Source: an optimization exercise on an open RTL-to-GDS flow (aim: small area and a short achievable clock period). Production flows keep margins and buffers that such runs may drop. RTL that was checked went through simulation tests only; none was proved equivalent to the original. The series may have gaps, and a smaller design here may also do less where the tests do not look. Function not checked in runs 2, 3, 7 and 8: the RTL went through the layout flow alone.

==> run_1/layer_met3.png <==
Scale: 1 px per micron.
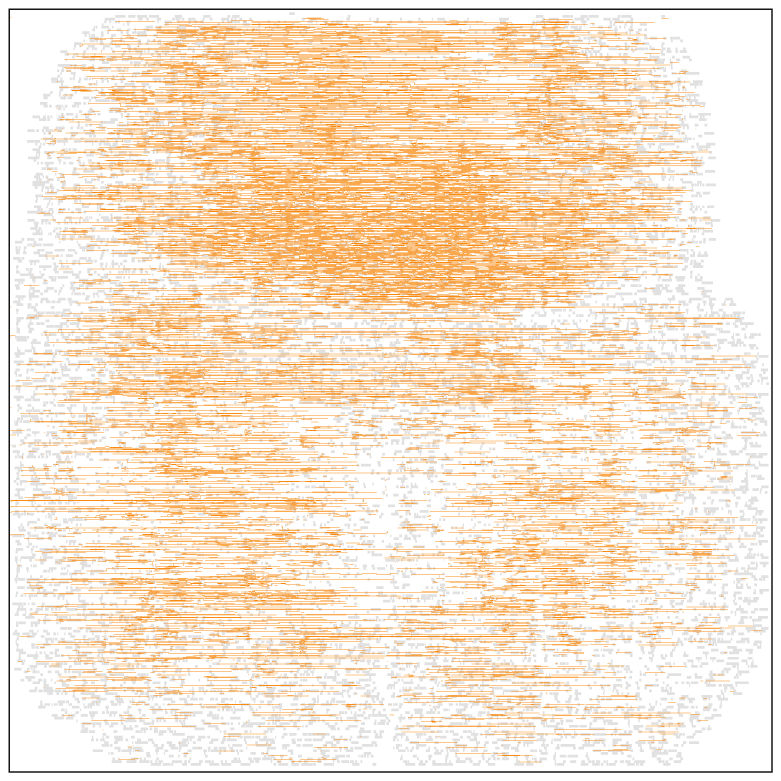
==> run_1/layer_met1.png <==
Scale: 1 px per micron. Supply wires on this layer in gray.
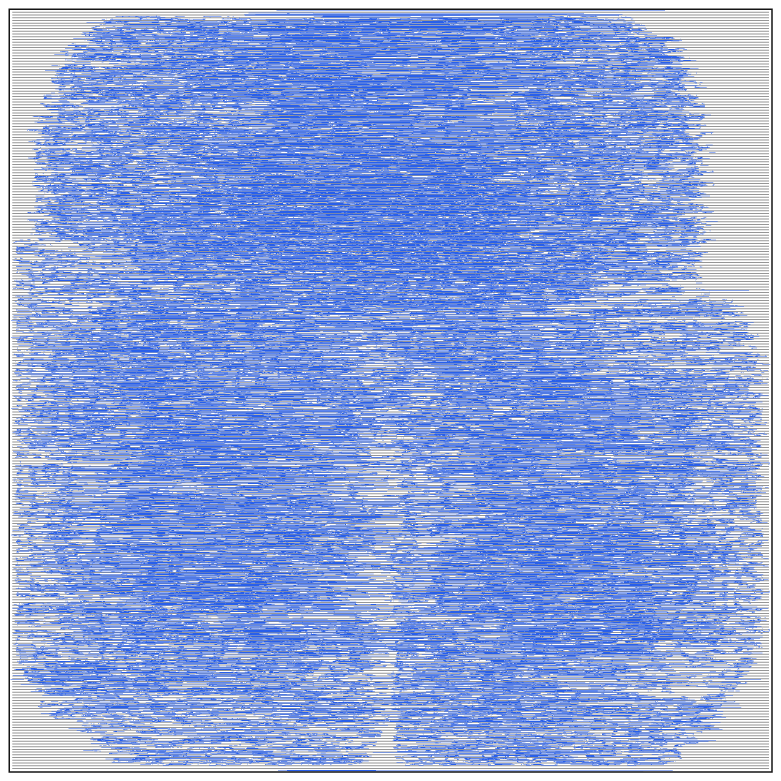
==> run_1/layer_met4.png <==
Scale: 1 px per micron. Supply wires on this layer in gray.
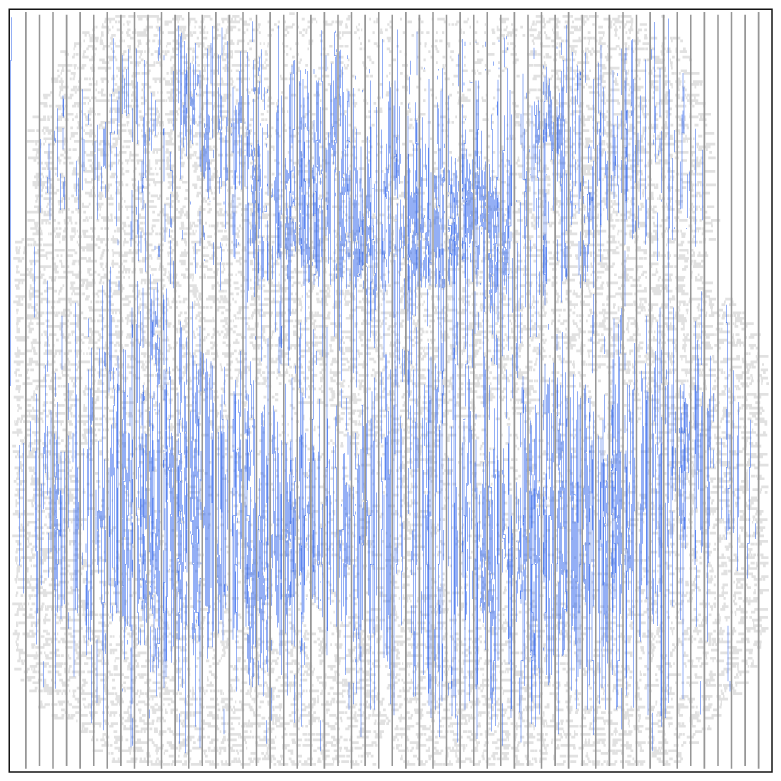
==> run_1/layer_met2.png <==
Scale: 1 px per micron.
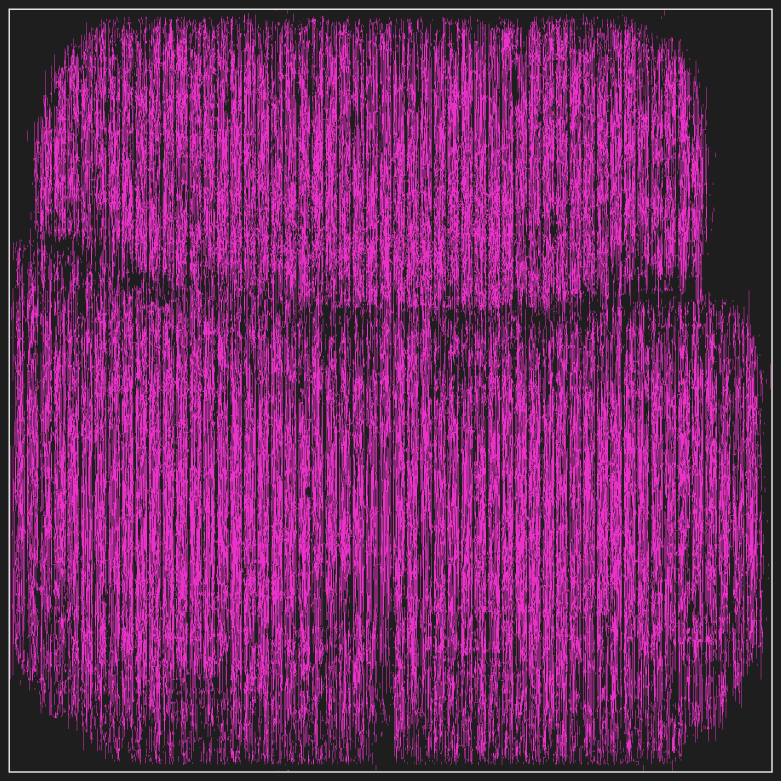
## config.mk

```make
export PLATFORM = sky130hd
export DESIGN_NAME = enigma_part3
export DESIGN_NICKNAME = enigma_part3
export VERILOG_FILES = /design/flow/design.v
export SDC_FILE = /design/flow/constraint.sdc
export NUM_CORES = 8
export LEC_CHECK = 0
export CAP_MARGIN = 20
export CORE_MARGIN = 2
export CORE_UTILIZATION = 20
export PLACE_DENSITY = 0.3
export SLEW_MARGIN = 20
```

## constraint.sdc

```tcl
create_clock -name core_clock -period 30.0 [get_ports {clk}]
set_input_delay 6.0000 -clock core_clock [delete_from_list [all_inputs] [get_ports {clk}]]
set_output_delay 6.0000 -clock core_clock [all_outputs]
set_load 0.01 [all_outputs]
```

## design.v

```verilog
module enigma_part3(clk, srst_n, load, encrypt, crypt_mode, table_idx, code_in, code_out, code_valid);
input clk;                
input srst_n;             
input load;               
input encrypt;            
input crypt_mode;         
input [2-1:0] table_idx;  
input [6-1:0] code_in;		 
output reg [6-1:0] code_out;    
output reg code_valid;          
parameter IDLE = 2'b00, LOAD = 2'b01, READY = 2'b10;
integer i, j, k;
reg [1:0] state, n_state;
reg [6-1:0] index, n_index;
reg [6-1:0] plug_board_table[0:64-1];
reg [6-1:0] n_plug_board_table[0:64-1];
reg [6-1:0] rotorA_table[0:64-1];
reg [6-1:0] n_rotorA_table[0:64-1];
reg [6-1:0] rotorB_table[0:64-1];
reg [6-1:0] n_rotorB_table[0:64-1];
reg [6-1:0] t_rotorB_table[0:64-1];
reg [6-1:0] reflector_table[0:64-1];
reg [6-1:0] PB_o;
reg [6-1:0] rotA_o;
reg [6-1:0] rotB_o;
reg [6-1:0] ref_o;
reg [6-1:0] rotA_b;
reg [6-1:0] rotB_b;
reg swap, n_swap;
reg [6-1:0] swap_temp, n_swap_temp;
reg [2-1:0] rotA_mode;
reg [3-1:0] rotB_mode;
reg [6-1:0] n_code_out;
reg n_code_valid;
always @*  begin
	case(state)
		IDLE: n_state = LOAD;
		LOAD: begin
			if (load)  n_state = LOAD;
			else      n_state = READY;
		end
		READY: n_state = READY;
		default: n_state = LOAD;
	endcase
  for (i=0; i<64; i=i+1) reflector_table[i] = 63-i;
end
always @* begin
	for (k=63; k>=0; k=k-1) begin
    n_rotorA_table[k] = rotorA_table[k];
    n_rotorB_table[k] = rotorB_table[k];
    n_plug_board_table[k] = plug_board_table[k];
  end
  n_swap = swap; 
  n_swap_temp = swap_temp;
  n_index = index;
	n_code_out = code_out;
	n_code_valid = code_valid;
	if(state == LOAD) begin
		if(((index < 63)&(table_idx != 2'b00))|((index < 31)&(table_idx == 2'b00))) n_index = index + 1;
		else n_index = 0;
		case(table_idx)
      2'b00:begin
        if(load) begin
          if(!swap) begin
            n_swap = 1'b1;
            n_swap_temp = plug_board_table[code_in];
          end
          else begin
            n_swap = 1'b0;
            n_swap_temp = 0;
            n_plug_board_table[swap_temp] = plug_board_table[code_in];
            n_plug_board_table[code_in] = swap_temp; 
          end
        end
        n_rotorA_table[index] = rotorA_table[index];
        n_rotorB_table[index] = rotorB_table[index];
        n_code_out = 0;
        n_code_valid = 0;
      end      
			2'b01:begin
				if(load) n_rotorA_table[index] = code_in;
        n_rotorB_table[index] = rotorB_table[index];
        n_plug_board_table[index] = plug_board_table[index];
				n_code_out = 0;
				n_code_valid = 0;
			end
      2'b10:begin
				if(load) n_rotorB_table[index] = code_in;
        n_rotorA_table[index] = rotorA_table[index];
        n_plug_board_table[index] = plug_board_table[index];
				n_code_out = 0;
				n_code_valid = 0;
			end
			default:begin
				n_rotorA_table[index] = rotorA_table[index];
        n_rotorB_table[index] = rotorB_table[index];
        n_plug_board_table[index] = plug_board_table[index];
				n_code_out = 0;
				n_code_valid = 0;
			end
		endcase
	end
	else if(state == READY) begin
		n_index = 0;
		if(encrypt) begin
      PB_o = plug_board_table[code_in];
      rotA_o = rotorA_table[PB_o]; 
      rotB_o = rotorB_table[rotA_o];  
      ref_o = reflector_table[rotB_o];
      rotB_b = 0;
      rotA_b = 0;
      for (j=0; j<64; j=j+1)
        if(rotorB_table[j] == ref_o) rotB_b = j;
      for(j=0; j<64; j=j+1)
        if(rotorA_table[j] == rotB_b) rotA_b = j;
      for (j=0; j<64; j=j+1)
        if(plug_board_table[j] == rotA_b) n_code_out = j;
			n_code_valid = 1;
      if(!crypt_mode) begin
        rotA_mode = rotA_o%4;
        rotB_mode = rotB_o%8;
      end
      else begin
        rotA_mode = rotB_b%4;
        rotB_mode = ref_o%8;
      end
			case (rotA_mode)
				2'b01:begin
					n_rotorA_table[0] = rotorA_table[63];
					for (k=62; k>=0; k=k-1) n_rotorA_table[k+1] = rotorA_table[k];
				end
				2'b10:begin
					n_rotorA_table[0] = rotorA_table[62];
					n_rotorA_table[1] = rotorA_table[63];
					for (k=61; k>=0; k=k-1) n_rotorA_table[k+2] = rotorA_table[k];
				end
				2'b11:begin
					n_rotorA_table[0] = rotorA_table[61];
					n_rotorA_table[1] = rotorA_table[62];
					n_rotorA_table[2] = rotorA_table[63];
					for (k=60; k>=0; k=k-1) n_rotorA_table[k+3] = rotorA_table[k];
				end
				default:begin
					for (k=63; k>=0; k=k-1) n_rotorA_table[k] = rotorA_table[k];
				end
			endcase
      case(rotB_mode)
        3'd0 : begin
          for(j=0; j<8; j=j+1) begin
            t_rotorB_table[0+(8*j)] = rotorB_table[0+(8*j)];
            t_rotorB_table[1+(8*j)] = rotorB_table[1+(8*j)];
            t_rotorB_table[2+(8*j)] = rotorB_table[2+(8*j)];
            t_rotorB_table[3+(8*j)] = rotorB_table[3+(8*j)];
            t_rotorB_table[4+(8*j)] = rotorB_table[4+(8*j)];
            t_rotorB_table[5+(8*j)] = rotorB_table[5+(8*j)];
            t_rotorB_table[6+(8*j)] = rotorB_table[6+(8*j)];
            t_rotorB_table[7+(8*j)] = rotorB_table[7+(8*j)];
          end
        end
        3'd1 : begin
          for(j=0; j<8; j=j+1) begin
            t_rotorB_table[0+(8*j)] = rotorB_table[1+(8*j)];
            t_rotorB_table[1+(8*j)] = rotorB_table[0+(8*j)];
            t_rotorB_table[2+(8*j)] = rotorB_table[3+(8*j)];
            t_rotorB_table[3+(8*j)] = rotorB_table[2+(8*j)];
            t_rotorB_table[4+(8*j)] = rotorB_table[5+(8*j)];
            t_rotorB_table[5+(8*j)] = rotorB_table[4+(8*j)];
            t_rotorB_table[6+(8*j)] = rotorB_table[7+(8*j)];
            t_rotorB_table[7+(8*j)] = rotorB_table[6+(8*j)];
          end
        end
        3'd2 : begin
          for(j=0; j<8; j=j+1) begin
            t_rotorB_table[0+(8*j)] = rotorB_table[2+(8*j)];   
            t_rotorB_table[1+(8*j)] = rotorB_table[3+(8*j)];
            t_rotorB_table[2+(8*j)] = rotorB_table[0+(8*j)];
            t_rotorB_table[3+(8*j)] = rotorB_table[1+(8*j)];
            t_rotorB_table[4+(8*j)] = rotorB_table[6+(8*j)];
            t_rotorB_table[5+(8*j)] = rotorB_table[7+(8*j)];
            t_rotorB_table[6+(8*j)] = rotorB_table[4+(8*j)];
            t_rotorB_table[7+(8*j)] = rotorB_table[5+(8*j)];
          end
        end
        3'd3 : begin
          for(j=0; j<8; j=j+1) begin
            t_rotorB_table[0+(8*j)] = rotorB_table[0+(8*j)];    
            t_rotorB_table[1+(8*j)] = rotorB_table[4+(8*j)];
            t_rotorB_table[2+(8*j)] = rotorB_table[5+(8*j)];
            t_rotorB_table[3+(8*j)] = rotorB_table[6+(8*j)];
            t_rotorB_table[4+(8*j)] = rotorB_table[1+(8*j)];
            t_rotorB_table[5+(8*j)] = rotorB_table[2+(8*j)];
            t_rotorB_table[6+(8*j)] = rotorB_table[3+(8*j)];
            t_rotorB_table[7+(8*j)] = rotorB_table[7+(8*j)];
          end
        end
        3'd4 : begin
          for(j=0; j<8; j=j+1) begin
            t_rotorB_table[0+(8*j)] = rotorB_table[4+(8*j)];    
            t_rotorB_table[1+(8*j)] = rotorB_table[5+(8*j)];
            t_rotorB_table[2+(8*j)] = rotorB_table[6+(8*j)];
            t_rotorB_table[3+(8*j)] = rotorB_table[7+(8*j)];
            t_rotorB_table[4+(8*j)] = rotorB_table[0+(8*j)];
            t_rotorB_table[5+(8*j)] = rotorB_table[1+(8*j)];
            t_rotorB_table[6+(8*j)] = rotorB_table[2+(8*j)];
            t_rotorB_table[7+(8*j)] = rotorB_table[3+(8*j)];
          end
        end
        3'd5 : begin
          for(j=0; j<8; j=j+1) begin
            t_rotorB_table[0+(8*j)] = rotorB_table[5+(8*j)];    
            t_rotorB_table[1+(8*j)] = rotorB_table[6+(8*j)];
            t_rotorB_table[2+(8*j)] = rotorB_table[7+(8*j)];
            t_rotorB_table[3+(8*j)] = rotorB_table[3+(8*j)];
            t_rotorB_table[4+(8*j)] = rotorB_table[4+(8*j)];
            t_rotorB_table[5+(8*j)] = rotorB_table[0+(8*j)];
            t_rotorB_table[6+(8*j)] = rotorB_table[1+(8*j)];
            t_rotorB_table[7+(8*j)] = rotorB_table[2+(8*j)];
          end
        end
        3'd6 : begin
          for(j=0; j<8; j=j+1) begin
            t_rotorB_table[0+(8*j)] = rotorB_table[6+(8*j)];    
            t_rotorB_table[1+(8*j)] = rotorB_table[7+(8*j)];
            t_rotorB_table[2+(8*j)] = rotorB_table[3+(8*j)];
            t_rotorB_table[3+(8*j)] = rotorB_table[2+(8*j)];
            t_rotorB_table[4+(8*j)] = rotorB_table[5+(8*j)];
            t_rotorB_table[5+(8*j)] = rotorB_table[4+(8*j)];
            t_rotorB_table[6+(8*j)] = rotorB_table[0+(8*j)];
            t_rotorB_table[7+(8*j)] = rotorB_table[1+(8*j)];
          end
        end
        3'd7 : begin
          for(j=0; j<8; j=j+1) begin
            t_rotorB_table[0+(8*j)] = rotorB_table[7+(8*j)];    
            t_rotorB_table[1+(8*j)] = rotorB_table[6+(8*j)];
            t_rotorB_table[2+(8*j)] = rotorB_table[5+(8*j)];
            t_rotorB_table[3+(8*j)] = rotorB_table[4+(8*j)];
            t_rotorB_table[4+(8*j)] = rotorB_table[3+(8*j)];
            t_rotorB_table[5+(8*j)] = rotorB_table[2+(8*j)];
            t_rotorB_table[6+(8*j)] = rotorB_table[1+(8*j)];
            t_rotorB_table[7+(8*j)] = rotorB_table[0+(8*j)];
          end
        end
        default : begin
          for(j=0; j<8; j=j+1) begin
            t_rotorB_table[0+(8*j)] = rotorB_table[0+(8*j)];    
            t_rotorB_table[1+(8*j)] = rotorB_table[1+(8*j)];
            t_rotorB_table[2+(8*j)] = rotorB_table[2+(8*j)];
            t_rotorB_table[3+(8*j)] = rotorB_table[3+(8*j)];
            t_rotorB_table[4+(8*j)] = rotorB_table[4+(8*j)];
            t_rotorB_table[5+(8*j)] = rotorB_table[5+(8*j)];
            t_rotorB_table[6+(8*j)] = rotorB_table[6+(8*j)];
            t_rotorB_table[7+(8*j)] = rotorB_table[7+(8*j)];
          end
        end
      endcase
      n_rotorB_table[0]  = t_rotorB_table[20];
      n_rotorB_table[1]  = t_rotorB_table[50];
      n_rotorB_table[2]  = t_rotorB_table[8];
      n_rotorB_table[3]  = t_rotorB_table[36];
      n_rotorB_table[4]  = t_rotorB_table[48];
      n_rotorB_table[5]  = t_rotorB_table[26];
      n_rotorB_table[6]  = t_rotorB_table[55];
      n_rotorB_table[7]  = t_rotorB_table[13];
      n_rotorB_table[8]  = t_rotorB_table[44];
      n_rotorB_table[9]  = t_rotorB_table[43];
      n_rotorB_table[10] = t_rotorB_table[10];
      n_rotorB_table[11] = t_rotorB_table[52];
      n_rotorB_table[12] = t_rotorB_table[54];
      n_rotorB_table[13] = t_rotorB_table[25];
      n_rotorB_table[14] = t_rotorB_table[41];
      n_rotorB_table[15] = t_rotorB_table[0];
      n_rotorB_table[16] = t_rotorB_table[63];
      n_rotorB_table[17] = t_rotorB_table[16];
      n_rotorB_table[18] = t_rotorB_table[34];
      n_rotorB_table[19] = t_rotorB_table[6];
      n_rotorB_table[20] = t_rotorB_table[61];
      n_rotorB_table[21] = t_rotorB_table[30];
      n_rotorB_table[22] = t_rotorB_table[7];
      n_rotorB_table[23] = t_rotorB_table[5];
      n_rotorB_table[24] = t_rotorB_table[47];
      n_rotorB_table[25] = t_rotorB_table[17];
      n_rotorB_table[26] = t_rotorB_table[11];
      n_rotorB_table[27] = t_rotorB_table[38];
      n_rotorB_table[28] = t_rotorB_table[12];
      n_rotorB_table[29] = t_rotorB_table[27];
      n_rotorB_table[30] = t_rotorB_table[3];
      n_rotorB_table[31] = t_rotorB_table[9];
      n_rotorB_table[32] = t_rotorB_table[35];
      n_rotorB_table[33] = t_rotorB_table[14];
      n_rotorB_table[34] = t_rotorB_table[40];
      n_rotorB_table[35] = t_rotorB_table[56];
      n_rotorB_table[36] = t_rotorB_table[32];
      n_rotorB_table[37] = t_rotorB_table[57];
      n_rotorB_table[38] = t_rotorB_table[49];
      n_rotorB_table[39] = t_rotorB_table[21];
      n_rotorB_table[40] = t_rotorB_table[19];
      n_rotorB_table[41] = t_rotorB_table[45];
      n_rotorB_table[42] = t_rotorB_table[18];
      n_rotorB_table[43] = t_rotorB_table[60];
      n_rotorB_table[44] = t_rotorB_table[15];
      n_rotorB_table[45] = t_rotorB_table[22];
      n_rotorB_table[46] = t_rotorB_table[53];
      n_rotorB_table[47] = t_rotorB_table[4];
      n_rotorB_table[48] = t_rotorB_table[1];
      n_rotorB_table[49] = t_rotorB_table[46];
      n_rotorB_table[50] = t_rotorB_table[2];
      n_rotorB_table[51] = t_rotorB_table[62];
      n_rotorB_table[52] = t_rotorB_table[28];
      n_rotorB_table[53] = t_rotorB_table[31];
      n_rotorB_table[54] = t_rotorB_table[23];
      n_rotorB_table[55] = t_rotorB_table[58];
      n_rotorB_table[56] = t_rotorB_table[29];
      n_rotorB_table[57] = t_rotorB_table[33];
      n_rotorB_table[58] = t_rotorB_table[51];
      n_rotorB_table[59] = t_rotorB_table[42];
      n_rotorB_table[60] = t_rotorB_table[24];
      n_rotorB_table[61] = t_rotorB_table[39];
      n_rotorB_table[62] = t_rotorB_table[37];
      n_rotorB_table[63] = t_rotorB_table[59];
      for(j=0;j<64;j=j+1) n_plug_board_table[j] = plug_board_table[j];
		end
	end
	else begin
		for (k=63; k>=0; k=k-1) begin
      n_rotorA_table[k] = 0;
      n_rotorB_table[k] = 0;
      n_plug_board_table[k] = plug_board_table[k];
    end
    n_index = 0;
		n_code_out = 0;
		n_code_valid = 0;
	end
end
always @(posedge clk) begin
	if (~srst_n) begin
    swap <= 0;
    swap_temp <= 0;
		state <= IDLE;
		index <= 0;
		code_out <= 0;
		code_valid <= 0;
		for(i=0;i<64;i=i+1) begin
      rotorA_table[i] <= 0;
      rotorB_table[i] <= 0;
      plug_board_table[i] <= i;
    end
	end
	else begin
    swap <= n_swap;
    swap_temp <= n_swap_temp;
		state <= n_state;
		index <= n_index;
		code_out <= n_code_out;
		code_valid <= n_code_valid;
		for(i=0;i<64;i=i+1) begin
      rotorA_table[i] <= n_rotorA_table[i];
      rotorB_table[i] <= n_rotorB_table[i];
      plug_board_table[i] <= n_plug_board_table[i];
    end
  end
end
endmodule
```

## run.sh

```bash
#!/bin/bash
# synth_recipe.tcl (not shown) runs the flow's synth.tcl, then flattens the netlist and writes it again
# the make line also repeats each setting of config.mk as NAME=value (left out here)
make -C /OpenROAD-flow-scripts/flow DESIGN_CONFIG=/design/flow/config.mk WORK_HOME=/design/flow/orfs CLKGATE_MAP_FILE= SYNTH_SCRIPT=/design/flow/synth_recipe.tcl finish
```

==> results.toml, run 1 <==
[final_layout]
multi_input_area_sq_um = 83300
comb.multi_input.count = 12700
sh_seq_area_pct = 17.0
drive_above_1_share_pct = 16.9
multi_input_area_share_pct = 60.1
clock_area_share_pct = 4.43
layout.nonclk_buf_share_pct = 11.0
diodes = 259
num-nonclk-inverters = 106

[worst_setup_path]
worstPathArrival_ns = 27.96
path_class = "in2reg"
path_depth = 54
worst-path-buf-inv = 16
critPathMaxStageDelay_ns = 1.06

[place]
dp_hpwl_microns = 1090000
port_buffers = 19

[timing]
slew-limit-headroom_pct = 1.59
slew_violations = 0
fin_crit_ns = 27.08
rsz0062_at_grt = "false"
tightest_slew_ns = 1.48

[grt]
grt_pass1_wl_microns = 1800000
gr-total-overflow = 0
track_usage_pct = 47.8

[cts]
cts.sinks = 1174
clk_pin_slew_ns = 0.06
cts_resized = 0

[synth]
synthCells = 16500
synthDistinctLibCells = 124
synth_area_leaders = "dfxtp_1 20%, o21ai_0 6.7%, clkbuf_1 6.2%"
ys_seq_elements = 1174

[die]
die_y_microns = 761
coreArea_sq_um = 572000

[run]
drv_cap = 0

[drt]
via_count = 169000
drcViolationCount = 0
postRouteAntennaNets = 0

[run_status]
outcome = "no timing/DRC/antenna violations"
## Picture notes: layer_met3.png
longest straight run = 478 microns
main direction = horizontal

## Picture notes: layer_met1.png
nets with wire on the layer = 15256
main direction = horizontal
share of all routed wire = 40%
longest straight run = 388 microns

## Picture notes: layer_met4.png
longest straight run = 484 microns
nets with wire on the layer = 1207
wire length on this layer = 121 mm
main direction = vertical
share of all routed wire = 8.3%

## Picture notes: layer_met2.png
wire length on this layer = 543 mm
nets with wire on the layer = 12031
main direction = vertical
share of all routed wire = 37%

-- run 1: cell families (layout without fill, tap and decap cells) --
kind of cell / after synthesis / after routing / share of synthesized area (%)
muxes: 565 / 565 / 5.10
adders and majority gates: 8 / 8 / 0.0851
and+or+nand+nor: 5099 / 5099 / 21.3
AOI/OAI and AO/OA: 6236 / 6236 / 37.7
DFF: 1174 / 1174 / 20.5
buffers and inverters: 2532 / 2341 / 8.91
other: 0 / 259 / 0
xor gates and xnor gates: 836 / 836 / 6.40
-- run 1: routing by layer --
layer	wire [microns]	part of all wire [%]	vias to the layer above	GRT usage [%]
met5	4970	0.34	-	5.82
met1	588000	40	87200	60.0
li1	-	-	62100	-
met4	121000	8.3	155	32.6
met3	206000	14	4072	24.3
met2	543000	37	15700	61.9
-- run 1: worst min path at each step --
| stage | endpoint | slack, ns |
|---|---|---|
| global route | plug_board_table[43][2] | 0.53 |
| global placement | index[0] | 0.47 |
| finish | index[0] | 0.50 |
| floorplan | index[0] | 0.44 |
| CTS | index[0] | 0.49 |
| detailed placement | index[0] | 0.48 |
==> run_1/placement.png <==
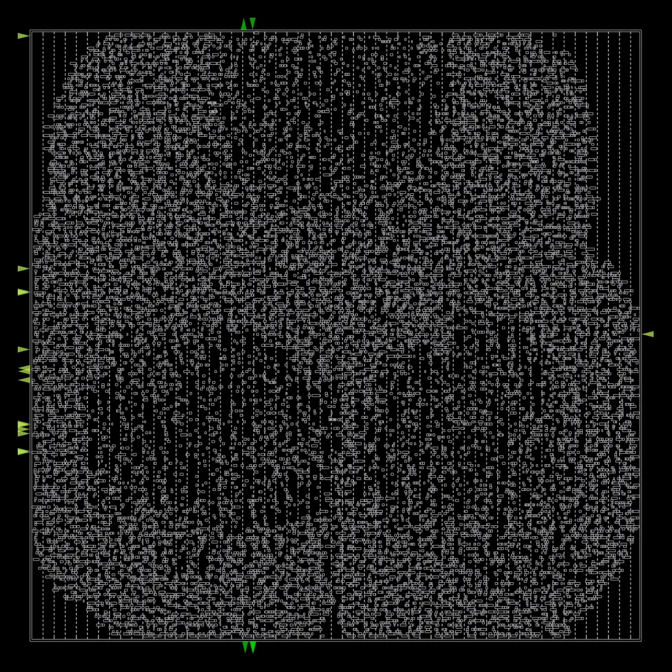

--- run 2 (changed files replaced; the others as in run 1) ---
==> design.v <==
module enigma_part3(clk, srst_n, load, encrypt, crypt_mode, table_idx, code_in, code_out, code_valid);
input clk;
input srst_n;
input load;
input encrypt;
input crypt_mode;
input [1:0] table_idx;
input [5:0] code_in;
output [5:0] code_out;
output code_valid;
integer k;
reg idle_q, ready_q;
reg valid_q;
reg cm_q;
reg [5:0] off_q;
reg [1:0] dA_q;
reg [5:0] rB_q;
reg [5:0] pb [0:31];
reg [5:0] a0 [0:63];
reg [5:0] br [0:63];
wire [5:0] bn [0:63];
wire in_load = ~idle_q & ~ready_q & load;
wire ld_pb = in_load & (table_idx == 2'd0);
wire ld_a  = in_load & (table_idx == 2'd1);
wire ld_b  = in_load & (table_idx == 2'd2);
wire sym   = ready_q & encrypt;
assign code_valid = valid_q;
wire [5:0] ref_v = ~rB_q;
reg [5:0] rotB_b;
reg [5:0] ka;
always @* begin
  rotB_b = 6'd0;
  for (k = 0; k < 64; k = k + 1)
    if (br[k] == ref_v) rotB_b = rotB_b | k[5:0];
  ka = 6'd0;
  for (k = 0; k < 64; k = k + 1)
    if (a0[k] == rotB_b) ka = ka | k[5:0];
end
wire [5:0] rotA_b = ka + off_q;
reg [5:0] pb_b;
reg hit_b;
always @* begin
  pb_b = 6'd0; hit_b = 1'b0;
  for (k = 0; k < 32; k = k + 1)
    if (pb[k] == rotA_b) begin pb_b = pb_b | pb[k ^ 1]; hit_b = 1'b1; end
end
assign code_out = {6{valid_q}} & (hit_b ? pb_b : rotA_b);
wire [1:0] d_a = valid_q ? (cm_q ? rotB_b[1:0] : dA_q) : 2'd0;
wire [5:0] off_e = off_q + {4'd0, d_a};
wire [2:0] m_e = valid_q ? (rB_q[2:0] ^ {3{cm_q}}) : 3'd0;
reg [5:0] pb_f;
reg hit_f;
always @* begin
  pb_f = 6'd0; hit_f = 1'b0;
  for (k = 0; k < 32; k = k + 1)
    if (pb[k] == code_in) begin pb_f = pb_f | pb[k ^ 1]; hit_f = 1'b1; end
end
wire [5:0] pbo = hit_f ? pb_f : code_in;
wire [5:0] aidx = pbo - off_e;
wire [5:0] rotA_o = a0[aidx];
wire [5:0] rotB_o = bn[rotA_o];
assign bn[0] = (m_e == 3'd0) ? br[20] : (m_e == 3'd1) ? br[21] : (m_e == 3'd2) ? br[22] : (m_e == 3'd3) ? br[17] : (m_e == 3'd4) ? br[16] : (m_e == 3'd5) ? br[20] : (m_e == 3'd6) ? br[21] : br[19];
assign bn[1] = (m_e == 3'd0) ? br[50] : (m_e == 3'd1) ? br[51] : (m_e == 3'd2) ? br[48] : (m_e == 3'd3) ? br[53] : (m_e == 3'd4) ? br[54] : (m_e == 3'd5) ? br[55] : (m_e == 3'd6) ? br[51] : br[53];
assign bn[2] = (m_e == 3'd0) ? br[8] : (m_e == 3'd1) ? br[9] : (m_e == 3'd2) ? br[10] : (m_e == 3'd3) ? br[8] : (m_e == 3'd4) ? br[12] : (m_e == 3'd5) ? br[13] : (m_e == 3'd6) ? br[14] : br[15];
assign bn[3] = (m_e == 3'd0) ? br[36] : (m_e == 3'd1) ? br[37] : (m_e == 3'd2) ? br[38] : (m_e == 3'd3) ? br[33] : (m_e == 3'd4) ? br[32] : (m_e == 3'd5) ? br[36] : (m_e == 3'd6) ? br[37] : br[35];
assign bn[4] = (m_e == 3'd0) ? br[48] : (m_e == 3'd1) ? br[49] : (m_e == 3'd2) ? br[50] : (m_e == 3'd3) ? br[48] : (m_e == 3'd4) ? br[52] : (m_e == 3'd5) ? br[53] : (m_e == 3'd6) ? br[54] : br[55];
assign bn[5] = (m_e == 3'd0) ? br[26] : (m_e == 3'd1) ? br[27] : (m_e == 3'd2) ? br[24] : (m_e == 3'd3) ? br[29] : (m_e == 3'd4) ? br[30] : (m_e == 3'd5) ? br[31] : (m_e == 3'd6) ? br[27] : br[29];
assign bn[6] = (m_e == 3'd0) ? br[55] : (m_e == 3'd1) ? br[54] : (m_e == 3'd2) ? br[53] : (m_e == 3'd3) ? br[55] : (m_e == 3'd4) ? br[51] : (m_e == 3'd5) ? br[50] : (m_e == 3'd6) ? br[49] : br[48];
assign bn[7] = (m_e == 3'd0) ? br[13] : (m_e == 3'd1) ? br[12] : (m_e == 3'd2) ? br[15] : (m_e == 3'd3) ? br[10] : (m_e == 3'd4) ? br[9] : (m_e == 3'd5) ? br[8] : (m_e == 3'd6) ? br[12] : br[10];
assign bn[8] = (m_e == 3'd0) ? br[44] : (m_e == 3'd1) ? br[45] : (m_e == 3'd2) ? br[46] : (m_e == 3'd3) ? br[41] : (m_e == 3'd4) ? br[40] : (m_e == 3'd5) ? br[44] : (m_e == 3'd6) ? br[45] : br[43];
assign bn[9] = (m_e == 3'd0) ? br[43] : (m_e == 3'd1) ? br[42] : (m_e == 3'd2) ? br[41] : (m_e == 3'd3) ? br[46] : (m_e == 3'd4) ? br[47] : (m_e == 3'd5) ? br[43] : (m_e == 3'd6) ? br[42] : br[44];
assign bn[10] = (m_e == 3'd0) ? br[10] : (m_e == 3'd1) ? br[11] : (m_e == 3'd2) ? br[8] : (m_e == 3'd3) ? br[13] : (m_e == 3'd4) ? br[14] : (m_e == 3'd5) ? br[15] : (m_e == 3'd6) ? br[11] : br[13];
assign bn[11] = (m_e == 3'd0) ? br[52] : (m_e == 3'd1) ? br[53] : (m_e == 3'd2) ? br[54] : (m_e == 3'd3) ? br[49] : (m_e == 3'd4) ? br[48] : (m_e == 3'd5) ? br[52] : (m_e == 3'd6) ? br[53] : br[51];
assign bn[12] = (m_e == 3'd0) ? br[54] : (m_e == 3'd1) ? br[55] : (m_e == 3'd2) ? br[52] : (m_e == 3'd3) ? br[51] : (m_e == 3'd4) ? br[50] : (m_e == 3'd5) ? br[49] : (m_e == 3'd6) ? br[48] : br[49];
assign bn[13] = (m_e == 3'd0) ? br[25] : (m_e == 3'd1) ? br[24] : (m_e == 3'd2) ? br[27] : (m_e == 3'd3) ? br[28] : (m_e == 3'd4) ? br[29] : (m_e == 3'd5) ? br[30] : (m_e == 3'd6) ? br[31] : br[30];
assign bn[14] = (m_e == 3'd0) ? br[41] : (m_e == 3'd1) ? br[40] : (m_e == 3'd2) ? br[43] : (m_e == 3'd3) ? br[44] : (m_e == 3'd4) ? br[45] : (m_e == 3'd5) ? br[46] : (m_e == 3'd6) ? br[47] : br[46];
assign bn[15] = (m_e == 3'd0) ? br[0] : (m_e == 3'd1) ? br[1] : (m_e == 3'd2) ? br[2] : (m_e == 3'd3) ? br[0] : (m_e == 3'd4) ? br[4] : (m_e == 3'd5) ? br[5] : (m_e == 3'd6) ? br[6] : br[7];
assign bn[16] = (m_e == 3'd0) ? br[63] : (m_e == 3'd1) ? br[62] : (m_e == 3'd2) ? br[61] : (m_e == 3'd3) ? br[63] : (m_e == 3'd4) ? br[59] : (m_e == 3'd5) ? br[58] : (m_e == 3'd6) ? br[57] : br[56];
assign bn[17] = (m_e == 3'd0) ? br[16] : (m_e == 3'd1) ? br[17] : (m_e == 3'd2) ? br[18] : (m_e == 3'd3) ? br[16] : (m_e == 3'd4) ? br[20] : (m_e == 3'd5) ? br[21] : (m_e == 3'd6) ? br[22] : br[23];
assign bn[18] = (m_e == 3'd0) ? br[34] : (m_e == 3'd1) ? br[35] : (m_e == 3'd2) ? br[32] : (m_e == 3'd3) ? br[37] : (m_e == 3'd4) ? br[38] : (m_e == 3'd5) ? br[39] : (m_e == 3'd6) ? br[35] : br[37];
assign bn[19] = (m_e == 3'd0) ? br[6] : (m_e == 3'd1) ? br[7] : (m_e == 3'd2) ? br[4] : (m_e == 3'd3) ? br[3] : (m_e == 3'd4) ? br[2] : (m_e == 3'd5) ? br[1] : (m_e == 3'd6) ? br[0] : br[1];
assign bn[20] = (m_e == 3'd0) ? br[61] : (m_e == 3'd1) ? br[60] : (m_e == 3'd2) ? br[63] : (m_e == 3'd3) ? br[58] : (m_e == 3'd4) ? br[57] : (m_e == 3'd5) ? br[56] : (m_e == 3'd6) ? br[60] : br[58];
assign bn[21] = (m_e == 3'd0) ? br[30] : (m_e == 3'd1) ? br[31] : (m_e == 3'd2) ? br[28] : (m_e == 3'd3) ? br[27] : (m_e == 3'd4) ? br[26] : (m_e == 3'd5) ? br[25] : (m_e == 3'd6) ? br[24] : br[25];
assign bn[22] = (m_e == 3'd0) ? br[7] : (m_e == 3'd1) ? br[6] : (m_e == 3'd2) ? br[5] : (m_e == 3'd3) ? br[7] : (m_e == 3'd4) ? br[3] : (m_e == 3'd5) ? br[2] : (m_e == 3'd6) ? br[1] : br[0];
assign bn[23] = (m_e == 3'd0) ? br[5] : (m_e == 3'd1) ? br[4] : (m_e == 3'd2) ? br[7] : (m_e == 3'd3) ? br[2] : (m_e == 3'd4) ? br[1] : (m_e == 3'd5) ? br[0] : (m_e == 3'd6) ? br[4] : br[2];
assign bn[24] = (m_e == 3'd0) ? br[47] : (m_e == 3'd1) ? br[46] : (m_e == 3'd2) ? br[45] : (m_e == 3'd3) ? br[47] : (m_e == 3'd4) ? br[43] : (m_e == 3'd5) ? br[42] : (m_e == 3'd6) ? br[41] : br[40];
assign bn[25] = (m_e == 3'd0) ? br[17] : (m_e == 3'd1) ? br[16] : (m_e == 3'd2) ? br[19] : (m_e == 3'd3) ? br[20] : (m_e == 3'd4) ? br[21] : (m_e == 3'd5) ? br[22] : (m_e == 3'd6) ? br[23] : br[22];
assign bn[26] = (m_e == 3'd0) ? br[11] : (m_e == 3'd1) ? br[10] : (m_e == 3'd2) ? br[9] : (m_e == 3'd3) ? br[14] : (m_e == 3'd4) ? br[15] : (m_e == 3'd5) ? br[11] : (m_e == 3'd6) ? br[10] : br[12];
assign bn[27] = (m_e == 3'd0) ? br[38] : (m_e == 3'd1) ? br[39] : (m_e == 3'd2) ? br[36] : (m_e == 3'd3) ? br[35] : (m_e == 3'd4) ? br[34] : (m_e == 3'd5) ? br[33] : (m_e == 3'd6) ? br[32] : br[33];
assign bn[28] = (m_e == 3'd0) ? br[12] : (m_e == 3'd1) ? br[13] : (m_e == 3'd2) ? br[14] : (m_e == 3'd3) ? br[9] : (m_e == 3'd4) ? br[8] : (m_e == 3'd5) ? br[12] : (m_e == 3'd6) ? br[13] : br[11];
assign bn[29] = (m_e == 3'd0) ? br[27] : (m_e == 3'd1) ? br[26] : (m_e == 3'd2) ? br[25] : (m_e == 3'd3) ? br[30] : (m_e == 3'd4) ? br[31] : (m_e == 3'd5) ? br[27] : (m_e == 3'd6) ? br[26] : br[28];
assign bn[30] = (m_e == 3'd0) ? br[3] : (m_e == 3'd1) ? br[2] : (m_e == 3'd2) ? br[1] : (m_e == 3'd3) ? br[6] : (m_e == 3'd4) ? br[7] : (m_e == 3'd5) ? br[3] : (m_e == 3'd6) ? br[2] : br[4];
assign bn[31] = (m_e == 3'd0) ? br[9] : (m_e == 3'd1) ? br[8] : (m_e == 3'd2) ? br[11] : (m_e == 3'd3) ? br[12] : (m_e == 3'd4) ? br[13] : (m_e == 3'd5) ? br[14] : (m_e == 3'd6) ? br[15] : br[14];
assign bn[32] = (m_e == 3'd0) ? br[35] : (m_e == 3'd1) ? br[34] : (m_e == 3'd2) ? br[33] : (m_e == 3'd3) ? br[38] : (m_e == 3'd4) ? br[39] : (m_e == 3'd5) ? br[35] : (m_e == 3'd6) ? br[34] : br[36];
assign bn[33] = (m_e == 3'd0) ? br[14] : (m_e == 3'd1) ? br[15] : (m_e == 3'd2) ? br[12] : (m_e == 3'd3) ? br[11] : (m_e == 3'd4) ? br[10] : (m_e == 3'd5) ? br[9] : (m_e == 3'd6) ? br[8] : br[9];
assign bn[34] = (m_e == 3'd0) ? br[40] : (m_e == 3'd1) ? br[41] : (m_e == 3'd2) ? br[42] : (m_e == 3'd3) ? br[40] : (m_e == 3'd4) ? br[44] : (m_e == 3'd5) ? br[45] : (m_e == 3'd6) ? br[46] : br[47];
assign bn[35] = (m_e == 3'd0) ? br[56] : (m_e == 3'd1) ? br[57] : (m_e == 3'd2) ? br[58] : (m_e == 3'd3) ? br[56] : (m_e == 3'd4) ? br[60] : (m_e == 3'd5) ? br[61] : (m_e == 3'd6) ? br[62] : br[63];
assign bn[36] = (m_e == 3'd0) ? br[32] : (m_e == 3'd1) ? br[33] : (m_e == 3'd2) ? br[34] : (m_e == 3'd3) ? br[32] : (m_e == 3'd4) ? br[36] : (m_e == 3'd5) ? br[37] : (m_e == 3'd6) ? br[38] : br[39];
assign bn[37] = (m_e == 3'd0) ? br[57] : (m_e == 3'd1) ? br[56] : (m_e == 3'd2) ? br[59] : (m_e == 3'd3) ? br[60] : (m_e == 3'd4) ? br[61] : (m_e == 3'd5) ? br[62] : (m_e == 3'd6) ? br[63] : br[62];
assign bn[38] = (m_e == 3'd0) ? br[49] : (m_e == 3'd1) ? br[48] : (m_e == 3'd2) ? br[51] : (m_e == 3'd3) ? br[52] : (m_e == 3'd4) ? br[53] : (m_e == 3'd5) ? br[54] : (m_e == 3'd6) ? br[55] : br[54];
assign bn[39] = (m_e == 3'd0) ? br[21] : (m_e == 3'd1) ? br[20] : (m_e == 3'd2) ? br[23] : (m_e == 3'd3) ? br[18] : (m_e == 3'd4) ? br[17] : (m_e == 3'd5) ? br[16] : (m_e == 3'd6) ? br[20] : br[18];
assign bn[40] = (m_e == 3'd0) ? br[19] : (m_e == 3'd1) ? br[18] : (m_e == 3'd2) ? br[17] : (m_e == 3'd3) ? br[22] : (m_e == 3'd4) ? br[23] : (m_e == 3'd5) ? br[19] : (m_e == 3'd6) ? br[18] : br[20];
assign bn[41] = (m_e == 3'd0) ? br[45] : (m_e == 3'd1) ? br[44] : (m_e == 3'd2) ? br[47] : (m_e == 3'd3) ? br[42] : (m_e == 3'd4) ? br[41] : (m_e == 3'd5) ? br[40] : (m_e == 3'd6) ? br[44] : br[42];
assign bn[42] = (m_e == 3'd0) ? br[18] : (m_e == 3'd1) ? br[19] : (m_e == 3'd2) ? br[16] : (m_e == 3'd3) ? br[21] : (m_e == 3'd4) ? br[22] : (m_e == 3'd5) ? br[23] : (m_e == 3'd6) ? br[19] : br[21];
assign bn[43] = (m_e == 3'd0) ? br[60] : (m_e == 3'd1) ? br[61] : (m_e == 3'd2) ? br[62] : (m_e == 3'd3) ? br[57] : (m_e == 3'd4) ? br[56] : (m_e == 3'd5) ? br[60] : (m_e == 3'd6) ? br[61] : br[59];
assign bn[44] = (m_e == 3'd0) ? br[15] : (m_e == 3'd1) ? br[14] : (m_e == 3'd2) ? br[13] : (m_e == 3'd3) ? br[15] : (m_e == 3'd4) ? br[11] : (m_e == 3'd5) ? br[10] : (m_e == 3'd6) ? br[9] : br[8];
assign bn[45] = (m_e == 3'd0) ? br[22] : (m_e == 3'd1) ? br[23] : (m_e == 3'd2) ? br[20] : (m_e == 3'd3) ? br[19] : (m_e == 3'd4) ? br[18] : (m_e == 3'd5) ? br[17] : (m_e == 3'd6) ? br[16] : br[17];
assign bn[46] = (m_e == 3'd0) ? br[53] : (m_e == 3'd1) ? br[52] : (m_e == 3'd2) ? br[55] : (m_e == 3'd3) ? br[50] : (m_e == 3'd4) ? br[49] : (m_e == 3'd5) ? br[48] : (m_e == 3'd6) ? br[52] : br[50];
assign bn[47] = (m_e == 3'd0) ? br[4] : (m_e == 3'd1) ? br[5] : (m_e == 3'd2) ? br[6] : (m_e == 3'd3) ? br[1] : (m_e == 3'd4) ? br[0] : (m_e == 3'd5) ? br[4] : (m_e == 3'd6) ? br[5] : br[3];
assign bn[48] = (m_e == 3'd0) ? br[1] : (m_e == 3'd1) ? br[0] : (m_e == 3'd2) ? br[3] : (m_e == 3'd3) ? br[4] : (m_e == 3'd4) ? br[5] : (m_e == 3'd5) ? br[6] : (m_e == 3'd6) ? br[7] : br[6];
assign bn[49] = (m_e == 3'd0) ? br[46] : (m_e == 3'd1) ? br[47] : (m_e == 3'd2) ? br[44] : (m_e == 3'd3) ? br[43] : (m_e == 3'd4) ? br[42] : (m_e == 3'd5) ? br[41] : (m_e == 3'd6) ? br[40] : br[41];
assign bn[50] = (m_e == 3'd0) ? br[2] : (m_e == 3'd1) ? br[3] : (m_e == 3'd2) ? br[0] : (m_e == 3'd3) ? br[5] : (m_e == 3'd4) ? br[6] : (m_e == 3'd5) ? br[7] : (m_e == 3'd6) ? br[3] : br[5];
assign bn[51] = (m_e == 3'd0) ? br[62] : (m_e == 3'd1) ? br[63] : (m_e == 3'd2) ? br[60] : (m_e == 3'd3) ? br[59] : (m_e == 3'd4) ? br[58] : (m_e == 3'd5) ? br[57] : (m_e == 3'd6) ? br[56] : br[57];
assign bn[52] = (m_e == 3'd0) ? br[28] : (m_e == 3'd1) ? br[29] : (m_e == 3'd2) ? br[30] : (m_e == 3'd3) ? br[25] : (m_e == 3'd4) ? br[24] : (m_e == 3'd5) ? br[28] : (m_e == 3'd6) ? br[29] : br[27];
assign bn[53] = (m_e == 3'd0) ? br[31] : (m_e == 3'd1) ? br[30] : (m_e == 3'd2) ? br[29] : (m_e == 3'd3) ? br[31] : (m_e == 3'd4) ? br[27] : (m_e == 3'd5) ? br[26] : (m_e == 3'd6) ? br[25] : br[24];
assign bn[54] = (m_e == 3'd0) ? br[23] : (m_e == 3'd1) ? br[22] : (m_e == 3'd2) ? br[21] : (m_e == 3'd3) ? br[23] : (m_e == 3'd4) ? br[19] : (m_e == 3'd5) ? br[18] : (m_e == 3'd6) ? br[17] : br[16];
assign bn[55] = (m_e == 3'd0) ? br[58] : (m_e == 3'd1) ? br[59] : (m_e == 3'd2) ? br[56] : (m_e == 3'd3) ? br[61] : (m_e == 3'd4) ? br[62] : (m_e == 3'd5) ? br[63] : (m_e == 3'd6) ? br[59] : br[61];
assign bn[56] = (m_e == 3'd0) ? br[29] : (m_e == 3'd1) ? br[28] : (m_e == 3'd2) ? br[31] : (m_e == 3'd3) ? br[26] : (m_e == 3'd4) ? br[25] : (m_e == 3'd5) ? br[24] : (m_e == 3'd6) ? br[28] : br[26];
assign bn[57] = (m_e == 3'd0) ? br[33] : (m_e == 3'd1) ? br[32] : (m_e == 3'd2) ? br[35] : (m_e == 3'd3) ? br[36] : (m_e == 3'd4) ? br[37] : (m_e == 3'd5) ? br[38] : (m_e == 3'd6) ? br[39] : br[38];
assign bn[58] = (m_e == 3'd0) ? br[51] : (m_e == 3'd1) ? br[50] : (m_e == 3'd2) ? br[49] : (m_e == 3'd3) ? br[54] : (m_e == 3'd4) ? br[55] : (m_e == 3'd5) ? br[51] : (m_e == 3'd6) ? br[50] : br[52];
assign bn[59] = (m_e == 3'd0) ? br[42] : (m_e == 3'd1) ? br[43] : (m_e == 3'd2) ? br[40] : (m_e == 3'd3) ? br[45] : (m_e == 3'd4) ? br[46] : (m_e == 3'd5) ? br[47] : (m_e == 3'd6) ? br[43] : br[45];
assign bn[60] = (m_e == 3'd0) ? br[24] : (m_e == 3'd1) ? br[25] : (m_e == 3'd2) ? br[26] : (m_e == 3'd3) ? br[24] : (m_e == 3'd4) ? br[28] : (m_e == 3'd5) ? br[29] : (m_e == 3'd6) ? br[30] : br[31];
assign bn[61] = (m_e == 3'd0) ? br[39] : (m_e == 3'd1) ? br[38] : (m_e == 3'd2) ? br[37] : (m_e == 3'd3) ? br[39] : (m_e == 3'd4) ? br[35] : (m_e == 3'd5) ? br[34] : (m_e == 3'd6) ? br[33] : br[32];
assign bn[62] = (m_e == 3'd0) ? br[37] : (m_e == 3'd1) ? br[36] : (m_e == 3'd2) ? br[39] : (m_e == 3'd3) ? br[34] : (m_e == 3'd4) ? br[33] : (m_e == 3'd5) ? br[32] : (m_e == 3'd6) ? br[36] : br[34];
assign bn[63] = (m_e == 3'd0) ? br[59] : (m_e == 3'd1) ? br[58] : (m_e == 3'd2) ? br[57] : (m_e == 3'd3) ? br[62] : (m_e == 3'd4) ? br[63] : (m_e == 3'd5) ? br[59] : (m_e == 3'd6) ? br[58] : br[60];
always @(posedge clk) begin
  if (~srst_n) begin
    idle_q <= 1'b1;
    ready_q <= 1'b0;
    valid_q <= 1'b0;
    off_q <= 6'd0;
  end else begin
    idle_q <= 1'b0;
    if (~idle_q & ~load) ready_q <= 1'b1;
    if (sym) begin
      valid_q <= 1'b1;
      off_q <= off_e;
    end
  end
end
always @(posedge clk) begin
  if (sym) begin
    cm_q <= crypt_mode;
    dA_q <= rotA_o[1:0];
    rB_q <= rotB_o;
  end
end
always @(posedge clk) begin
  if (ld_pb) begin
    for (k = 0; k < 31; k = k + 1) pb[k] <= pb[k + 1];
    pb[31] <= code_in;
  end
end
always @(posedge clk) begin
  if (ld_a) begin
    for (k = 0; k < 63; k = k + 1) a0[k] <= a0[k + 1];
    a0[63] <= code_in;
  end
end
always @(posedge clk) begin
  if (ld_b) begin
    br[20] <= br[50];
    br[50] <= br[8];
    br[8] <= br[36];
    br[36] <= br[48];
    br[48] <= br[26];
    br[26] <= br[55];
    br[55] <= br[13];
    br[13] <= br[44];
    br[44] <= br[43];
    br[43] <= br[10];
    br[10] <= br[52];
    br[52] <= br[54];
    br[54] <= br[25];
    br[25] <= br[41];
    br[41] <= br[0];
    br[0] <= br[63];
    br[63] <= br[16];
    br[16] <= br[34];
    br[34] <= br[6];
    br[6] <= br[61];
    br[61] <= br[30];
    br[30] <= br[7];
    br[7] <= br[5];
    br[5] <= br[47];
    br[47] <= br[17];
    br[17] <= br[11];
    br[11] <= br[38];
    br[38] <= br[12];
    br[12] <= br[27];
    br[27] <= br[3];
    br[3] <= br[9];
    br[9] <= br[35];
    br[35] <= br[14];
    br[14] <= br[40];
    br[40] <= br[56];
    br[56] <= br[32];
    br[32] <= br[57];
    br[57] <= br[49];
    br[49] <= br[21];
    br[21] <= br[19];
    br[19] <= br[45];
    br[45] <= br[18];
    br[18] <= br[60];
    br[60] <= br[15];
    br[15] <= br[22];
    br[22] <= br[53];
    br[53] <= br[4];
    br[4] <= br[1];
    br[1] <= br[46];
    br[46] <= br[2];
    br[2] <= br[62];
    br[62] <= br[28];
    br[28] <= br[31];
    br[31] <= br[23];
    br[23] <= br[58];
    br[58] <= br[29];
    br[29] <= br[33];
    br[33] <= br[51];
    br[51] <= br[42];
    br[42] <= br[24];
    br[24] <= br[39];
    br[39] <= br[37];
    br[37] <= br[59];
    br[59] <= code_in;
  end else if (sym) begin
    for (k = 0; k < 64; k = k + 1) br[k] <= bn[k];
  end
end
endmodule
==> run_2/placement.png <==
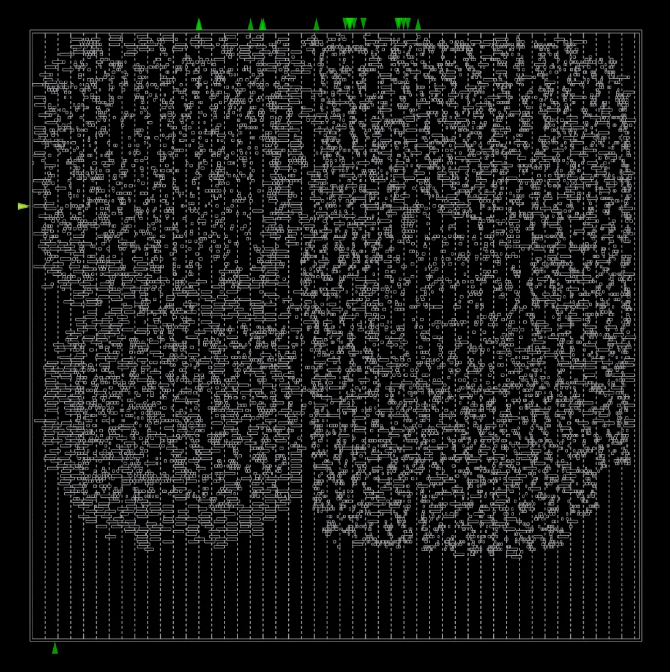
fill cell count: 47000
Rows: 240

==> results.toml, run 2 <==
[drt]
drcViolationCount = 0
via_count = 92900
postRouteAntennaNets = 0

[timing]
slew-limit-headroom_pct = 18.2
tightest_slew_ns = 1.22
fin_crit_ns = 20.45
finalSetupViolations = 0
rsz0062_at_grt = "false"
post-route-period-util_pct = 68.2
slew_violations = 0

[cts]
cts.sinks = 978
cts_resized = 0
clk_pin_slew_ns = 0.06
cts.root.buffer_cell = "clkbuf_16"
cts_buffer_depth = 4
numCtsBuffers = 142
postCtsHoldBufs = 0
cts_htree_levels = 4

[place]
dp_hpwl_microns = 464000
port_buffers = 19
place_area_sq_um = 91800
gp_congestion = 1.00

[synth]
synth_area_leaders = "edfxtp_1 34%, a21oi_1 6.6%, nor2_1 6.1%"
yosysSeqAreaShare_pct = 34.1
ys_seq_elements = 978
synth_compound_area_share_pct = 24.5
ys_top_cells_by_count = "1391 x nor2_1, 1304 x nand2_1, 1129 x a21oi_1, 991 x clkbuf_1, 969 x edfxtp_1"
synth_simple_gate_area_share_pct = 21.5
synth_ff_type = "edfxtp_1"
synth.area.mux_share_pct = 1.42
synthCells = 10900
synth_xor_area_share_pct = 11.1
synth_top_area_share_pct = 33.9
synthDistinctLibCells = 106
synth_adder_area_share_pct = 0.245
postSynthAreaPerCell_sq_um = 7.85
synth_top_family_by_area = "compound AO/OA/AOI/OAI gates"
ys_async_sr_fraction_pct = 0
synth_warnings = 4
syn_nets = 11000

[grt]
track_usage_pct = 29.0
grt_max_degree = 136
gr-total-overflow = 0
antenna_found_initial = 49
grt_pass1_wl_microns = 864000

[worst_setup_path]
path_class = "reg2out"
worstPathArrival_ns = 14.45
critPathMaxStageDelay_ns = 0.86
worst-path-buf-inv = 5
crit_path_start = "rB_q[4]"
path_depth = 33

[final_layout]
drive_above_1_share_pct = 8.74

[min_path]
min_to = "a0[38][0]"

[run]
drv_cap = 0

[die]
coreArea_sq_um = 427000
die_y_microns = 659
die_w_microns = 659

[run_status]
outcome = "no timing/DRC/antenna violations"
==> run_2/layer_met1.png <==
Scale: 1 px per micron. Supply wires on this layer in gray.
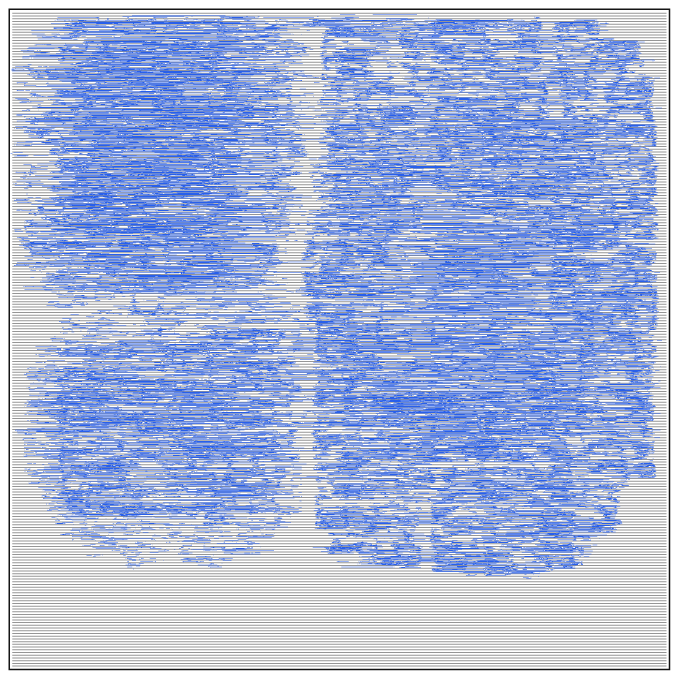
wire length on this layer = 275 mm
main direction = horizontal

-- run 2: layer usage --
metal	part of all wire, %	track usage (%)	routed length [microns]
met4	5.9	14.5	38400
met1	42	37.6	275000
met3	6.7	4.18	44100
met2	46	46.9	299000
met5	0.022	0	143
-- run 2: stage by stage --
stage / worst slack [ns] / util, %
2_1_floorplan: 8.35 / -
3_3_place_gp: 10.34 / 21.5
3_5_place_dp: 10.53 / 21.5
4_1_cts: 9.60 / 22.6
5_1_grt: 9.09 / 22.6
6_report: 9.55 / 22.6
-- run 2: cells by family after synthesis --
kind of cell,count (synthesis)
compound gates,3183
buf+inv,1454
flops,978
simple gates,4106
xor+xnor,1084
fa+ha+maj,15
mux,112
-- run 2: final cells by class --
type | instances | area (sq um)
repair buffers | 527 | 4180
clock inverters | 74 | 881
multi-input cells | 8500 | 51000
inverters | 48 | 181
fillers | 47000 | 330000
clock buffers | 173 | 3800
flip-flops and latches | 978 | 29300
diodes | 22 | 55.1
well taps | 5687 | 7120
--- run 3 (changed files replaced; the others as in run 2) ---
removed: run.sh
==> design.v <==
module enigma_part3(clk, srst_n, load, encrypt, crypt_mode, table_idx, code_in, code_out, code_valid);
input clk;
input srst_n;
input load;
input encrypt;
input crypt_mode;
input [1:0] table_idx;
input [5:0] code_in;
output [5:0] code_out;
output code_valid;
integer k;
reg idle_q, ready_q;
reg valid_q;
reg cm_q;
reg par_q;
reg [5:0] z_q;
reg [1:0] dA_q;
reg [5:0] rB_q;
reg [5:0] pb [0:31];
reg [5:0] a0 [0:63];
reg [5:0] br [0:63];
wire [5:0] bx [0:63];
wire in_load = ~idle_q & ~ready_q & load;
wire ld_pb = in_load & (table_idx == 2'd0);
wire ld_a  = in_load & (table_idx == 2'd1);
wire ld_b  = in_load & (table_idx == 2'd2);
wire sym   = ready_q & encrypt;
assign code_valid = valid_q;
function [5:0] pbl;
  input [5:0] x;
  input par;
  reg [31:0] mt;
  reg [5:0] r;
  integer q;
  begin
    for (q = 0; q < 32; q = q + 1) mt[q] = (pb[q] == x);
    r = 6'd0;
    for (q = 0; q < 32; q = q + 1)
      if (par ? mt[(q & 1) ? (q + 1) % 32 : (q + 31) % 32] : mt[q ^ 1]) r = r | pb[q];
    pbl = (|mt) ? r : x;
  end
endfunction
wire [5:0] ref_v = ~rB_q;
reg [5:0] rotB_b;
reg [5:0] ka;
always @* begin
  rotB_b = 6'd0;
  for (k = 0; k < 64; k = k + 1)
    if (br[k] == ref_v) rotB_b = rotB_b | k[5:0];
  ka = 6'd0;
  for (k = 0; k < 64; k = k + 1)
    if (a0[k] == rotB_b) ka = ka | k[5:0];
end
wire [5:0] rotA_b = ka + z_q;
assign code_out = {6{valid_q}} & pbl(rotA_b, par_q);
wire [1:0] d_a = valid_q ? (cm_q ? rotB_b[1:0] : dA_q) : 2'd0;
wire [5:0] y_f = z_q + {4'd0, d_a};
wire [2:0] m_e = valid_q ? (rB_q[2:0] ^ {3{cm_q}}) : 3'd0;
wire [7:0] oh = {8{sym}} & (8'd1 << m_e);
wire hold = ~sym & ~ld_b;
wire [5:0] pbo = pbl(code_in, par_q);
wire [5:0] aidx = pbo - y_f;
wire [5:0] rotA_o = a0[aidx];
wire [5:0] rotB_o = bx[rotA_o];
assign bx[0] = ({6{oh[0]|oh[5]}} & br[20]) | ({6{oh[1]|oh[6]}} & br[21]) | ({6{oh[2]}} & br[22]) | ({6{oh[3]}} & br[17]) | ({6{oh[4]}} & br[16]) | ({6{oh[7]}} & br[19]) | ({6{hold}} & br[0]) | ({6{ld_b}} & br[63]);
assign bx[1] = ({6{oh[0]}} & br[50]) | ({6{oh[1]|oh[6]}} & br[51]) | ({6{oh[2]}} & br[48]) | ({6{oh[3]|oh[7]}} & br[53]) | ({6{oh[4]}} & br[54]) | ({6{oh[5]}} & br[55]) | ({6{hold}} & br[1]) | ({6{ld_b}} & br[46]);
assign bx[2] = ({6{oh[0]|oh[3]}} & br[8]) | ({6{oh[1]}} & br[9]) | ({6{oh[2]}} & br[10]) | ({6{oh[4]}} & br[12]) | ({6{oh[5]}} & br[13]) | ({6{oh[6]}} & br[14]) | ({6{oh[7]}} & br[15]) | ({6{hold}} & br[2]) | ({6{ld_b}} & br[62]);
assign bx[3] = ({6{oh[0]|oh[5]}} & br[36]) | ({6{oh[1]|oh[6]}} & br[37]) | ({6{oh[2]}} & br[38]) | ({6{oh[3]}} & br[33]) | ({6{oh[4]}} & br[32]) | ({6{oh[7]}} & br[35]) | ({6{hold}} & br[3]) | ({6{ld_b}} & br[9]);
assign bx[4] = ({6{oh[0]|oh[3]}} & br[48]) | ({6{oh[1]}} & br[49]) | ({6{oh[2]}} & br[50]) | ({6{oh[4]}} & br[52]) | ({6{oh[5]}} & br[53]) | ({6{oh[6]}} & br[54]) | ({6{oh[7]}} & br[55]) | ({6{hold}} & br[4]) | ({6{ld_b}} & br[1]);
assign bx[5] = ({6{oh[0]}} & br[26]) | ({6{oh[1]|oh[6]}} & br[27]) | ({6{oh[2]}} & br[24]) | ({6{oh[3]|oh[7]}} & br[29]) | ({6{oh[4]}} & br[30]) | ({6{oh[5]}} & br[31]) | ({6{hold}} & br[5]) | ({6{ld_b}} & br[47]);
assign bx[6] = ({6{oh[0]|oh[3]}} & br[55]) | ({6{oh[1]}} & br[54]) | ({6{oh[2]}} & br[53]) | ({6{oh[4]}} & br[51]) | ({6{oh[5]}} & br[50]) | ({6{oh[6]}} & br[49]) | ({6{oh[7]}} & br[48]) | ({6{hold}} & br[6]) | ({6{ld_b}} & br[61]);
assign bx[7] = ({6{oh[0]}} & br[13]) | ({6{oh[1]|oh[6]}} & br[12]) | ({6{oh[2]}} & br[15]) | ({6{oh[3]|oh[7]}} & br[10]) | ({6{oh[4]}} & br[9]) | ({6{oh[5]}} & br[8]) | ({6{hold}} & br[7]) | ({6{ld_b}} & br[5]);
assign bx[8] = ({6{oh[0]|oh[5]}} & br[44]) | ({6{oh[1]|oh[6]}} & br[45]) | ({6{oh[2]}} & br[46]) | ({6{oh[3]}} & br[41]) | ({6{oh[4]}} & br[40]) | ({6{oh[7]}} & br[43]) | ({6{hold}} & br[8]) | ({6{ld_b}} & br[36]);
assign bx[9] = ({6{oh[0]|oh[5]}} & br[43]) | ({6{oh[1]|oh[6]}} & br[42]) | ({6{oh[2]}} & br[41]) | ({6{oh[3]}} & br[46]) | ({6{oh[4]}} & br[47]) | ({6{oh[7]}} & br[44]) | ({6{hold}} & br[9]) | ({6{ld_b}} & br[35]);
assign bx[10] = ({6{oh[0]|hold}} & br[10]) | ({6{oh[1]|oh[6]}} & br[11]) | ({6{oh[2]}} & br[8]) | ({6{oh[3]|oh[7]}} & br[13]) | ({6{oh[4]}} & br[14]) | ({6{oh[5]}} & br[15]) | ({6{ld_b}} & br[52]);
assign bx[11] = ({6{oh[0]|oh[5]}} & br[52]) | ({6{oh[1]|oh[6]}} & br[53]) | ({6{oh[2]}} & br[54]) | ({6{oh[3]}} & br[49]) | ({6{oh[4]}} & br[48]) | ({6{oh[7]}} & br[51]) | ({6{hold}} & br[11]) | ({6{ld_b}} & br[38]);
assign bx[12] = ({6{oh[0]}} & br[54]) | ({6{oh[1]}} & br[55]) | ({6{oh[2]}} & br[52]) | ({6{oh[3]}} & br[51]) | ({6{oh[4]}} & br[50]) | ({6{oh[5]|oh[7]}} & br[49]) | ({6{oh[6]}} & br[48]) | ({6{hold}} & br[12]) | ({6{ld_b}} & br[27]);
assign bx[13] = ({6{oh[0]}} & br[25]) | ({6{oh[1]}} & br[24]) | ({6{oh[2]}} & br[27]) | ({6{oh[3]}} & br[28]) | ({6{oh[4]}} & br[29]) | ({6{oh[5]|oh[7]}} & br[30]) | ({6{oh[6]}} & br[31]) | ({6{hold}} & br[13]) | ({6{ld_b}} & br[44]);
assign bx[14] = ({6{oh[0]}} & br[41]) | ({6{oh[1]|ld_b}} & br[40]) | ({6{oh[2]}} & br[43]) | ({6{oh[3]}} & br[44]) | ({6{oh[4]}} & br[45]) | ({6{oh[5]|oh[7]}} & br[46]) | ({6{oh[6]}} & br[47]) | ({6{hold}} & br[14]);
assign bx[15] = ({6{oh[0]|oh[3]}} & br[0]) | ({6{oh[1]}} & br[1]) | ({6{oh[2]}} & br[2]) | ({6{oh[4]}} & br[4]) | ({6{oh[5]}} & br[5]) | ({6{oh[6]}} & br[6]) | ({6{oh[7]}} & br[7]) | ({6{hold}} & br[15]) | ({6{ld_b}} & br[22]);
assign bx[16] = ({6{oh[0]|oh[3]}} & br[63]) | ({6{oh[1]}} & br[62]) | ({6{oh[2]}} & br[61]) | ({6{oh[4]}} & br[59]) | ({6{oh[5]}} & br[58]) | ({6{oh[6]}} & br[57]) | ({6{oh[7]}} & br[56]) | ({6{hold}} & br[16]) | ({6{ld_b}} & br[34]);
assign bx[17] = ({6{oh[0]|oh[3]}} & br[16]) | ({6{oh[1]|hold}} & br[17]) | ({6{oh[2]}} & br[18]) | ({6{oh[4]}} & br[20]) | ({6{oh[5]}} & br[21]) | ({6{oh[6]}} & br[22]) | ({6{oh[7]}} & br[23]) | ({6{ld_b}} & br[11]);
assign bx[18] = ({6{oh[0]}} & br[34]) | ({6{oh[1]|oh[6]}} & br[35]) | ({6{oh[2]}} & br[32]) | ({6{oh[3]|oh[7]}} & br[37]) | ({6{oh[4]}} & br[38]) | ({6{oh[5]}} & br[39]) | ({6{hold}} & br[18]) | ({6{ld_b}} & br[60]);
assign bx[19] = ({6{oh[0]}} & br[6]) | ({6{oh[1]}} & br[7]) | ({6{oh[2]}} & br[4]) | ({6{oh[3]}} & br[3]) | ({6{oh[4]}} & br[2]) | ({6{oh[5]|oh[7]}} & br[1]) | ({6{oh[6]}} & br[0]) | ({6{hold}} & br[19]) | ({6{ld_b}} & br[45]);
assign bx[20] = ({6{oh[0]}} & br[61]) | ({6{oh[1]|oh[6]}} & br[60]) | ({6{oh[2]}} & br[63]) | ({6{oh[3]|oh[7]}} & br[58]) | ({6{oh[4]}} & br[57]) | ({6{oh[5]}} & br[56]) | ({6{hold}} & br[20]) | ({6{ld_b}} & br[50]);
assign bx[21] = ({6{oh[0]}} & br[30]) | ({6{oh[1]}} & br[31]) | ({6{oh[2]}} & br[28]) | ({6{oh[3]}} & br[27]) | ({6{oh[4]}} & br[26]) | ({6{oh[5]|oh[7]}} & br[25]) | ({6{oh[6]}} & br[24]) | ({6{hold}} & br[21]) | ({6{ld_b}} & br[19]);
assign bx[22] = ({6{oh[0]|oh[3]}} & br[7]) | ({6{oh[1]}} & br[6]) | ({6{oh[2]}} & br[5]) | ({6{oh[4]}} & br[3]) | ({6{oh[5]}} & br[2]) | ({6{oh[6]}} & br[1]) | ({6{oh[7]}} & br[0]) | ({6{hold}} & br[22]) | ({6{ld_b}} & br[53]);
assign bx[23] = ({6{oh[0]}} & br[5]) | ({6{oh[1]|oh[6]}} & br[4]) | ({6{oh[2]}} & br[7]) | ({6{oh[3]|oh[7]}} & br[2]) | ({6{oh[4]}} & br[1]) | ({6{oh[5]}} & br[0]) | ({6{hold}} & br[23]) | ({6{ld_b}} & br[58]);
assign bx[24] = ({6{oh[0]|oh[3]}} & br[47]) | ({6{oh[1]}} & br[46]) | ({6{oh[2]}} & br[45]) | ({6{oh[4]}} & br[43]) | ({6{oh[5]}} & br[42]) | ({6{oh[6]}} & br[41]) | ({6{oh[7]}} & br[40]) | ({6{hold}} & br[24]) | ({6{ld_b}} & br[39]);
assign bx[25] = ({6{oh[0]}} & br[17]) | ({6{oh[1]}} & br[16]) | ({6{oh[2]}} & br[19]) | ({6{oh[3]}} & br[20]) | ({6{oh[4]}} & br[21]) | ({6{oh[5]|oh[7]}} & br[22]) | ({6{oh[6]}} & br[23]) | ({6{hold}} & br[25]) | ({6{ld_b}} & br[41]);
assign bx[26] = ({6{oh[0]|oh[5]}} & br[11]) | ({6{oh[1]|oh[6]}} & br[10]) | ({6{oh[2]}} & br[9]) | ({6{oh[3]}} & br[14]) | ({6{oh[4]}} & br[15]) | ({6{oh[7]}} & br[12]) | ({6{hold}} & br[26]) | ({6{ld_b}} & br[55]);
assign bx[27] = ({6{oh[0]}} & br[38]) | ({6{oh[1]}} & br[39]) | ({6{oh[2]}} & br[36]) | ({6{oh[3]}} & br[35]) | ({6{oh[4]}} & br[34]) | ({6{oh[5]|oh[7]}} & br[33]) | ({6{oh[6]}} & br[32]) | ({6{hold}} & br[27]) | ({6{ld_b}} & br[3]);
assign bx[28] = ({6{oh[0]|oh[5]}} & br[12]) | ({6{oh[1]|oh[6]}} & br[13]) | ({6{oh[2]}} & br[14]) | ({6{oh[3]}} & br[9]) | ({6{oh[4]}} & br[8]) | ({6{oh[7]}} & br[11]) | ({6{hold}} & br[28]) | ({6{ld_b}} & br[31]);
assign bx[29] = ({6{oh[0]|oh[5]}} & br[27]) | ({6{oh[1]|oh[6]}} & br[26]) | ({6{oh[2]}} & br[25]) | ({6{oh[3]}} & br[30]) | ({6{oh[4]}} & br[31]) | ({6{oh[7]}} & br[28]) | ({6{hold}} & br[29]) | ({6{ld_b}} & br[33]);
assign bx[30] = ({6{oh[0]|oh[5]}} & br[3]) | ({6{oh[1]|oh[6]}} & br[2]) | ({6{oh[2]}} & br[1]) | ({6{oh[3]}} & br[6]) | ({6{oh[4]|ld_b}} & br[7]) | ({6{oh[7]}} & br[4]) | ({6{hold}} & br[30]);
assign bx[31] = ({6{oh[0]}} & br[9]) | ({6{oh[1]}} & br[8]) | ({6{oh[2]}} & br[11]) | ({6{oh[3]}} & br[12]) | ({6{oh[4]}} & br[13]) | ({6{oh[5]|oh[7]}} & br[14]) | ({6{oh[6]}} & br[15]) | ({6{hold}} & br[31]) | ({6{ld_b}} & br[23]);
assign bx[32] = ({6{oh[0]|oh[5]}} & br[35]) | ({6{oh[1]|oh[6]}} & br[34]) | ({6{oh[2]}} & br[33]) | ({6{oh[3]}} & br[38]) | ({6{oh[4]}} & br[39]) | ({6{oh[7]}} & br[36]) | ({6{hold}} & br[32]) | ({6{ld_b}} & br[57]);
assign bx[33] = ({6{oh[0]}} & br[14]) | ({6{oh[1]}} & br[15]) | ({6{oh[2]}} & br[12]) | ({6{oh[3]}} & br[11]) | ({6{oh[4]}} & br[10]) | ({6{oh[5]|oh[7]}} & br[9]) | ({6{oh[6]}} & br[8]) | ({6{hold}} & br[33]) | ({6{ld_b}} & br[51]);
assign bx[34] = ({6{oh[0]|oh[3]}} & br[40]) | ({6{oh[1]}} & br[41]) | ({6{oh[2]}} & br[42]) | ({6{oh[4]}} & br[44]) | ({6{oh[5]}} & br[45]) | ({6{oh[6]}} & br[46]) | ({6{oh[7]}} & br[47]) | ({6{hold}} & br[34]) | ({6{ld_b}} & br[6]);
assign bx[35] = ({6{oh[0]|oh[3]}} & br[56]) | ({6{oh[1]}} & br[57]) | ({6{oh[2]}} & br[58]) | ({6{oh[4]}} & br[60]) | ({6{oh[5]}} & br[61]) | ({6{oh[6]}} & br[62]) | ({6{oh[7]}} & br[63]) | ({6{hold}} & br[35]) | ({6{ld_b}} & br[14]);
assign bx[36] = ({6{oh[0]|oh[3]}} & br[32]) | ({6{oh[1]}} & br[33]) | ({6{oh[2]}} & br[34]) | ({6{oh[4]|hold}} & br[36]) | ({6{oh[5]}} & br[37]) | ({6{oh[6]}} & br[38]) | ({6{oh[7]}} & br[39]) | ({6{ld_b}} & br[48]);
assign bx[37] = ({6{oh[0]}} & br[57]) | ({6{oh[1]}} & br[56]) | ({6{oh[2]|ld_b}} & br[59]) | ({6{oh[3]}} & br[60]) | ({6{oh[4]}} & br[61]) | ({6{oh[5]|oh[7]}} & br[62]) | ({6{oh[6]}} & br[63]) | ({6{hold}} & br[37]);
assign bx[38] = ({6{oh[0]}} & br[49]) | ({6{oh[1]}} & br[48]) | ({6{oh[2]}} & br[51]) | ({6{oh[3]}} & br[52]) | ({6{oh[4]}} & br[53]) | ({6{oh[5]|oh[7]}} & br[54]) | ({6{oh[6]}} & br[55]) | ({6{hold}} & br[38]) | ({6{ld_b}} & br[12]);
assign bx[39] = ({6{oh[0]}} & br[21]) | ({6{oh[1]|oh[6]}} & br[20]) | ({6{oh[2]}} & br[23]) | ({6{oh[3]|oh[7]}} & br[18]) | ({6{oh[4]}} & br[17]) | ({6{oh[5]}} & br[16]) | ({6{hold}} & br[39]) | ({6{ld_b}} & br[37]);
assign bx[40] = ({6{oh[0]|oh[5]}} & br[19]) | ({6{oh[1]|oh[6]}} & br[18]) | ({6{oh[2]}} & br[17]) | ({6{oh[3]}} & br[22]) | ({6{oh[4]}} & br[23]) | ({6{oh[7]}} & br[20]) | ({6{hold}} & br[40]) | ({6{ld_b}} & br[56]);
assign bx[41] = ({6{oh[0]}} & br[45]) | ({6{oh[1]|oh[6]}} & br[44]) | ({6{oh[2]}} & br[47]) | ({6{oh[3]|oh[7]}} & br[42]) | ({6{oh[4]|hold}} & br[41]) | ({6{oh[5]}} & br[40]) | ({6{ld_b}} & br[0]);
assign bx[42] = ({6{oh[0]}} & br[18]) | ({6{oh[1]|oh[6]}} & br[19]) | ({6{oh[2]}} & br[16]) | ({6{oh[3]|oh[7]}} & br[21]) | ({6{oh[4]}} & br[22]) | ({6{oh[5]}} & br[23]) | ({6{hold}} & br[42]) | ({6{ld_b}} & br[24]);
assign bx[43] = ({6{oh[0]|oh[5]}} & br[60]) | ({6{oh[1]|oh[6]}} & br[61]) | ({6{oh[2]}} & br[62]) | ({6{oh[3]}} & br[57]) | ({6{oh[4]}} & br[56]) | ({6{oh[7]}} & br[59]) | ({6{hold}} & br[43]) | ({6{ld_b}} & br[10]);
assign bx[44] = ({6{oh[0]|oh[3]}} & br[15]) | ({6{oh[1]}} & br[14]) | ({6{oh[2]}} & br[13]) | ({6{oh[4]}} & br[11]) | ({6{oh[5]}} & br[10]) | ({6{oh[6]}} & br[9]) | ({6{oh[7]}} & br[8]) | ({6{hold}} & br[44]) | ({6{ld_b}} & br[43]);
assign bx[45] = ({6{oh[0]}} & br[22]) | ({6{oh[1]}} & br[23]) | ({6{oh[2]}} & br[20]) | ({6{oh[3]}} & br[19]) | ({6{oh[4]|ld_b}} & br[18]) | ({6{oh[5]|oh[7]}} & br[17]) | ({6{oh[6]}} & br[16]) | ({6{hold}} & br[45]);
assign bx[46] = ({6{oh[0]}} & br[53]) | ({6{oh[1]|oh[6]}} & br[52]) | ({6{oh[2]}} & br[55]) | ({6{oh[3]|oh[7]}} & br[50]) | ({6{oh[4]}} & br[49]) | ({6{oh[5]}} & br[48]) | ({6{hold}} & br[46]) | ({6{ld_b}} & br[2]);
assign bx[47] = ({6{oh[0]|oh[5]}} & br[4]) | ({6{oh[1]|oh[6]}} & br[5]) | ({6{oh[2]}} & br[6]) | ({6{oh[3]}} & br[1]) | ({6{oh[4]}} & br[0]) | ({6{oh[7]}} & br[3]) | ({6{hold}} & br[47]) | ({6{ld_b}} & br[17]);
assign bx[48] = ({6{oh[0]}} & br[1]) | ({6{oh[1]}} & br[0]) | ({6{oh[2]}} & br[3]) | ({6{oh[3]}} & br[4]) | ({6{oh[4]}} & br[5]) | ({6{oh[5]|oh[7]}} & br[6]) | ({6{oh[6]}} & br[7]) | ({6{hold}} & br[48]) | ({6{ld_b}} & br[26]);
assign bx[49] = ({6{oh[0]}} & br[46]) | ({6{oh[1]}} & br[47]) | ({6{oh[2]}} & br[44]) | ({6{oh[3]}} & br[43]) | ({6{oh[4]}} & br[42]) | ({6{oh[5]|oh[7]}} & br[41]) | ({6{oh[6]}} & br[40]) | ({6{hold}} & br[49]) | ({6{ld_b}} & br[21]);
assign bx[50] = ({6{oh[0]}} & br[2]) | ({6{oh[1]|oh[6]}} & br[3]) | ({6{oh[2]}} & br[0]) | ({6{oh[3]|oh[7]}} & br[5]) | ({6{oh[4]}} & br[6]) | ({6{oh[5]}} & br[7]) | ({6{hold}} & br[50]) | ({6{ld_b}} & br[8]);
assign bx[51] = ({6{oh[0]}} & br[62]) | ({6{oh[1]}} & br[63]) | ({6{oh[2]}} & br[60]) | ({6{oh[3]}} & br[59]) | ({6{oh[4]}} & br[58]) | ({6{oh[5]|oh[7]}} & br[57]) | ({6{oh[6]}} & br[56]) | ({6{hold}} & br[51]) | ({6{ld_b}} & br[42]);
assign bx[52] = ({6{oh[0]|oh[5]}} & br[28]) | ({6{oh[1]|oh[6]}} & br[29]) | ({6{oh[2]}} & br[30]) | ({6{oh[3]}} & br[25]) | ({6{oh[4]}} & br[24]) | ({6{oh[7]}} & br[27]) | ({6{hold}} & br[52]) | ({6{ld_b}} & br[54]);
assign bx[53] = ({6{oh[0]|oh[3]}} & br[31]) | ({6{oh[1]}} & br[30]) | ({6{oh[2]}} & br[29]) | ({6{oh[4]}} & br[27]) | ({6{oh[5]}} & br[26]) | ({6{oh[6]}} & br[25]) | ({6{oh[7]}} & br[24]) | ({6{hold}} & br[53]) | ({6{ld_b}} & br[4]);
assign bx[54] = ({6{oh[0]|oh[3]}} & br[23]) | ({6{oh[1]}} & br[22]) | ({6{oh[2]}} & br[21]) | ({6{oh[4]}} & br[19]) | ({6{oh[5]}} & br[18]) | ({6{oh[6]}} & br[17]) | ({6{oh[7]}} & br[16]) | ({6{hold}} & br[54]) | ({6{ld_b}} & br[25]);
assign bx[55] = ({6{oh[0]}} & br[58]) | ({6{oh[1]|oh[6]}} & br[59]) | ({6{oh[2]}} & br[56]) | ({6{oh[3]|oh[7]}} & br[61]) | ({6{oh[4]}} & br[62]) | ({6{oh[5]}} & br[63]) | ({6{hold}} & br[55]) | ({6{ld_b}} & br[13]);
assign bx[56] = ({6{oh[0]}} & br[29]) | ({6{oh[1]|oh[6]}} & br[28]) | ({6{oh[2]}} & br[31]) | ({6{oh[3]|oh[7]}} & br[26]) | ({6{oh[4]}} & br[25]) | ({6{oh[5]}} & br[24]) | ({6{hold}} & br[56]) | ({6{ld_b}} & br[32]);
assign bx[57] = ({6{oh[0]}} & br[33]) | ({6{oh[1]}} & br[32]) | ({6{oh[2]}} & br[35]) | ({6{oh[3]}} & br[36]) | ({6{oh[4]}} & br[37]) | ({6{oh[5]|oh[7]}} & br[38]) | ({6{oh[6]}} & br[39]) | ({6{hold}} & br[57]) | ({6{ld_b}} & br[49]);
assign bx[58] = ({6{oh[0]|oh[5]}} & br[51]) | ({6{oh[1]|oh[6]}} & br[50]) | ({6{oh[2]}} & br[49]) | ({6{oh[3]}} & br[54]) | ({6{oh[4]}} & br[55]) | ({6{oh[7]}} & br[52]) | ({6{hold}} & br[58]) | ({6{ld_b}} & br[29]);
assign bx[59] = ({6{oh[0]}} & br[42]) | ({6{oh[1]|oh[6]}} & br[43]) | ({6{oh[2]}} & br[40]) | ({6{oh[3]|oh[7]}} & br[45]) | ({6{oh[4]}} & br[46]) | ({6{oh[5]}} & br[47]) | ({6{hold}} & br[59]) | ({6{ld_b}} & code_in);
assign bx[60] = ({6{oh[0]|oh[3]}} & br[24]) | ({6{oh[1]}} & br[25]) | ({6{oh[2]}} & br[26]) | ({6{oh[4]}} & br[28]) | ({6{oh[5]}} & br[29]) | ({6{oh[6]}} & br[30]) | ({6{oh[7]}} & br[31]) | ({6{hold}} & br[60]) | ({6{ld_b}} & br[15]);
assign bx[61] = ({6{oh[0]|oh[3]}} & br[39]) | ({6{oh[1]}} & br[38]) | ({6{oh[2]}} & br[37]) | ({6{oh[4]}} & br[35]) | ({6{oh[5]}} & br[34]) | ({6{oh[6]}} & br[33]) | ({6{oh[7]}} & br[32]) | ({6{hold}} & br[61]) | ({6{ld_b}} & br[30]);
assign bx[62] = ({6{oh[0]}} & br[37]) | ({6{oh[1]|oh[6]}} & br[36]) | ({6{oh[2]}} & br[39]) | ({6{oh[3]|oh[7]}} & br[34]) | ({6{oh[4]}} & br[33]) | ({6{oh[5]}} & br[32]) | ({6{hold}} & br[62]) | ({6{ld_b}} & br[28]);
assign bx[63] = ({6{oh[0]|oh[5]}} & br[59]) | ({6{oh[1]|oh[6]}} & br[58]) | ({6{oh[2]}} & br[57]) | ({6{oh[3]}} & br[62]) | ({6{oh[4]|hold}} & br[63]) | ({6{oh[7]}} & br[60]) | ({6{ld_b}} & br[16]);
always @(posedge clk) begin
  if (~srst_n) begin
    idle_q <= 1'b1;
    ready_q <= 1'b0;
    valid_q <= 1'b0;
  end else begin
    idle_q <= 1'b0;
    if (~idle_q & ~load) ready_q <= 1'b1;
    if (sym) valid_q <= 1'b1;
  end
end
always @(posedge clk) begin
  par_q <= ~ld_pb & ~par_q;
  z_q <= ld_a ? 6'd0 : (sym ? y_f : z_q) + 6'd1;
  if (sym) begin
    cm_q <= crypt_mode;
    dA_q <= rotA_o[1:0];
    rB_q <= rotB_o;
  end
end
always @(posedge clk) begin
  for (k = 0; k < 31; k = k + 1) pb[k] <= pb[k + 1];
  pb[31] <= ld_pb ? code_in : pb[0];
  for (k = 0; k < 63; k = k + 1) a0[k] <= a0[k + 1];
  a0[63] <= ld_a ? code_in : a0[0];
  for (k = 0; k < 64; k = k + 1) br[k] <= bx[k];
end
endmodule
==> flow/run.sh <==
#!/bin/bash
# Standard layout through standard.sh, with timing repair asked for a
# setup margin so that the gates on the long paths get sized up.
cd "$(dirname "$0")/.."
bash standard.sh SETUP_SLACK_MARGIN=18 finish > standard.log 2>&1
==> standard.sh <==
#!/bin/bash
# synth_recipe.tcl (not shown) runs the flow's synth.tcl, then flattens the netlist and writes it again
# the make line also repeats each setting of config.mk as NAME=value (left out here)
make -C /OpenROAD-flow-scripts/flow DESIGN_CONFIG=/design/flow/config.mk WORK_HOME=/design/flow/orfs CLKGATE_MAP_FILE= SYNTH_SCRIPT=/design/flow/synth_recipe.tcl "${@:-finish}"
==> config.mk <==
export PLATFORM = sky130hd
export DESIGN_NAME = enigma_part3
export DESIGN_NICKNAME = enigma_part3
export VERILOG_FILES = /design/flow/design.v
export SDC_FILE = /design/flow/constraint.sdc
export NUM_CORES = 8
export LEC_CHECK = 0
export CAP_MARGIN = 20
export CORE_MARGIN = 2
export CORE_UTILIZATION = 35
export MIN_ROUTING_LAYER = met2
export PLACE_DENSITY = 0.5
export SLEW_MARGIN = 20
==> results.toml, run 3 <==
[run_status]
outcome = "aborted with a tool error"
stop_stage = "global routing (5_1_grt)"
tool.error = "[ERROR GRT-0116] Global routing finished with congestion. Check the congestion regions in the DRC Viewer."

[synth]
synthDistinctLibCells = 96
syn_nets = 7987
ys_top_cells_by_count = "970 x dfxtp_1, 859 x nand2_1, 746 x clkbuf_1, 633 x a22oi_1, 580 x xnor2_1"
synth_area_leaders = "dfxtp_1 30%, xnor2_1 7.9%, xor2_1 7.4%"
ys_async_sr_fraction_pct = 0
synthCells = 7958
postSynthAreaPerCell_sq_um = 8.13
yosysSeqAreaShare_pct = 30.4
synth_top_area_share_pct = 30.0

[die]
die_w_microns = 434
die_y_microns = 434

[grt]
gr-total-overflow = 1582
grt_use_met3_pct = 93.9
use_met1_pct = 0
grt_pass1_wl_microns = 802000
track_usage_pct = 89.1

[cts]
postCtsHoldBufs = 0
cts.root.buffer_cell = "clkbuf_16"
numCtsBuffers = 116
cts.sinks = 979
cts_buffer_depth = 3

[place]
dp_hpwl_microns = 338000
port_buffers = 19
pre_cts_ws_ns = 12.06
-- run 3: cell count changes after synthesis, moves of 369 or more --
cell,before,now
nor3_1,482,113
a21oi_1,1129,311
nor2_1,1391,180
dfxtp_1,9,970
edfxtp_1,969,9
a211oi_1,519,26
nand2_1,1304,859
a22oi_1,132,633
-- run 3: worst max path at each step --
stage	startpoint	to	slack (ns)	cells after the start
detailed placement	rB_q[0]	code_out[4]	12.06	36
global placement	rB_q[0]	code_out[4]	11.82	30
CTS	rB_q[0]	code_out[2]	14.55	39
floorplan	rB_q[0]	code_out[0]	16.89	38
-- run 3: logic make-up after synthesis --
group	synth area share, %
AND/OR/NAND/NOR	19.5
AO/OA/AOI/OAI	26.6
XOR/XNOR	15.4
buffers and inverters	6.95
flip-flops	30.4
multiplexers	0.762
adder cells (fa/ha/maj)	0.344
==> run 4, diff against run 3 <==
--- a/design.v
+++ b/design.v
@@ -17,3 +17,4 @@
 reg [1:0] dA_q;
-reg [5:0] rB_q;
+reg [2:0] rB_q;
+reg [63:0] hb_q;
 reg [5:0] pb [0:31];
@@ -42,3 +43,2 @@
 endfunction
-wire [5:0] ref_v = ~rB_q;
 reg [5:0] rotB_b;
@@ -48,3 +48,3 @@
   for (k = 0; k < 64; k = k + 1)
-    if (br[k] == ref_v) rotB_b = rotB_b | k[5:0];
+    if (hb_q[k]) rotB_b = rotB_b | k[5:0];
   ka = 6'd0;
@@ -64,2 +64,4 @@
 wire [5:0] rotB_o = bx[rotA_o];
+reg [63:0] hb;
+always @* for (k = 0; k < 64; k = k + 1) hb[k] = (bx[k] == ~rotB_o);
 assign bx[0] = ({6{oh[0]|oh[5]}} & br[20]) | ({6{oh[1]|oh[6]}} & br[21]) | ({6{oh[2]}} & br[22]) | ({6{oh[3]}} & br[17]) | ({6{oh[4]}} & br[16]) | ({6{oh[7]}} & br[19]) | ({6{hold}} & br[0]) | ({6{ld_b}} & br[63]);
@@ -145,3 +147,4 @@
     dA_q <= rotA_o[1:0];
-    rB_q <= rotB_o;
+    rB_q <= rotB_o[2:0];
+    hb_q <= hb;
   end
==> flow/run.sh (replaced) <==
#!/bin/bash
# Layout through standard.sh, with timing repair asked for a setup
# margin so that the gates on the long paths get sized up.
cd "$(dirname "$0")/.."
bash standard.sh SETUP_SLACK_MARGIN=17 finish > standard.log 2>&1
--- a/config.mk
+++ b/config.mk
@@ -10,4 +10,5 @@
 export CORE_UTILIZATION = 35
-export MIN_ROUTING_LAYER = met2
+export CTS_BUF_LIST = sky130_fd_sc_hd__clkbuf_8
 export PLACE_DENSITY = 0.5
 export SLEW_MARGIN = 20
+export TNS_END_PERCENT = 5
==> run_4/layer_met1.png <==
Scale: 1 px per micron. Supply wires on this layer in gray.
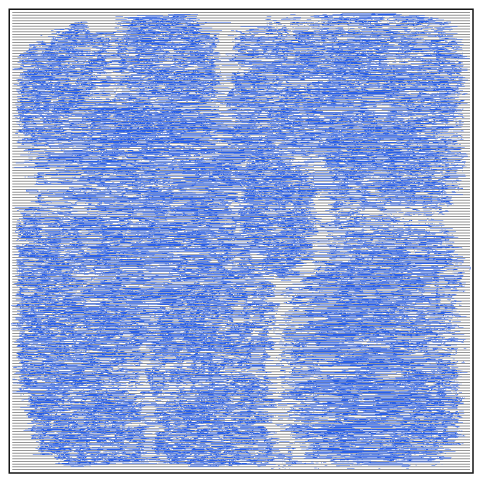
main direction = horizontal
nets with wire on the layer = 8544
longest straight run = 127 microns

==> run_4/layer_met2.png <==
Scale: 1.5 px per micron.
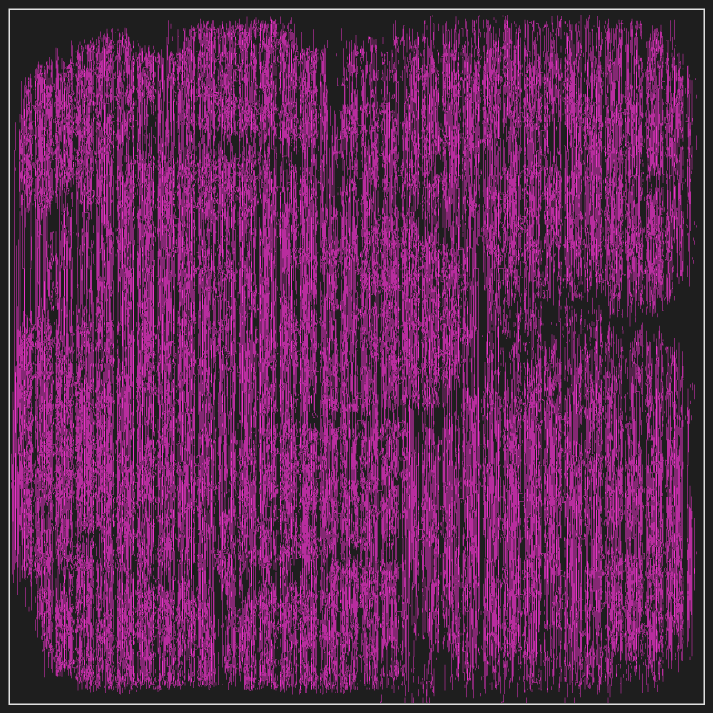
longest straight run = 205 microns
nets with wire on the layer = 7550

==> results.toml, run 4 <==
[run_status]
outcome = "no timing/DRC/antenna violations"

[cts]
cts_buffer_depth = 3
cts.root.buffer_cell = "clkbuf_8"
numCtsBuffers = 193
cts.sinks = 1039

[synth]
syn_nets = 9360
synth.area.mux_share_pct = 2.59
synth_adder_area_share_pct = 0.303
synth_area_leaders = "dfxtp_1 26%, xnor2_1 5.3%, xor2_1 4.7%"
synth_top_area_share_pct = 26.4
synth_xor_area_share_pct = 10.0
synthCells = 9331
synth_simple_gate_area_share_pct = 22.4
synth_top_family_by_area = "compound AO/OA/AOI/OAI gates"
ys_top_cells_by_count = "970 x dfxtp_1, 862 x nand2_1, 833 x clkbuf_1, 580 x nand3_1, 442 x xnor2_1"
yosysSeqAreaShare_pct = 29.2
ys_async_sr_fraction_pct = 0
synth_compound_area_share_pct = 27.4
synthDistinctLibCells = 114

[grt]
grt_pass1_wl_microns = 743000
grt_use_met3_pct = 17.8
track_usage_pct = 49.8
gr-total-overflow = 0
use_met1_pct = 59.0

[die]
start_util_pct = 35.1
die_w_microns = 462
row_count = 168
die_y_microns = 462

[place]
port_buffers = 19

[worst_setup_path]
critPathMaxStageDelay_ns = 0.93

[drt]
wl_met3_microns = 74700
top_layer_used = "met5"

[final_layout]
final_core_util_pct = 42.9
n_all_buffers = 727

[timing]
hold_viol_final = 0

[run]
drv_cap = 0
==> run 4: cell types whose count changed after synthesis, sizes merged, moves of 107 or more <==
cell	delta
xnor2	-139
o2111ai	+120
inv	+209
a22oi	-267
a222oi	+162
mux2i	+127
nand3	+276
xor2	-152
nor2	+198
a221oi	-107
o21ai	+212
nor4	+228
==> run 4: metrics by stage <==
stage	setup WS, ns	cells
4_1_cts	15.71	12000
6_report	15.03	12100
5_1_grt	15.30	12100
3_5_place_dp	10.60	11400
3_3_place_gp	10.01	11400
2_1_floorplan	16.37	9331
==> run 4: worst max path at each step <==
stage | startpoint | to | slack, ns | cells past startpoint
floorplan | code_in[5] | hb_q[22] | 16.37 | 42
global placement | code_in[5] | hb_q[55] | 10.01 | 32
detailed placement | code_in[5] | hb_q[34] | 10.60 | 33
CTS | hb_q[39] | code_out[2] | 15.71 | 31
global route | hb_q[14] | code_out[4] | 15.30 | 30
finish | code_in[4] | hb_q[20] | 15.03 | 39
==> run 4: repair_timing <==
item                       in CTS  in global routing
gates resized for setup       850                159
pin swaps                     162                 52
setup endpoints to repair      73                 72
cloned                         67                 11
buffers inserted              203                 59
hold buffers                    0                  0
==> run_4/layer_met3.png <==
Scale: 1.5 px per micron.
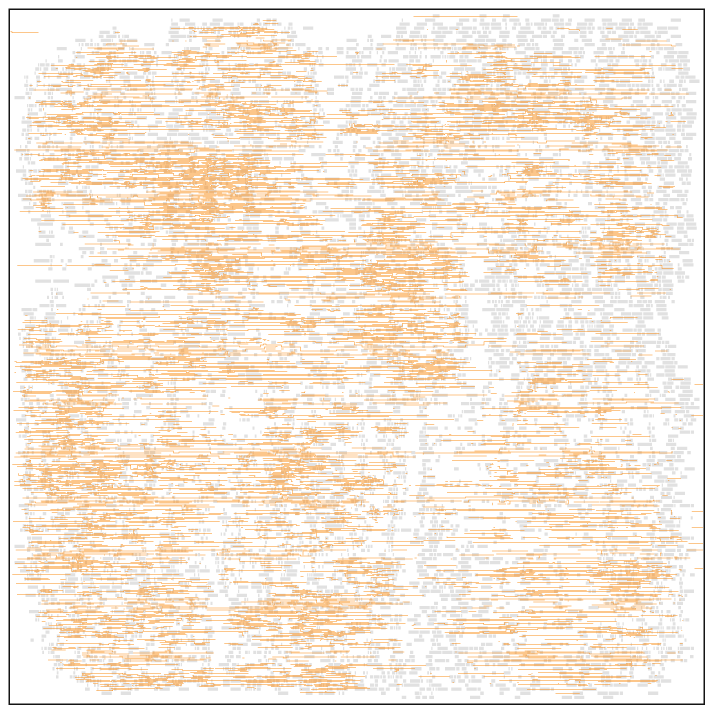

==> run 5, diff against run 4 <==
--- a/config.mk
+++ b/config.mk
@@ -9,5 +9,5 @@
 export CORE_MARGIN = 2
-export CORE_UTILIZATION = 35
+export CORE_UTILIZATION = 25
 export CTS_BUF_LIST = sky130_fd_sc_hd__clkbuf_8
-export PLACE_DENSITY = 0.5
+export PLACE_DENSITY = 0.35
 export SLEW_MARGIN = 20
==> run_5/layer_met3.png <==
Scale: 1 px per micron.
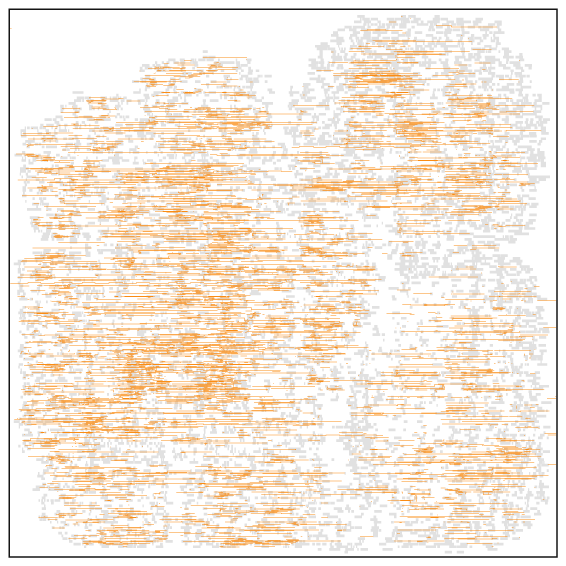
main direction = horizontal
share of all routed wire = 10%
nets with wire on the layer = 1847
wire length on this layer = 62.6 mm

==> results.toml, run 5 <==
[synth]
synth_top_area_share_pct = 26.4
synthCells = 9331
ys_top_cells_by_count = "970 x dfxtp_1, 862 x nand2_1, 833 x clkbuf_1, 580 x nand3_1, 442 x xnor2_1"
yosysSeqAreaShare_pct = 29.2
ys_async_sr_fraction_pct = 0
syn_nets = 9360
synthDistinctLibCells = 114

[grt]
grt_use_met3_pct = 9.46
gr-total-overflow = 0

[die]
die_y_microns = 546
die_w_microns = 546
start_util_pct = 25.1
row_count = 199

[cts]
numCtsBuffers = 212
postCtsHoldBufs = 0
cts.sinks = 1039
cts.root.buffer_cell = "clkbuf_8"

[place]
pre_cts_ws_ns = 10.50
port_buffers = 19
dp_cells = 12500

[final_layout]
n_all_buffers = 909
final_core_util_pct = 32.0
stdcell_count = 13400

[timing]
layout_setup_ws_ns = 15.24

[run]
drv_cap = 0

[worst_setup_path]
critPathMaxStageDelay_ns = 0.63
endpoint = "hb_q[28]"
crit_path_start = "code_in[2]"

[run_status]
outcome = "no timing/DRC/antenna violations"
==> run_5/layer_met4.png <==
Scale: 1 px per micron. Supply wires on this layer in gray.
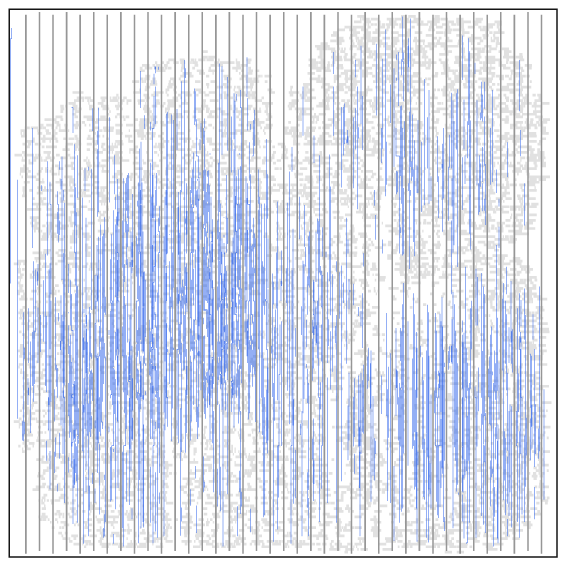
share of all routed wire = 9.6%
main direction = vertical
nets with wire on the layer = 653
wire length on this layer = 58.8 mm

run 5: cell counts after synthesis:
No cell type changed its count.
run 5: worst max-delay path: cells and delay by family:
family,cells,cell delay [ns]
simple gates,14,3.65
fa+ha+maj,1,0.62
mux,1,0.19
buf+inv,16,2.51
xor+xnor,1,0.29
compound gates,7,2.18
run 5: kinds of logic (layout without fill, tap and decap cells):
kind of cell	count (synthesis)	in the layout	share of synthesized area, %
flip-flops	1039	1039	29.2
buffers and inverters	1436	1555	8.02
XOR/XNOR	840	841	10.0
multiplexers	184	184	2.59
AND/OR/NAND/NOR	3204	3215	22.4
AO/OA/AOI/OAI	2612	2615	27.4
adder cells (fa/ha/maj)	16	16	0.303
other	0	35	0
run 5: routing by layer:
| metal | vias up | part of all wire (%) |
|---|---|---|
| li1 | 35800 | - |
| met1 | 45700 | 38 |
| met2 | 7183 | 42 |
| met3 | 2018 | 10 |
| met4 | 28 | 9.6 |
| met5 | - | 0.034 |
run 5: what timing repair did:
action	CTS	global route
resized for setup	968	168
gates cloned	65	18
setup endpoints to repair	74	72
pin swaps	227	119
buffers inserted	294	102
==> run_5/layer_met1.png <==
Scale: 1 px per micron. Supply wires on this layer in gray.
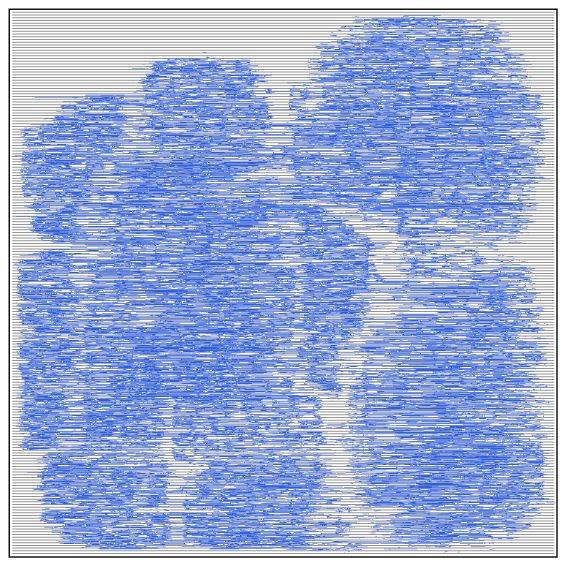

==> run 6, diff against run 5 <==
==> flow/run.sh (replaced) <==
#!/bin/bash
# Layout through standard.sh. Synthesis is the standard flow's script with abc run on
# flow/yos.abc (yosys's default mapping script) instead of ORFS's speed script;
# timing repair is asked for a setup margin so the long paths get sized up.
cd "$(dirname "$0")/.."
export MY_ABC_SCRIPT=$PWD/flow/yos.abc
bash standard.sh SYNTH_SCRIPT=$PWD/flow/my_synth.tcl synth > synth.log 2>&1
bash standard.sh SETUP_SLACK_MARGIN=16 finish > standard.log 2>&1
==> flow/my_synth.tcl (new file) <==
# The standard flow's synthesis script (synth_recipe.tcl), with abc run on the script named in MY_ABC_SCRIPT.
proc synth {args} { yosys synth -nofsm -noshare {*}$args }

proc abc {args} {
  set i [lsearch -exact $args -script]
  if {$i >= 0 && [info exists ::env(MY_ABC_SCRIPT)] && $::env(MY_ABC_SCRIPT) ne ""} {
    set args [lreplace $args [expr {$i + 1}] [expr {$i + 1}] $::env(MY_ABC_SCRIPT)]
  }
  if {[info exists ::env(MY_ABC_DONT_USE)]} {
    foreach c $::env(MY_ABC_DONT_USE) { lappend args -dont_use $c }
  }
  puts "abc (own script): $args"
  yosys abc {*}$args
}
source $::env(SCRIPTS_DIR)/synth.tcl
# left out here: clear keep_hierarchy, flatten, clean up, hide names made inside functions, write 1_2_yosys.v
==> flow/yos.abc (new file) <==
strash
&get -n
&fraig -x
&put
scorr
dc2
dretime
strash
&get -n
&dch -f
&nf
&put
buffer
upsize
dnsize
stime -p
==> run_6/layer_met1.png <==
Scale: 1 px per micron. Supply wires on this layer in gray.
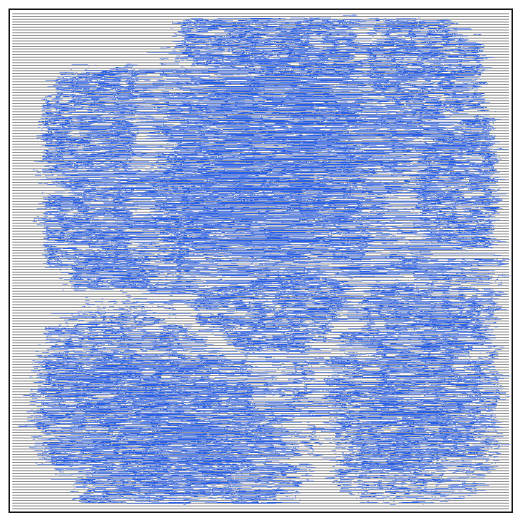
nets with wire on the layer = 6643
share of all routed wire = 43%

==> results.toml, run 6 <==
[synth]
syn_nets = 6964
synthCells = 6935
ys_async_sr_fraction_pct = 0
synth_adder_area_share_pct = 0.360
synth_compound_area_share_pct = 30.7
yosysMostFrequentCell = "dfxtp_1"
yosysSeqAreaShare_pct = 34.7
synth_edf_count = 69
postSynthAreaPerCell_sq_um = 8.92
synth.largest_area_cell = "dfxtp_1"
synth.area.mux_share_pct = 0.388
synth_top_family_by_area = "compound AO/OA/AOI/OAI gates"
synth_xor_area_share_pct = 11.7
synth_simple_gate_area_share_pct = 14.9
synthDistinctLibCells = 94
synth_top_area_share_pct = 31.4
ys_top_cells_by_count = "970 x dfxtp_1, 885 x a222oi_1, 563 x xnor2_1, 511 x clkbuf_1, 468 x nand2_1"

[final_layout]
final_core_util_pct = 31.0
design.seq.count = 1039
clock_area_share_pct = 5.82
final_common_cell = "dfxtp_1"
mostFrequentLayoutCells = "969 x dfxtp_1, 885 x a222oi_1, 518 x xnor2_1"
reg_top3 = "a0: 384 flops, br: 384 flops, pb: 192 flops"
n_all_buffers = 531
multi_input_area_sq_um = 39000
comb.multi_input.count = 4819
stdcell_count = 10300
diodes = 20

[worst_setup_path]
worstPathArrival_ns = 15.99
crit_path_start = "code_in[4]"
r2r_start = "par_q"
cp_slowest_cell = "nor4_2"
critPathMaxStageDelay_ns = 0.81

[cts]
cts.root.buffer_cell = "clkbuf_8"
cts.sinks = 1039
clk_pin_slew_ns = 0.06
postCtsHoldBufs = 0
numCtsBuffers = 203

[die]
start_util_pct = 25.2
die_w_microns = 501
row_count = 182
die_y_microns = 501

[grt]
grt_pass1_wl_microns = 638000
gr-total-overflow = 0

[run_status]
outcome = "no timing/DRC/antenna violations"

[run]
drv_cap = 0

[timing]
hold_ws_ns = 0.348
fin_crit_ns = 15.26
layout_setup_ws_ns = 14.74
slew_violations = 0

[place]
port_buffers = 19
dp_cells = 9668
pre_cts_ws_ns = 9.95
==> run_6/layer_met4.png <==
Scale: 1 px per micron. Supply wires on this layer in gray.
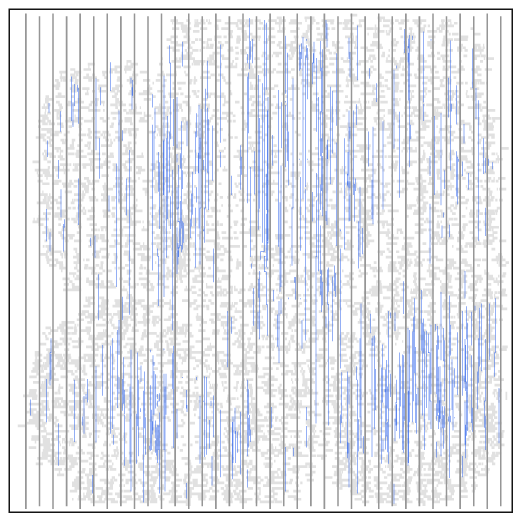
main direction = vertical
share of all routed wire = 4.4%
wire length on this layer = 21.0 mm
longest straight run = 231 microns
nets with wire on the layer = 335

==> run 6: path summary, 6_finish.rpt <==
path | to | cells past startpoint
setup / recovery | hb_q[1] | 36
hold / removal | a0[55][5] | 0
setup reg to reg | hb_q[1] | 31
hold reg to reg | a0[55][5] | 0
==> run 6: worst max-delay path, delay by kind of cell <==
kind / cells / cell delay [ns]
AND/OR/NAND/NOR: 14 / 4.61
AO/OA/AOI/OAI: 12 / 3.08
buffers and inverters: 8 / 1.59
adder cells (fa/ha/maj): 1 / 0.30
XOR/XNOR: 1 / 0.26
==> run 6: routing by layer <==
| metal | part of all wire [%] | vias up | global-route usage (%) | wire length [microns] |
|---|---|---|---|---|
| met1 | 43 | 36900 | 52.0 | 206000 |
| li1 | - | 27900 | - | - |
| met5 | 0.025 | - | 0 | 122 |
| met4 | 4.4 | 18 | 13.1 | 21000 |
| met2 | 41 | 5975 | 51.8 | 194000 |
| met3 | 12 | 967 | 10.2 | 58400 |
==> run 6: what timing repair did <==
action                     CTS  global route
cloned                      42             3
resized for setup          607            92
hold endpoints to repair     0             0
pin swaps                  141            59
setup endpoints to repair   72            72
setup buffers              175            48
==> run_6/layer_met2.png <==
Scale: 1.5 px per micron.
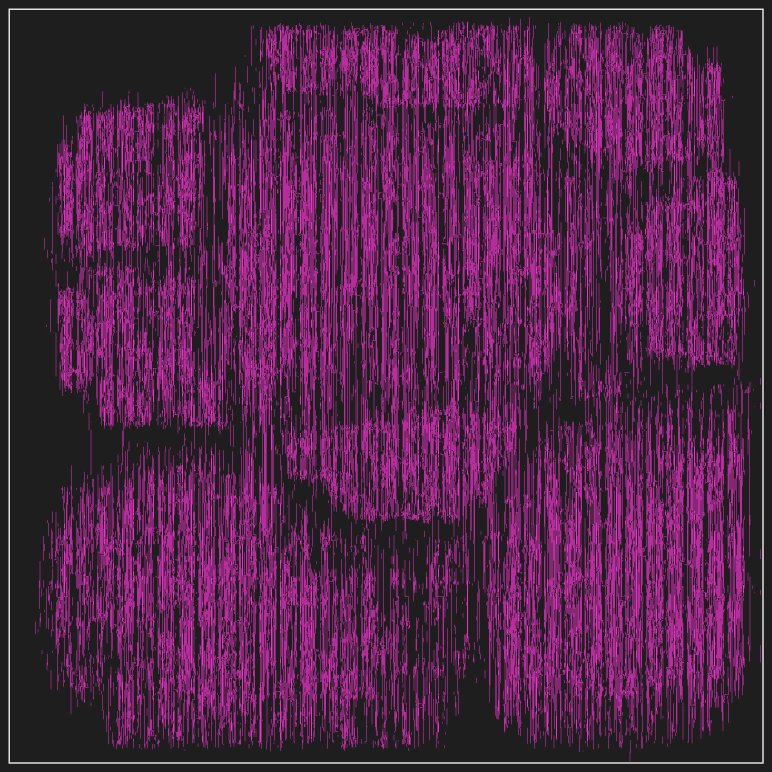

==> run 7, diff against run 6 <==
--- a/design.v
+++ b/design.v
@@ -61,4 +61,9 @@
 wire [5:0] pbo = pbl(code_in, par_q);
-wire [5:0] aidx = pbo - y_f;
-wire [5:0] rotA_o = a0[aidx];
+wire [5:0] w_f = -y_f;
+wire [3:0] alo = {1'b0, pbo[2:0]} + {1'b0, w_f[2:0]};
+wire [2:0] ahi0 = pbo[5:3] + w_f[5:3];
+wire [2:0] ahi1 = ahi0 + 3'd1;
+reg [5:0] ag [0:7];
+always @* for (k = 0; k < 8; k = k + 1) ag[k] = a0[{k[2:0], alo[2:0]}];
+wire [5:0] rotA_o = alo[3] ? ag[ahi1] : ag[ahi0];
 wire [5:0] rotB_o = bx[rotA_o];
==> flow/run.sh (replaced) <==
#!/bin/bash
# Layout through standard.sh. Synthesis is the standard flow's script with abc run on
# flow/yos.abc (yosys's default mapping script) instead of ORFS's speed script;
# clock tree without dummy loads; timing repair is asked for a setup margin so
# the long paths get sized up.
cd "$(dirname "$0")/.."
export MY_ABC_SCRIPT=$PWD/flow/yos.abc
bash standard.sh SYNTH_SCRIPT=$PWD/flow/my_synth.tcl synth > synth.log 2>&1
bash standard.sh SETUP_SLACK_MARGIN=15 "CTS_ARGS=-sink_clustering_enable -repair_clock_nets -dont_use_dummy_load -buf_list sky130_fd_sc_hd__clkbuf_4" finish > standard.log 2>&1
--- a/config.mk
+++ b/config.mk
@@ -10,3 +10,2 @@
 export CORE_UTILIZATION = 25
-export CTS_BUF_LIST = sky130_fd_sc_hd__clkbuf_8
 export PLACE_DENSITY = 0.35
==> run_7/layer_met2.png <==
Scale: 1.5 px per micron.
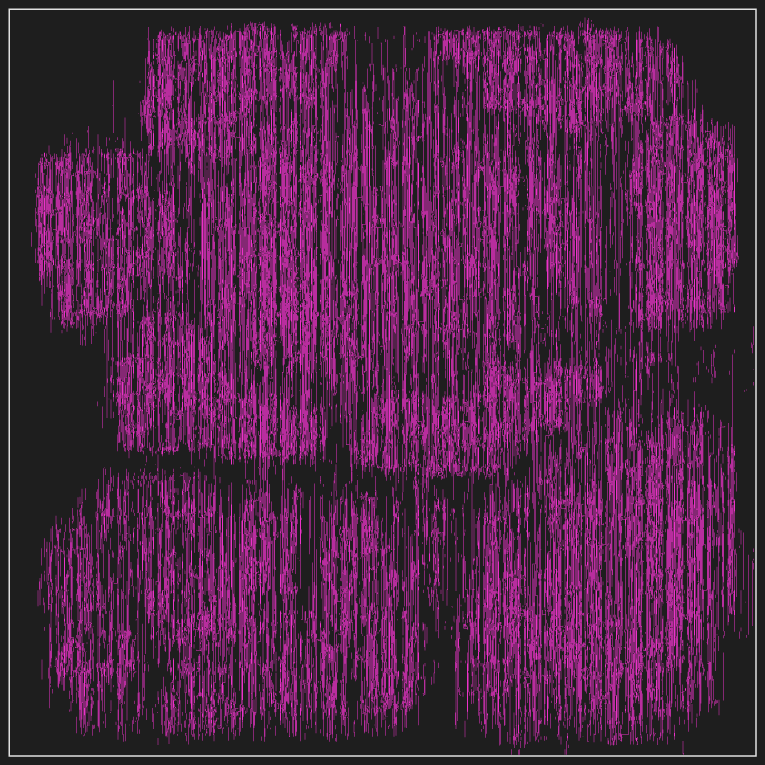
nets with wire on the layer = 5793
wire length on this layer = 185 mm
share of all routed wire = 41%
longest straight run = 206 microns

==> results.toml, run 7 <==
[run]
drv_cap = 0

[final_layout]
stdcell_count = 10100
reg_top3 = "a0: 384 flops, br: 384 flops, pb: 192 flops"
final_common_cell = "dfxtp_1"
final_core_util_pct = 29.7

[worst_setup_path]
worstPathArrival_ns = 16.59
worst-path-buf-inv = 9
cp_slowest_cell = "a222oi_1"
reg2regPathDepth = 34
reg2reg_to = "hb_q[12]"
critPathMaxStageDelay_ns = 0.75

[run_status]
outcome = "no timing/DRC/antenna violations"

[grt]
gr-total-overflow = 0
met2_usage_pct = 49.8
use_met1_pct = 48.9
busiest_layer = "met2"

[synth]
syn_nets = 6845
synthCells = 6813
synthDistinctLibCells = 89
postSynthAreaPerCell_sq_um = 8.91
synth_edf_count = 69
synth_top_area_share_pct = 32.0
yosysMostFrequentCell = "dfxtp_1"

[cts]
clk_pin_slew_ns = 0.06
cts.sinks = 1039
cts.root.buffer_cell = "clkbuf_4"
numCtsBuffers = 337

[drt]
wl_met1_microns = 192000
wl_met2_microns = 185000

[timing]
layout_setup_ws_ns = 14.63
fin_crit_ns = 15.37

[place]
dp_cells = 9524

[die]
row_count = 180
die_y_microns = 497
==> run_7/layer_met1.png <==
Scale: 1 px per micron. Supply wires on this layer in gray.
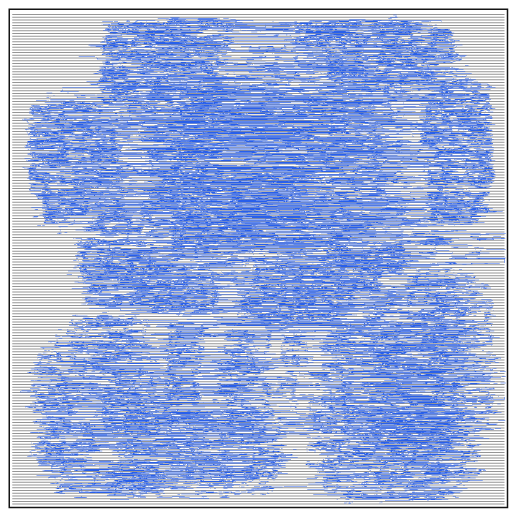
longest straight run = 146 microns
main direction = horizontal
nets with wire on the layer = 6623
share of all routed wire = 43%
wire length on this layer = 192 mm

==> run 7: repair_timing <==
action / 4_1_cts / 5_1_grt
gates cloned: 30 / 1
pin swaps: 78 / 61
endpoints found under the setup margin: 72 / 72
setup buffers: 148 / 37
resized for setup: 399 / 97
==> run 7: kinds of logic (layout without fill, tap and decap cells) <==
logic type | count (synthesis) | after routing | share of synthesized area [%]
AO/OA/AOI/OAI | 2172 | 2173 | 30.2
XOR/XNOR | 864 | 864 | 12.5
adder cells (fa/ha/maj) | 19 | 19 | 0.441
buffers and inverters | 1012 | 1091 | 6.74
flip-flops | 1039 | 1039 | 35.4
multiplexers | 40 | 40 | 0.690
other | 0 | 23 | 0
AND/OR/NAND/NOR | 1667 | 1668 | 14.1
==> run 7: layout make-up <==
| class | instances | area [sq um] | share of cell area [%] |
|---|---|---|---|
| tap | 3185 | 3990 | 5.57 |
| timing repair inverter | 1 | 5.00 | 0.00699 |
| timing repair buffer | 497 | 5170 | 7.22 |
| antenna | 23 | 57.6 | 0.0804 |
| clock buffer | 337 | 2530 | 3.53 |
| sequential | 1039 | 21500 | 30.0 |
| inverter | 256 | 983 | 1.37 |
| multi-input combinational | 4764 | 37400 | 52.2 |
==> run_7/placement.png <==
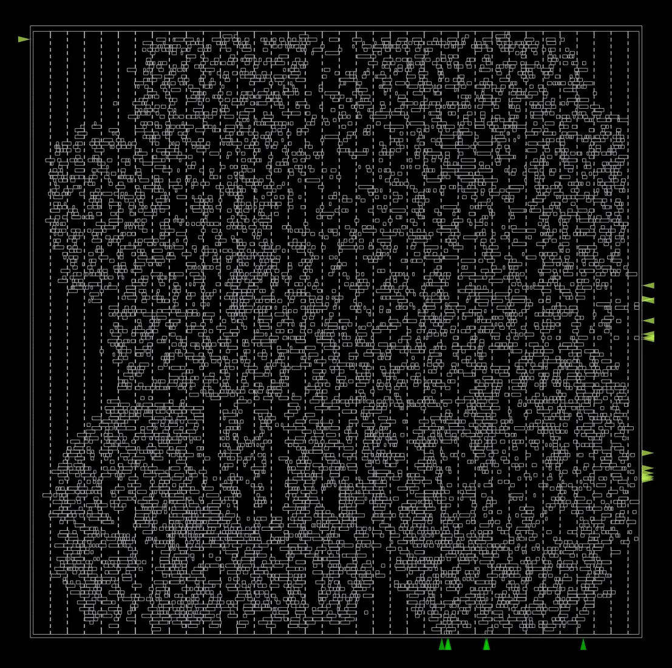

==> run 8, diff against run 7 <==
--- a/design.v
+++ b/design.v
@@ -14,3 +14,2 @@
 reg cm_q;
-reg par_q;
 reg [5:0] z_q;
@@ -31,3 +30,2 @@
   input [5:0] x;
-  input par;
   reg [31:0] mt;
@@ -39,3 +37,3 @@
     for (q = 0; q < 32; q = q + 1)
-      if (par ? mt[(q & 1) ? (q + 1) % 32 : (q + 31) % 32] : mt[q ^ 1]) r = r | pb[q];
+      if (mt[q ^ 1]) r = r | pb[q];
     pbl = (|mt) ? r : x;
@@ -54,3 +52,3 @@
 wire [5:0] rotA_b = ka + z_q;
-assign code_out = {6{valid_q}} & pbl(rotA_b, par_q);
+assign code_out = {6{valid_q}} & pbl(rotA_b);
 wire [1:0] d_a = valid_q ? (cm_q ? rotB_b[1:0] : dA_q) : 2'd0;
@@ -60,3 +58,3 @@
 wire hold = ~sym & ~ld_b;
-wire [5:0] pbo = pbl(code_in, par_q);
+wire [5:0] pbo = pbl(code_in);
 wire [5:0] w_f = -y_f;
@@ -147,3 +145,2 @@
 always @(posedge clk) begin
-  par_q <= ~ld_pb & ~par_q;
   z_q <= ld_a ? 6'd0 : (sym ? y_f : z_q) + 6'd1;
@@ -157,4 +154,6 @@
 always @(posedge clk) begin
-  for (k = 0; k < 31; k = k + 1) pb[k] <= pb[k + 1];
-  pb[31] <= ld_pb ? code_in : pb[0];
+  if (ld_pb) begin
+    for (k = 0; k < 31; k = k + 1) pb[k] <= pb[k + 1];
+    pb[31] <= code_in;
+  end
   for (k = 0; k < 63; k = k + 1) a0[k] <= a0[k + 1];
==> run_8/placement.png <==
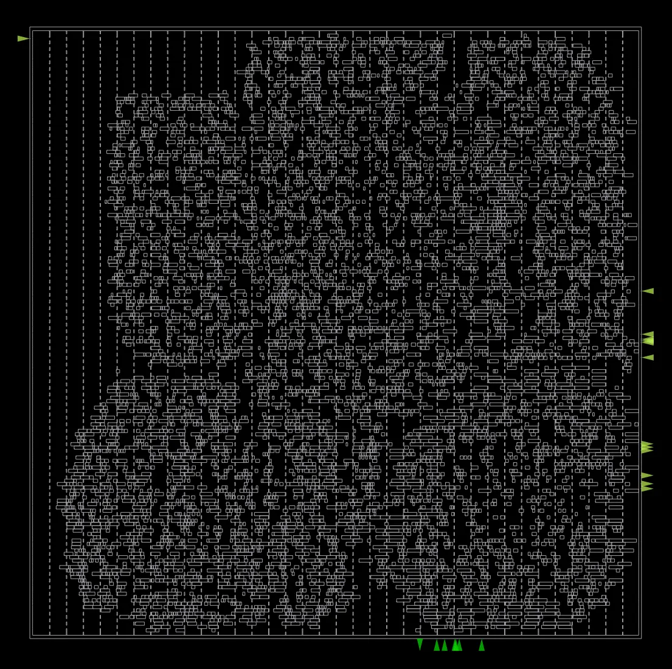
# Taps: 3220
fin util: 29.0%
Seq cells: 1038
Seq area share: 32.8%

==> run_8/layer_met2.png <==
Scale: 1.5 px per micron.
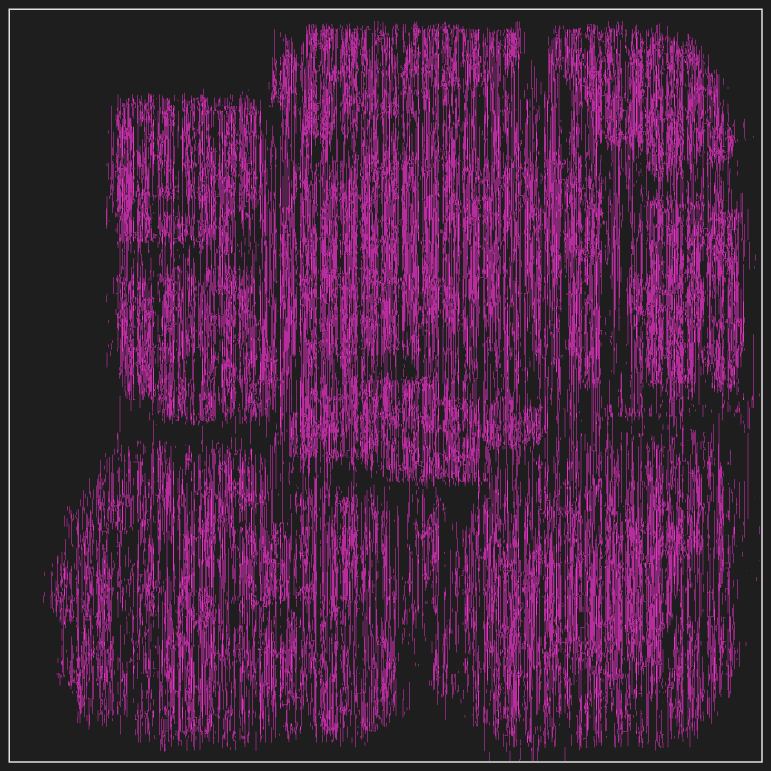
longest straight run = 193 microns
share of all routed wire = 41%
wire length on this layer = 173 mm
nets with wire on the layer = 5541

==> results.toml, run 8 <==
[run_status]
outcome = "no timing/DRC/antenna violations"

[synth]
ys_top_cells_by_count = "954 x a222oi_1, 777 x dfxtp_1, 581 x xnor2_1, 510 x clkbuf_1, 459 x nand2_1"
postSynthAreaPerCell_sq_um = 9.29
synth_simple_gate_area_share_pct = 13.8
synth_edf_count = 261
synth_top_area_share_pct = 25.2
syn_nets = 6672
synth_adder_area_share_pct = 0.434
yosysMostFrequentCell = "a222oi_1"
synth_compound_area_share_pct = 28.3
synth.area.mux_share_pct = 0.0162
synthDistinctLibCells = 93
synthCells = 6640
synth_top_family_by_area = "compound AO/OA/AOI/OAI gates"
synth_xor_area_share_pct = 13.1

[cts]
cts.root.buffer_cell = "clkbuf_4"
cts_resized = 249
clock_latency_ns = 1.47
cts.sinks = 1038
clk_pin_slew_ns = 0.06
numCtsBuffers = 332

[final_layout]
multi_input_area_sq_um = 35900
drive_above_1_share_pct = 15.3
reg_top3 = "a0: 384 flops, br: 384 flops, pb: 192 flops"
regArea_sq_um = 23400
final_common_cell = "a222oi_1"
stdcell_count = 9929
num-fill-cells = 25800

[place]
dp_cells = 9421
port_buffers = 19
gp_congestion = 1.07

[timing]
layout_setup_ws_ns = 14.81
fin_crit_ns = 15.19

[worst_setup_path]
critPathMaxStageDelay_ns = 0.64
worstPathArrival_ns = 9.19
cp_slowest_cell = "a222oi_1"
worst-path-buf-inv = 9

[drt]
wl_met1_microns = 180000
wl_met2_microns = 173000
routed_wl_microns = 420000

[grt]
met2_usage_pct = 45.9
gr-total-overflow = 0
busiest_layer = "met2"
first_global_vias = 63400
use_met1_pct = 45.0

[die]
die_y_microns = 501
io-pin-count = 20
row_count = 182

[run]
drv_cap = 0
==> run 8: area by class of cell <==
| cell class | instances | area share, % |
|---|---|---|
| timing repair buffer | 426 | 6.29 |
| inverter | 258 | 1.37 |
| multi-input combinational | 4632 | 50.3 |
| clock buffer | 332 | 3.49 |
| tap | 3220 | 5.65 |
| sequential | 1038 | 32.8 |
| antenna | 23 | 0.0806 |
==> run 8: cell families after synthesis <==
kind of cell             count (synthesis)
adder cells (fa/ha/maj)                 19
XOR/XNOR                               924
buffers and inverters                  974
flip-flops                            1038
multiplexers                             1
AND/OR/NAND/NOR                       1646
AO/OA/AOI/OAI                         2038
==> run 8: path summary, 6_finish.rpt <==
kind                            slack, ns           to  depth (start not counted)
worst max register to register      19.03     hb_q[22]                         35
worst max-delay path                14.81  code_out[5]                         32
worst min-delay path                 0.29    a0[13][3]                          0
worst min register to register       0.29    a0[13][3]                          0

==> screenshots <==
Placed standard cells.
(a)
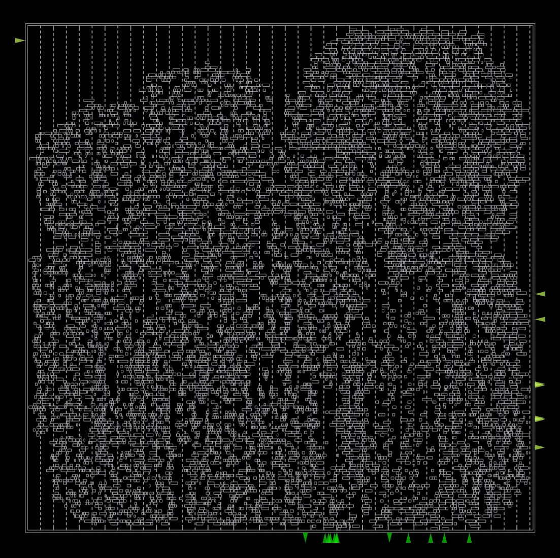
(b)
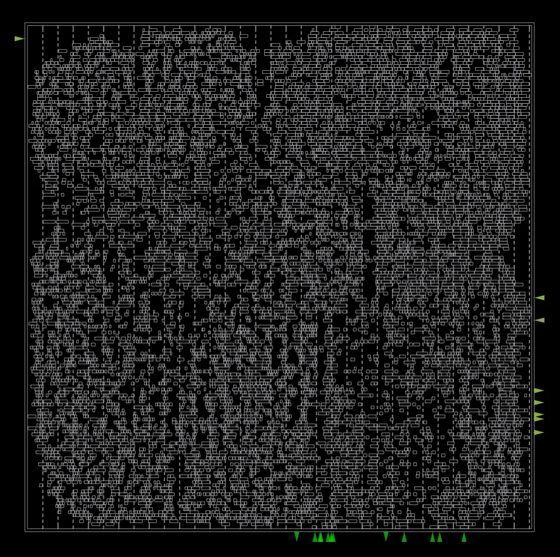
(c)
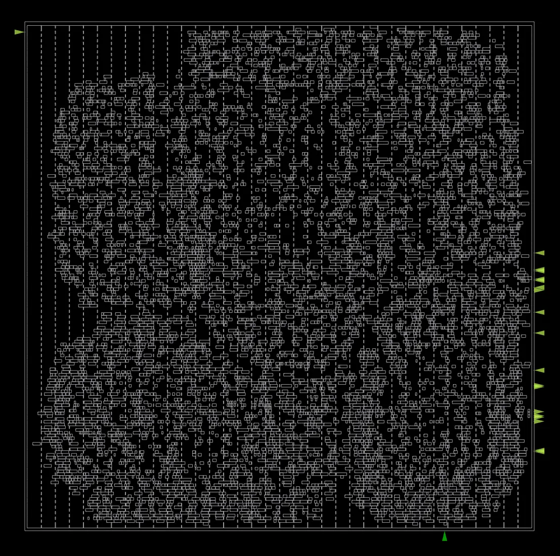
| picture | from |
|---|---|
| (b) | run 4 |
| (a) | run 5 |
| (c) | run 6 |


==> screenshots <==
The metal 3 layer.
panel A
Scale: 1.5 px per micron.
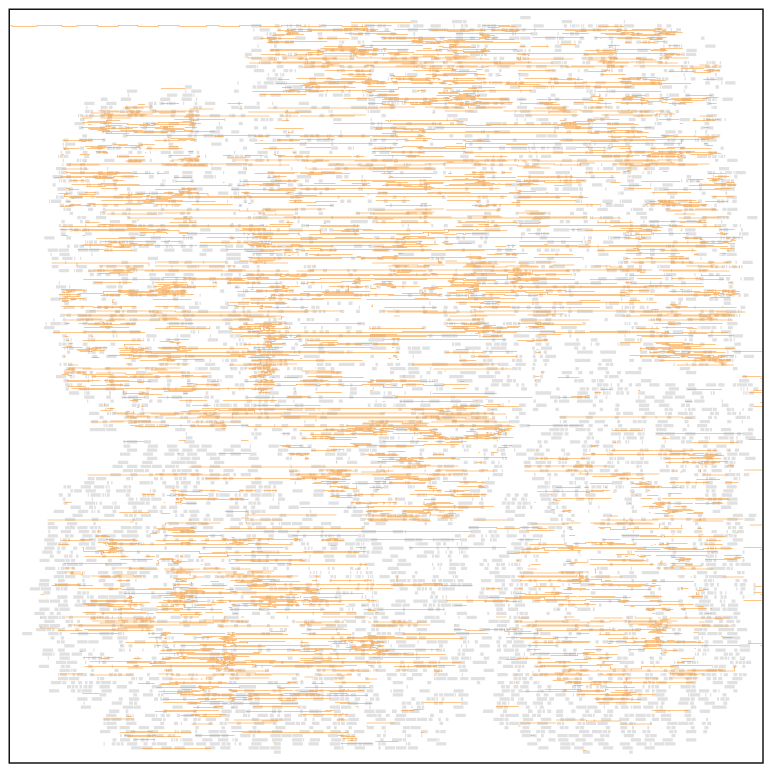
panel B
Scale: 1.5 px per micron.
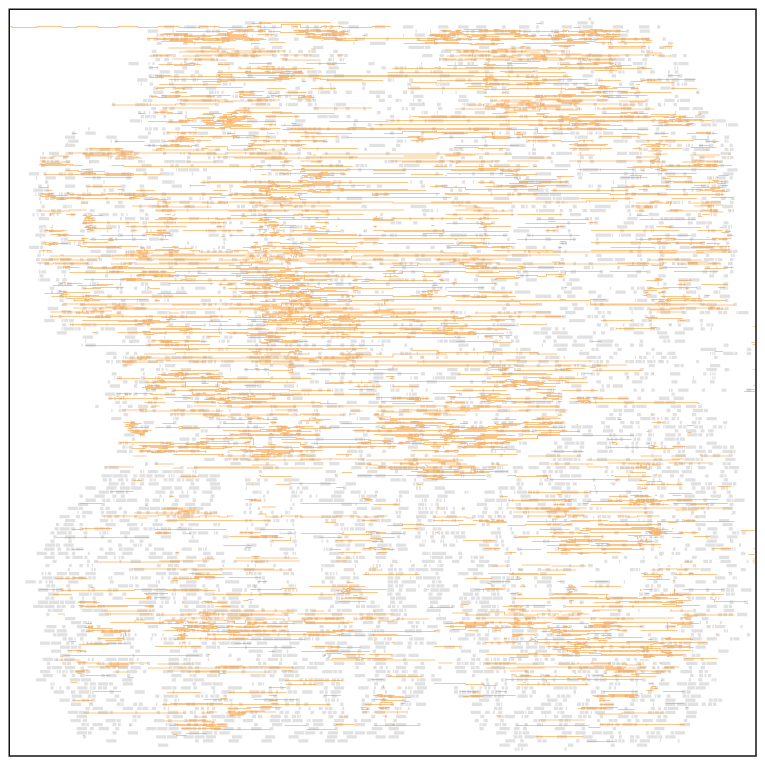
panel C
Scale: 1 px per micron.
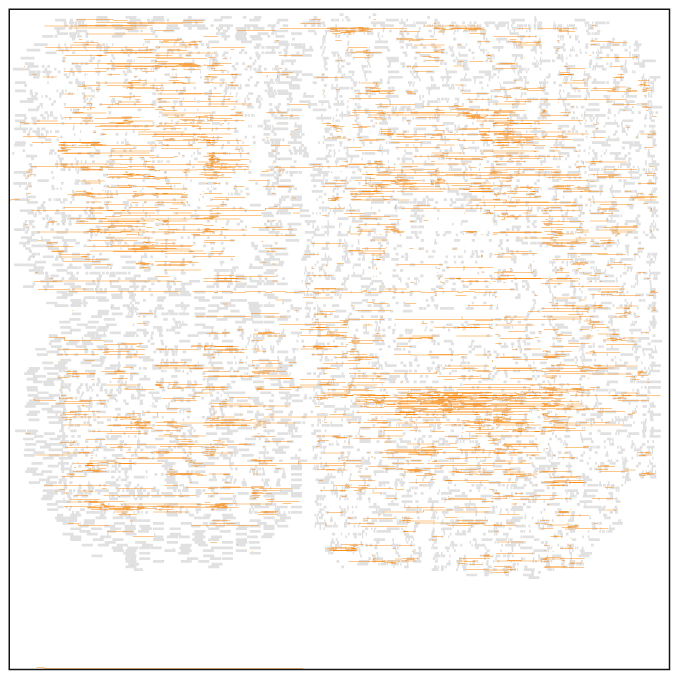
Panel C comes from run 2.
Panel A comes from run 6.
Panel B comes from run 7.
The one with the largest die is panel C.

## static timing again, ports no longer ideal
How much do the figures lean on ideal ports? The routed layouts below were timed once more, with nothing changed but the port constraints.
Step 1 assumes that a clkbuf_16 drives the clock port and a buf_2 every other input.
Step 2 adds t to the input delays and takes it off the output delays; t is the mean of the earliest and latest rising clock arrival at the registers after step 1. Input paths then give back, and output paths get back, about the clock's delay inside the block.
a / b / c = ideal ports / drivers / drivers and shift; a / b = the first two.
| run | shift t [ns] | setup slack, ns | hold slack, ns | slew at the worst register clock pin (ns) | worst slew at a driven data input, ns |
|---|---|---|---|---|---|
| run 1 | 1.135 | 2.924 / 2.730 / 1.595 | 0.497 / 0.497 / 0.497 | 0.09 / 0.09 | 0.48 |
| run 2 | 0.955 | 9.550 / 9.446 / 10.301 | 0.492 / 0.492 / 0.492 | 0.07 / 0.07 | 0.05 |
| run 4 | 1.156 | 15.029 / 15.077 / 13.921 | 0.360 / 0.360 / 0.360 | 0.08 / 0.08 | 0.06 |
| run 5 | 1.152 | 15.235 / 15.179 / 14.027 | 0.345 / 0.345 / 0.345 | 0.08 / 0.08 | 0.21 |
| run 6 | 1.103 | 14.742 / 14.788 / 13.685 | 0.348 / 0.348 / 0.348 | 0.09 / 0.09 | 0.05 |
| run 7 | 1.521 | 14.628 / 14.609 / 13.180 | 0.310 / 0.310 / 0.310 | 0.07 / 0.07 | 0.05 |
| run 8 | 1.450 | 14.813 / 14.726 / 13.437 | 0.294 / 0.294 / 0.294 | 0.07 / 0.07 | 0.05 |
After both steps every run listed still meets setup and hold. The setup slack of run 7, which loses most, moves by -0.019 ns with the drivers and by -1.448 ns with both steps.
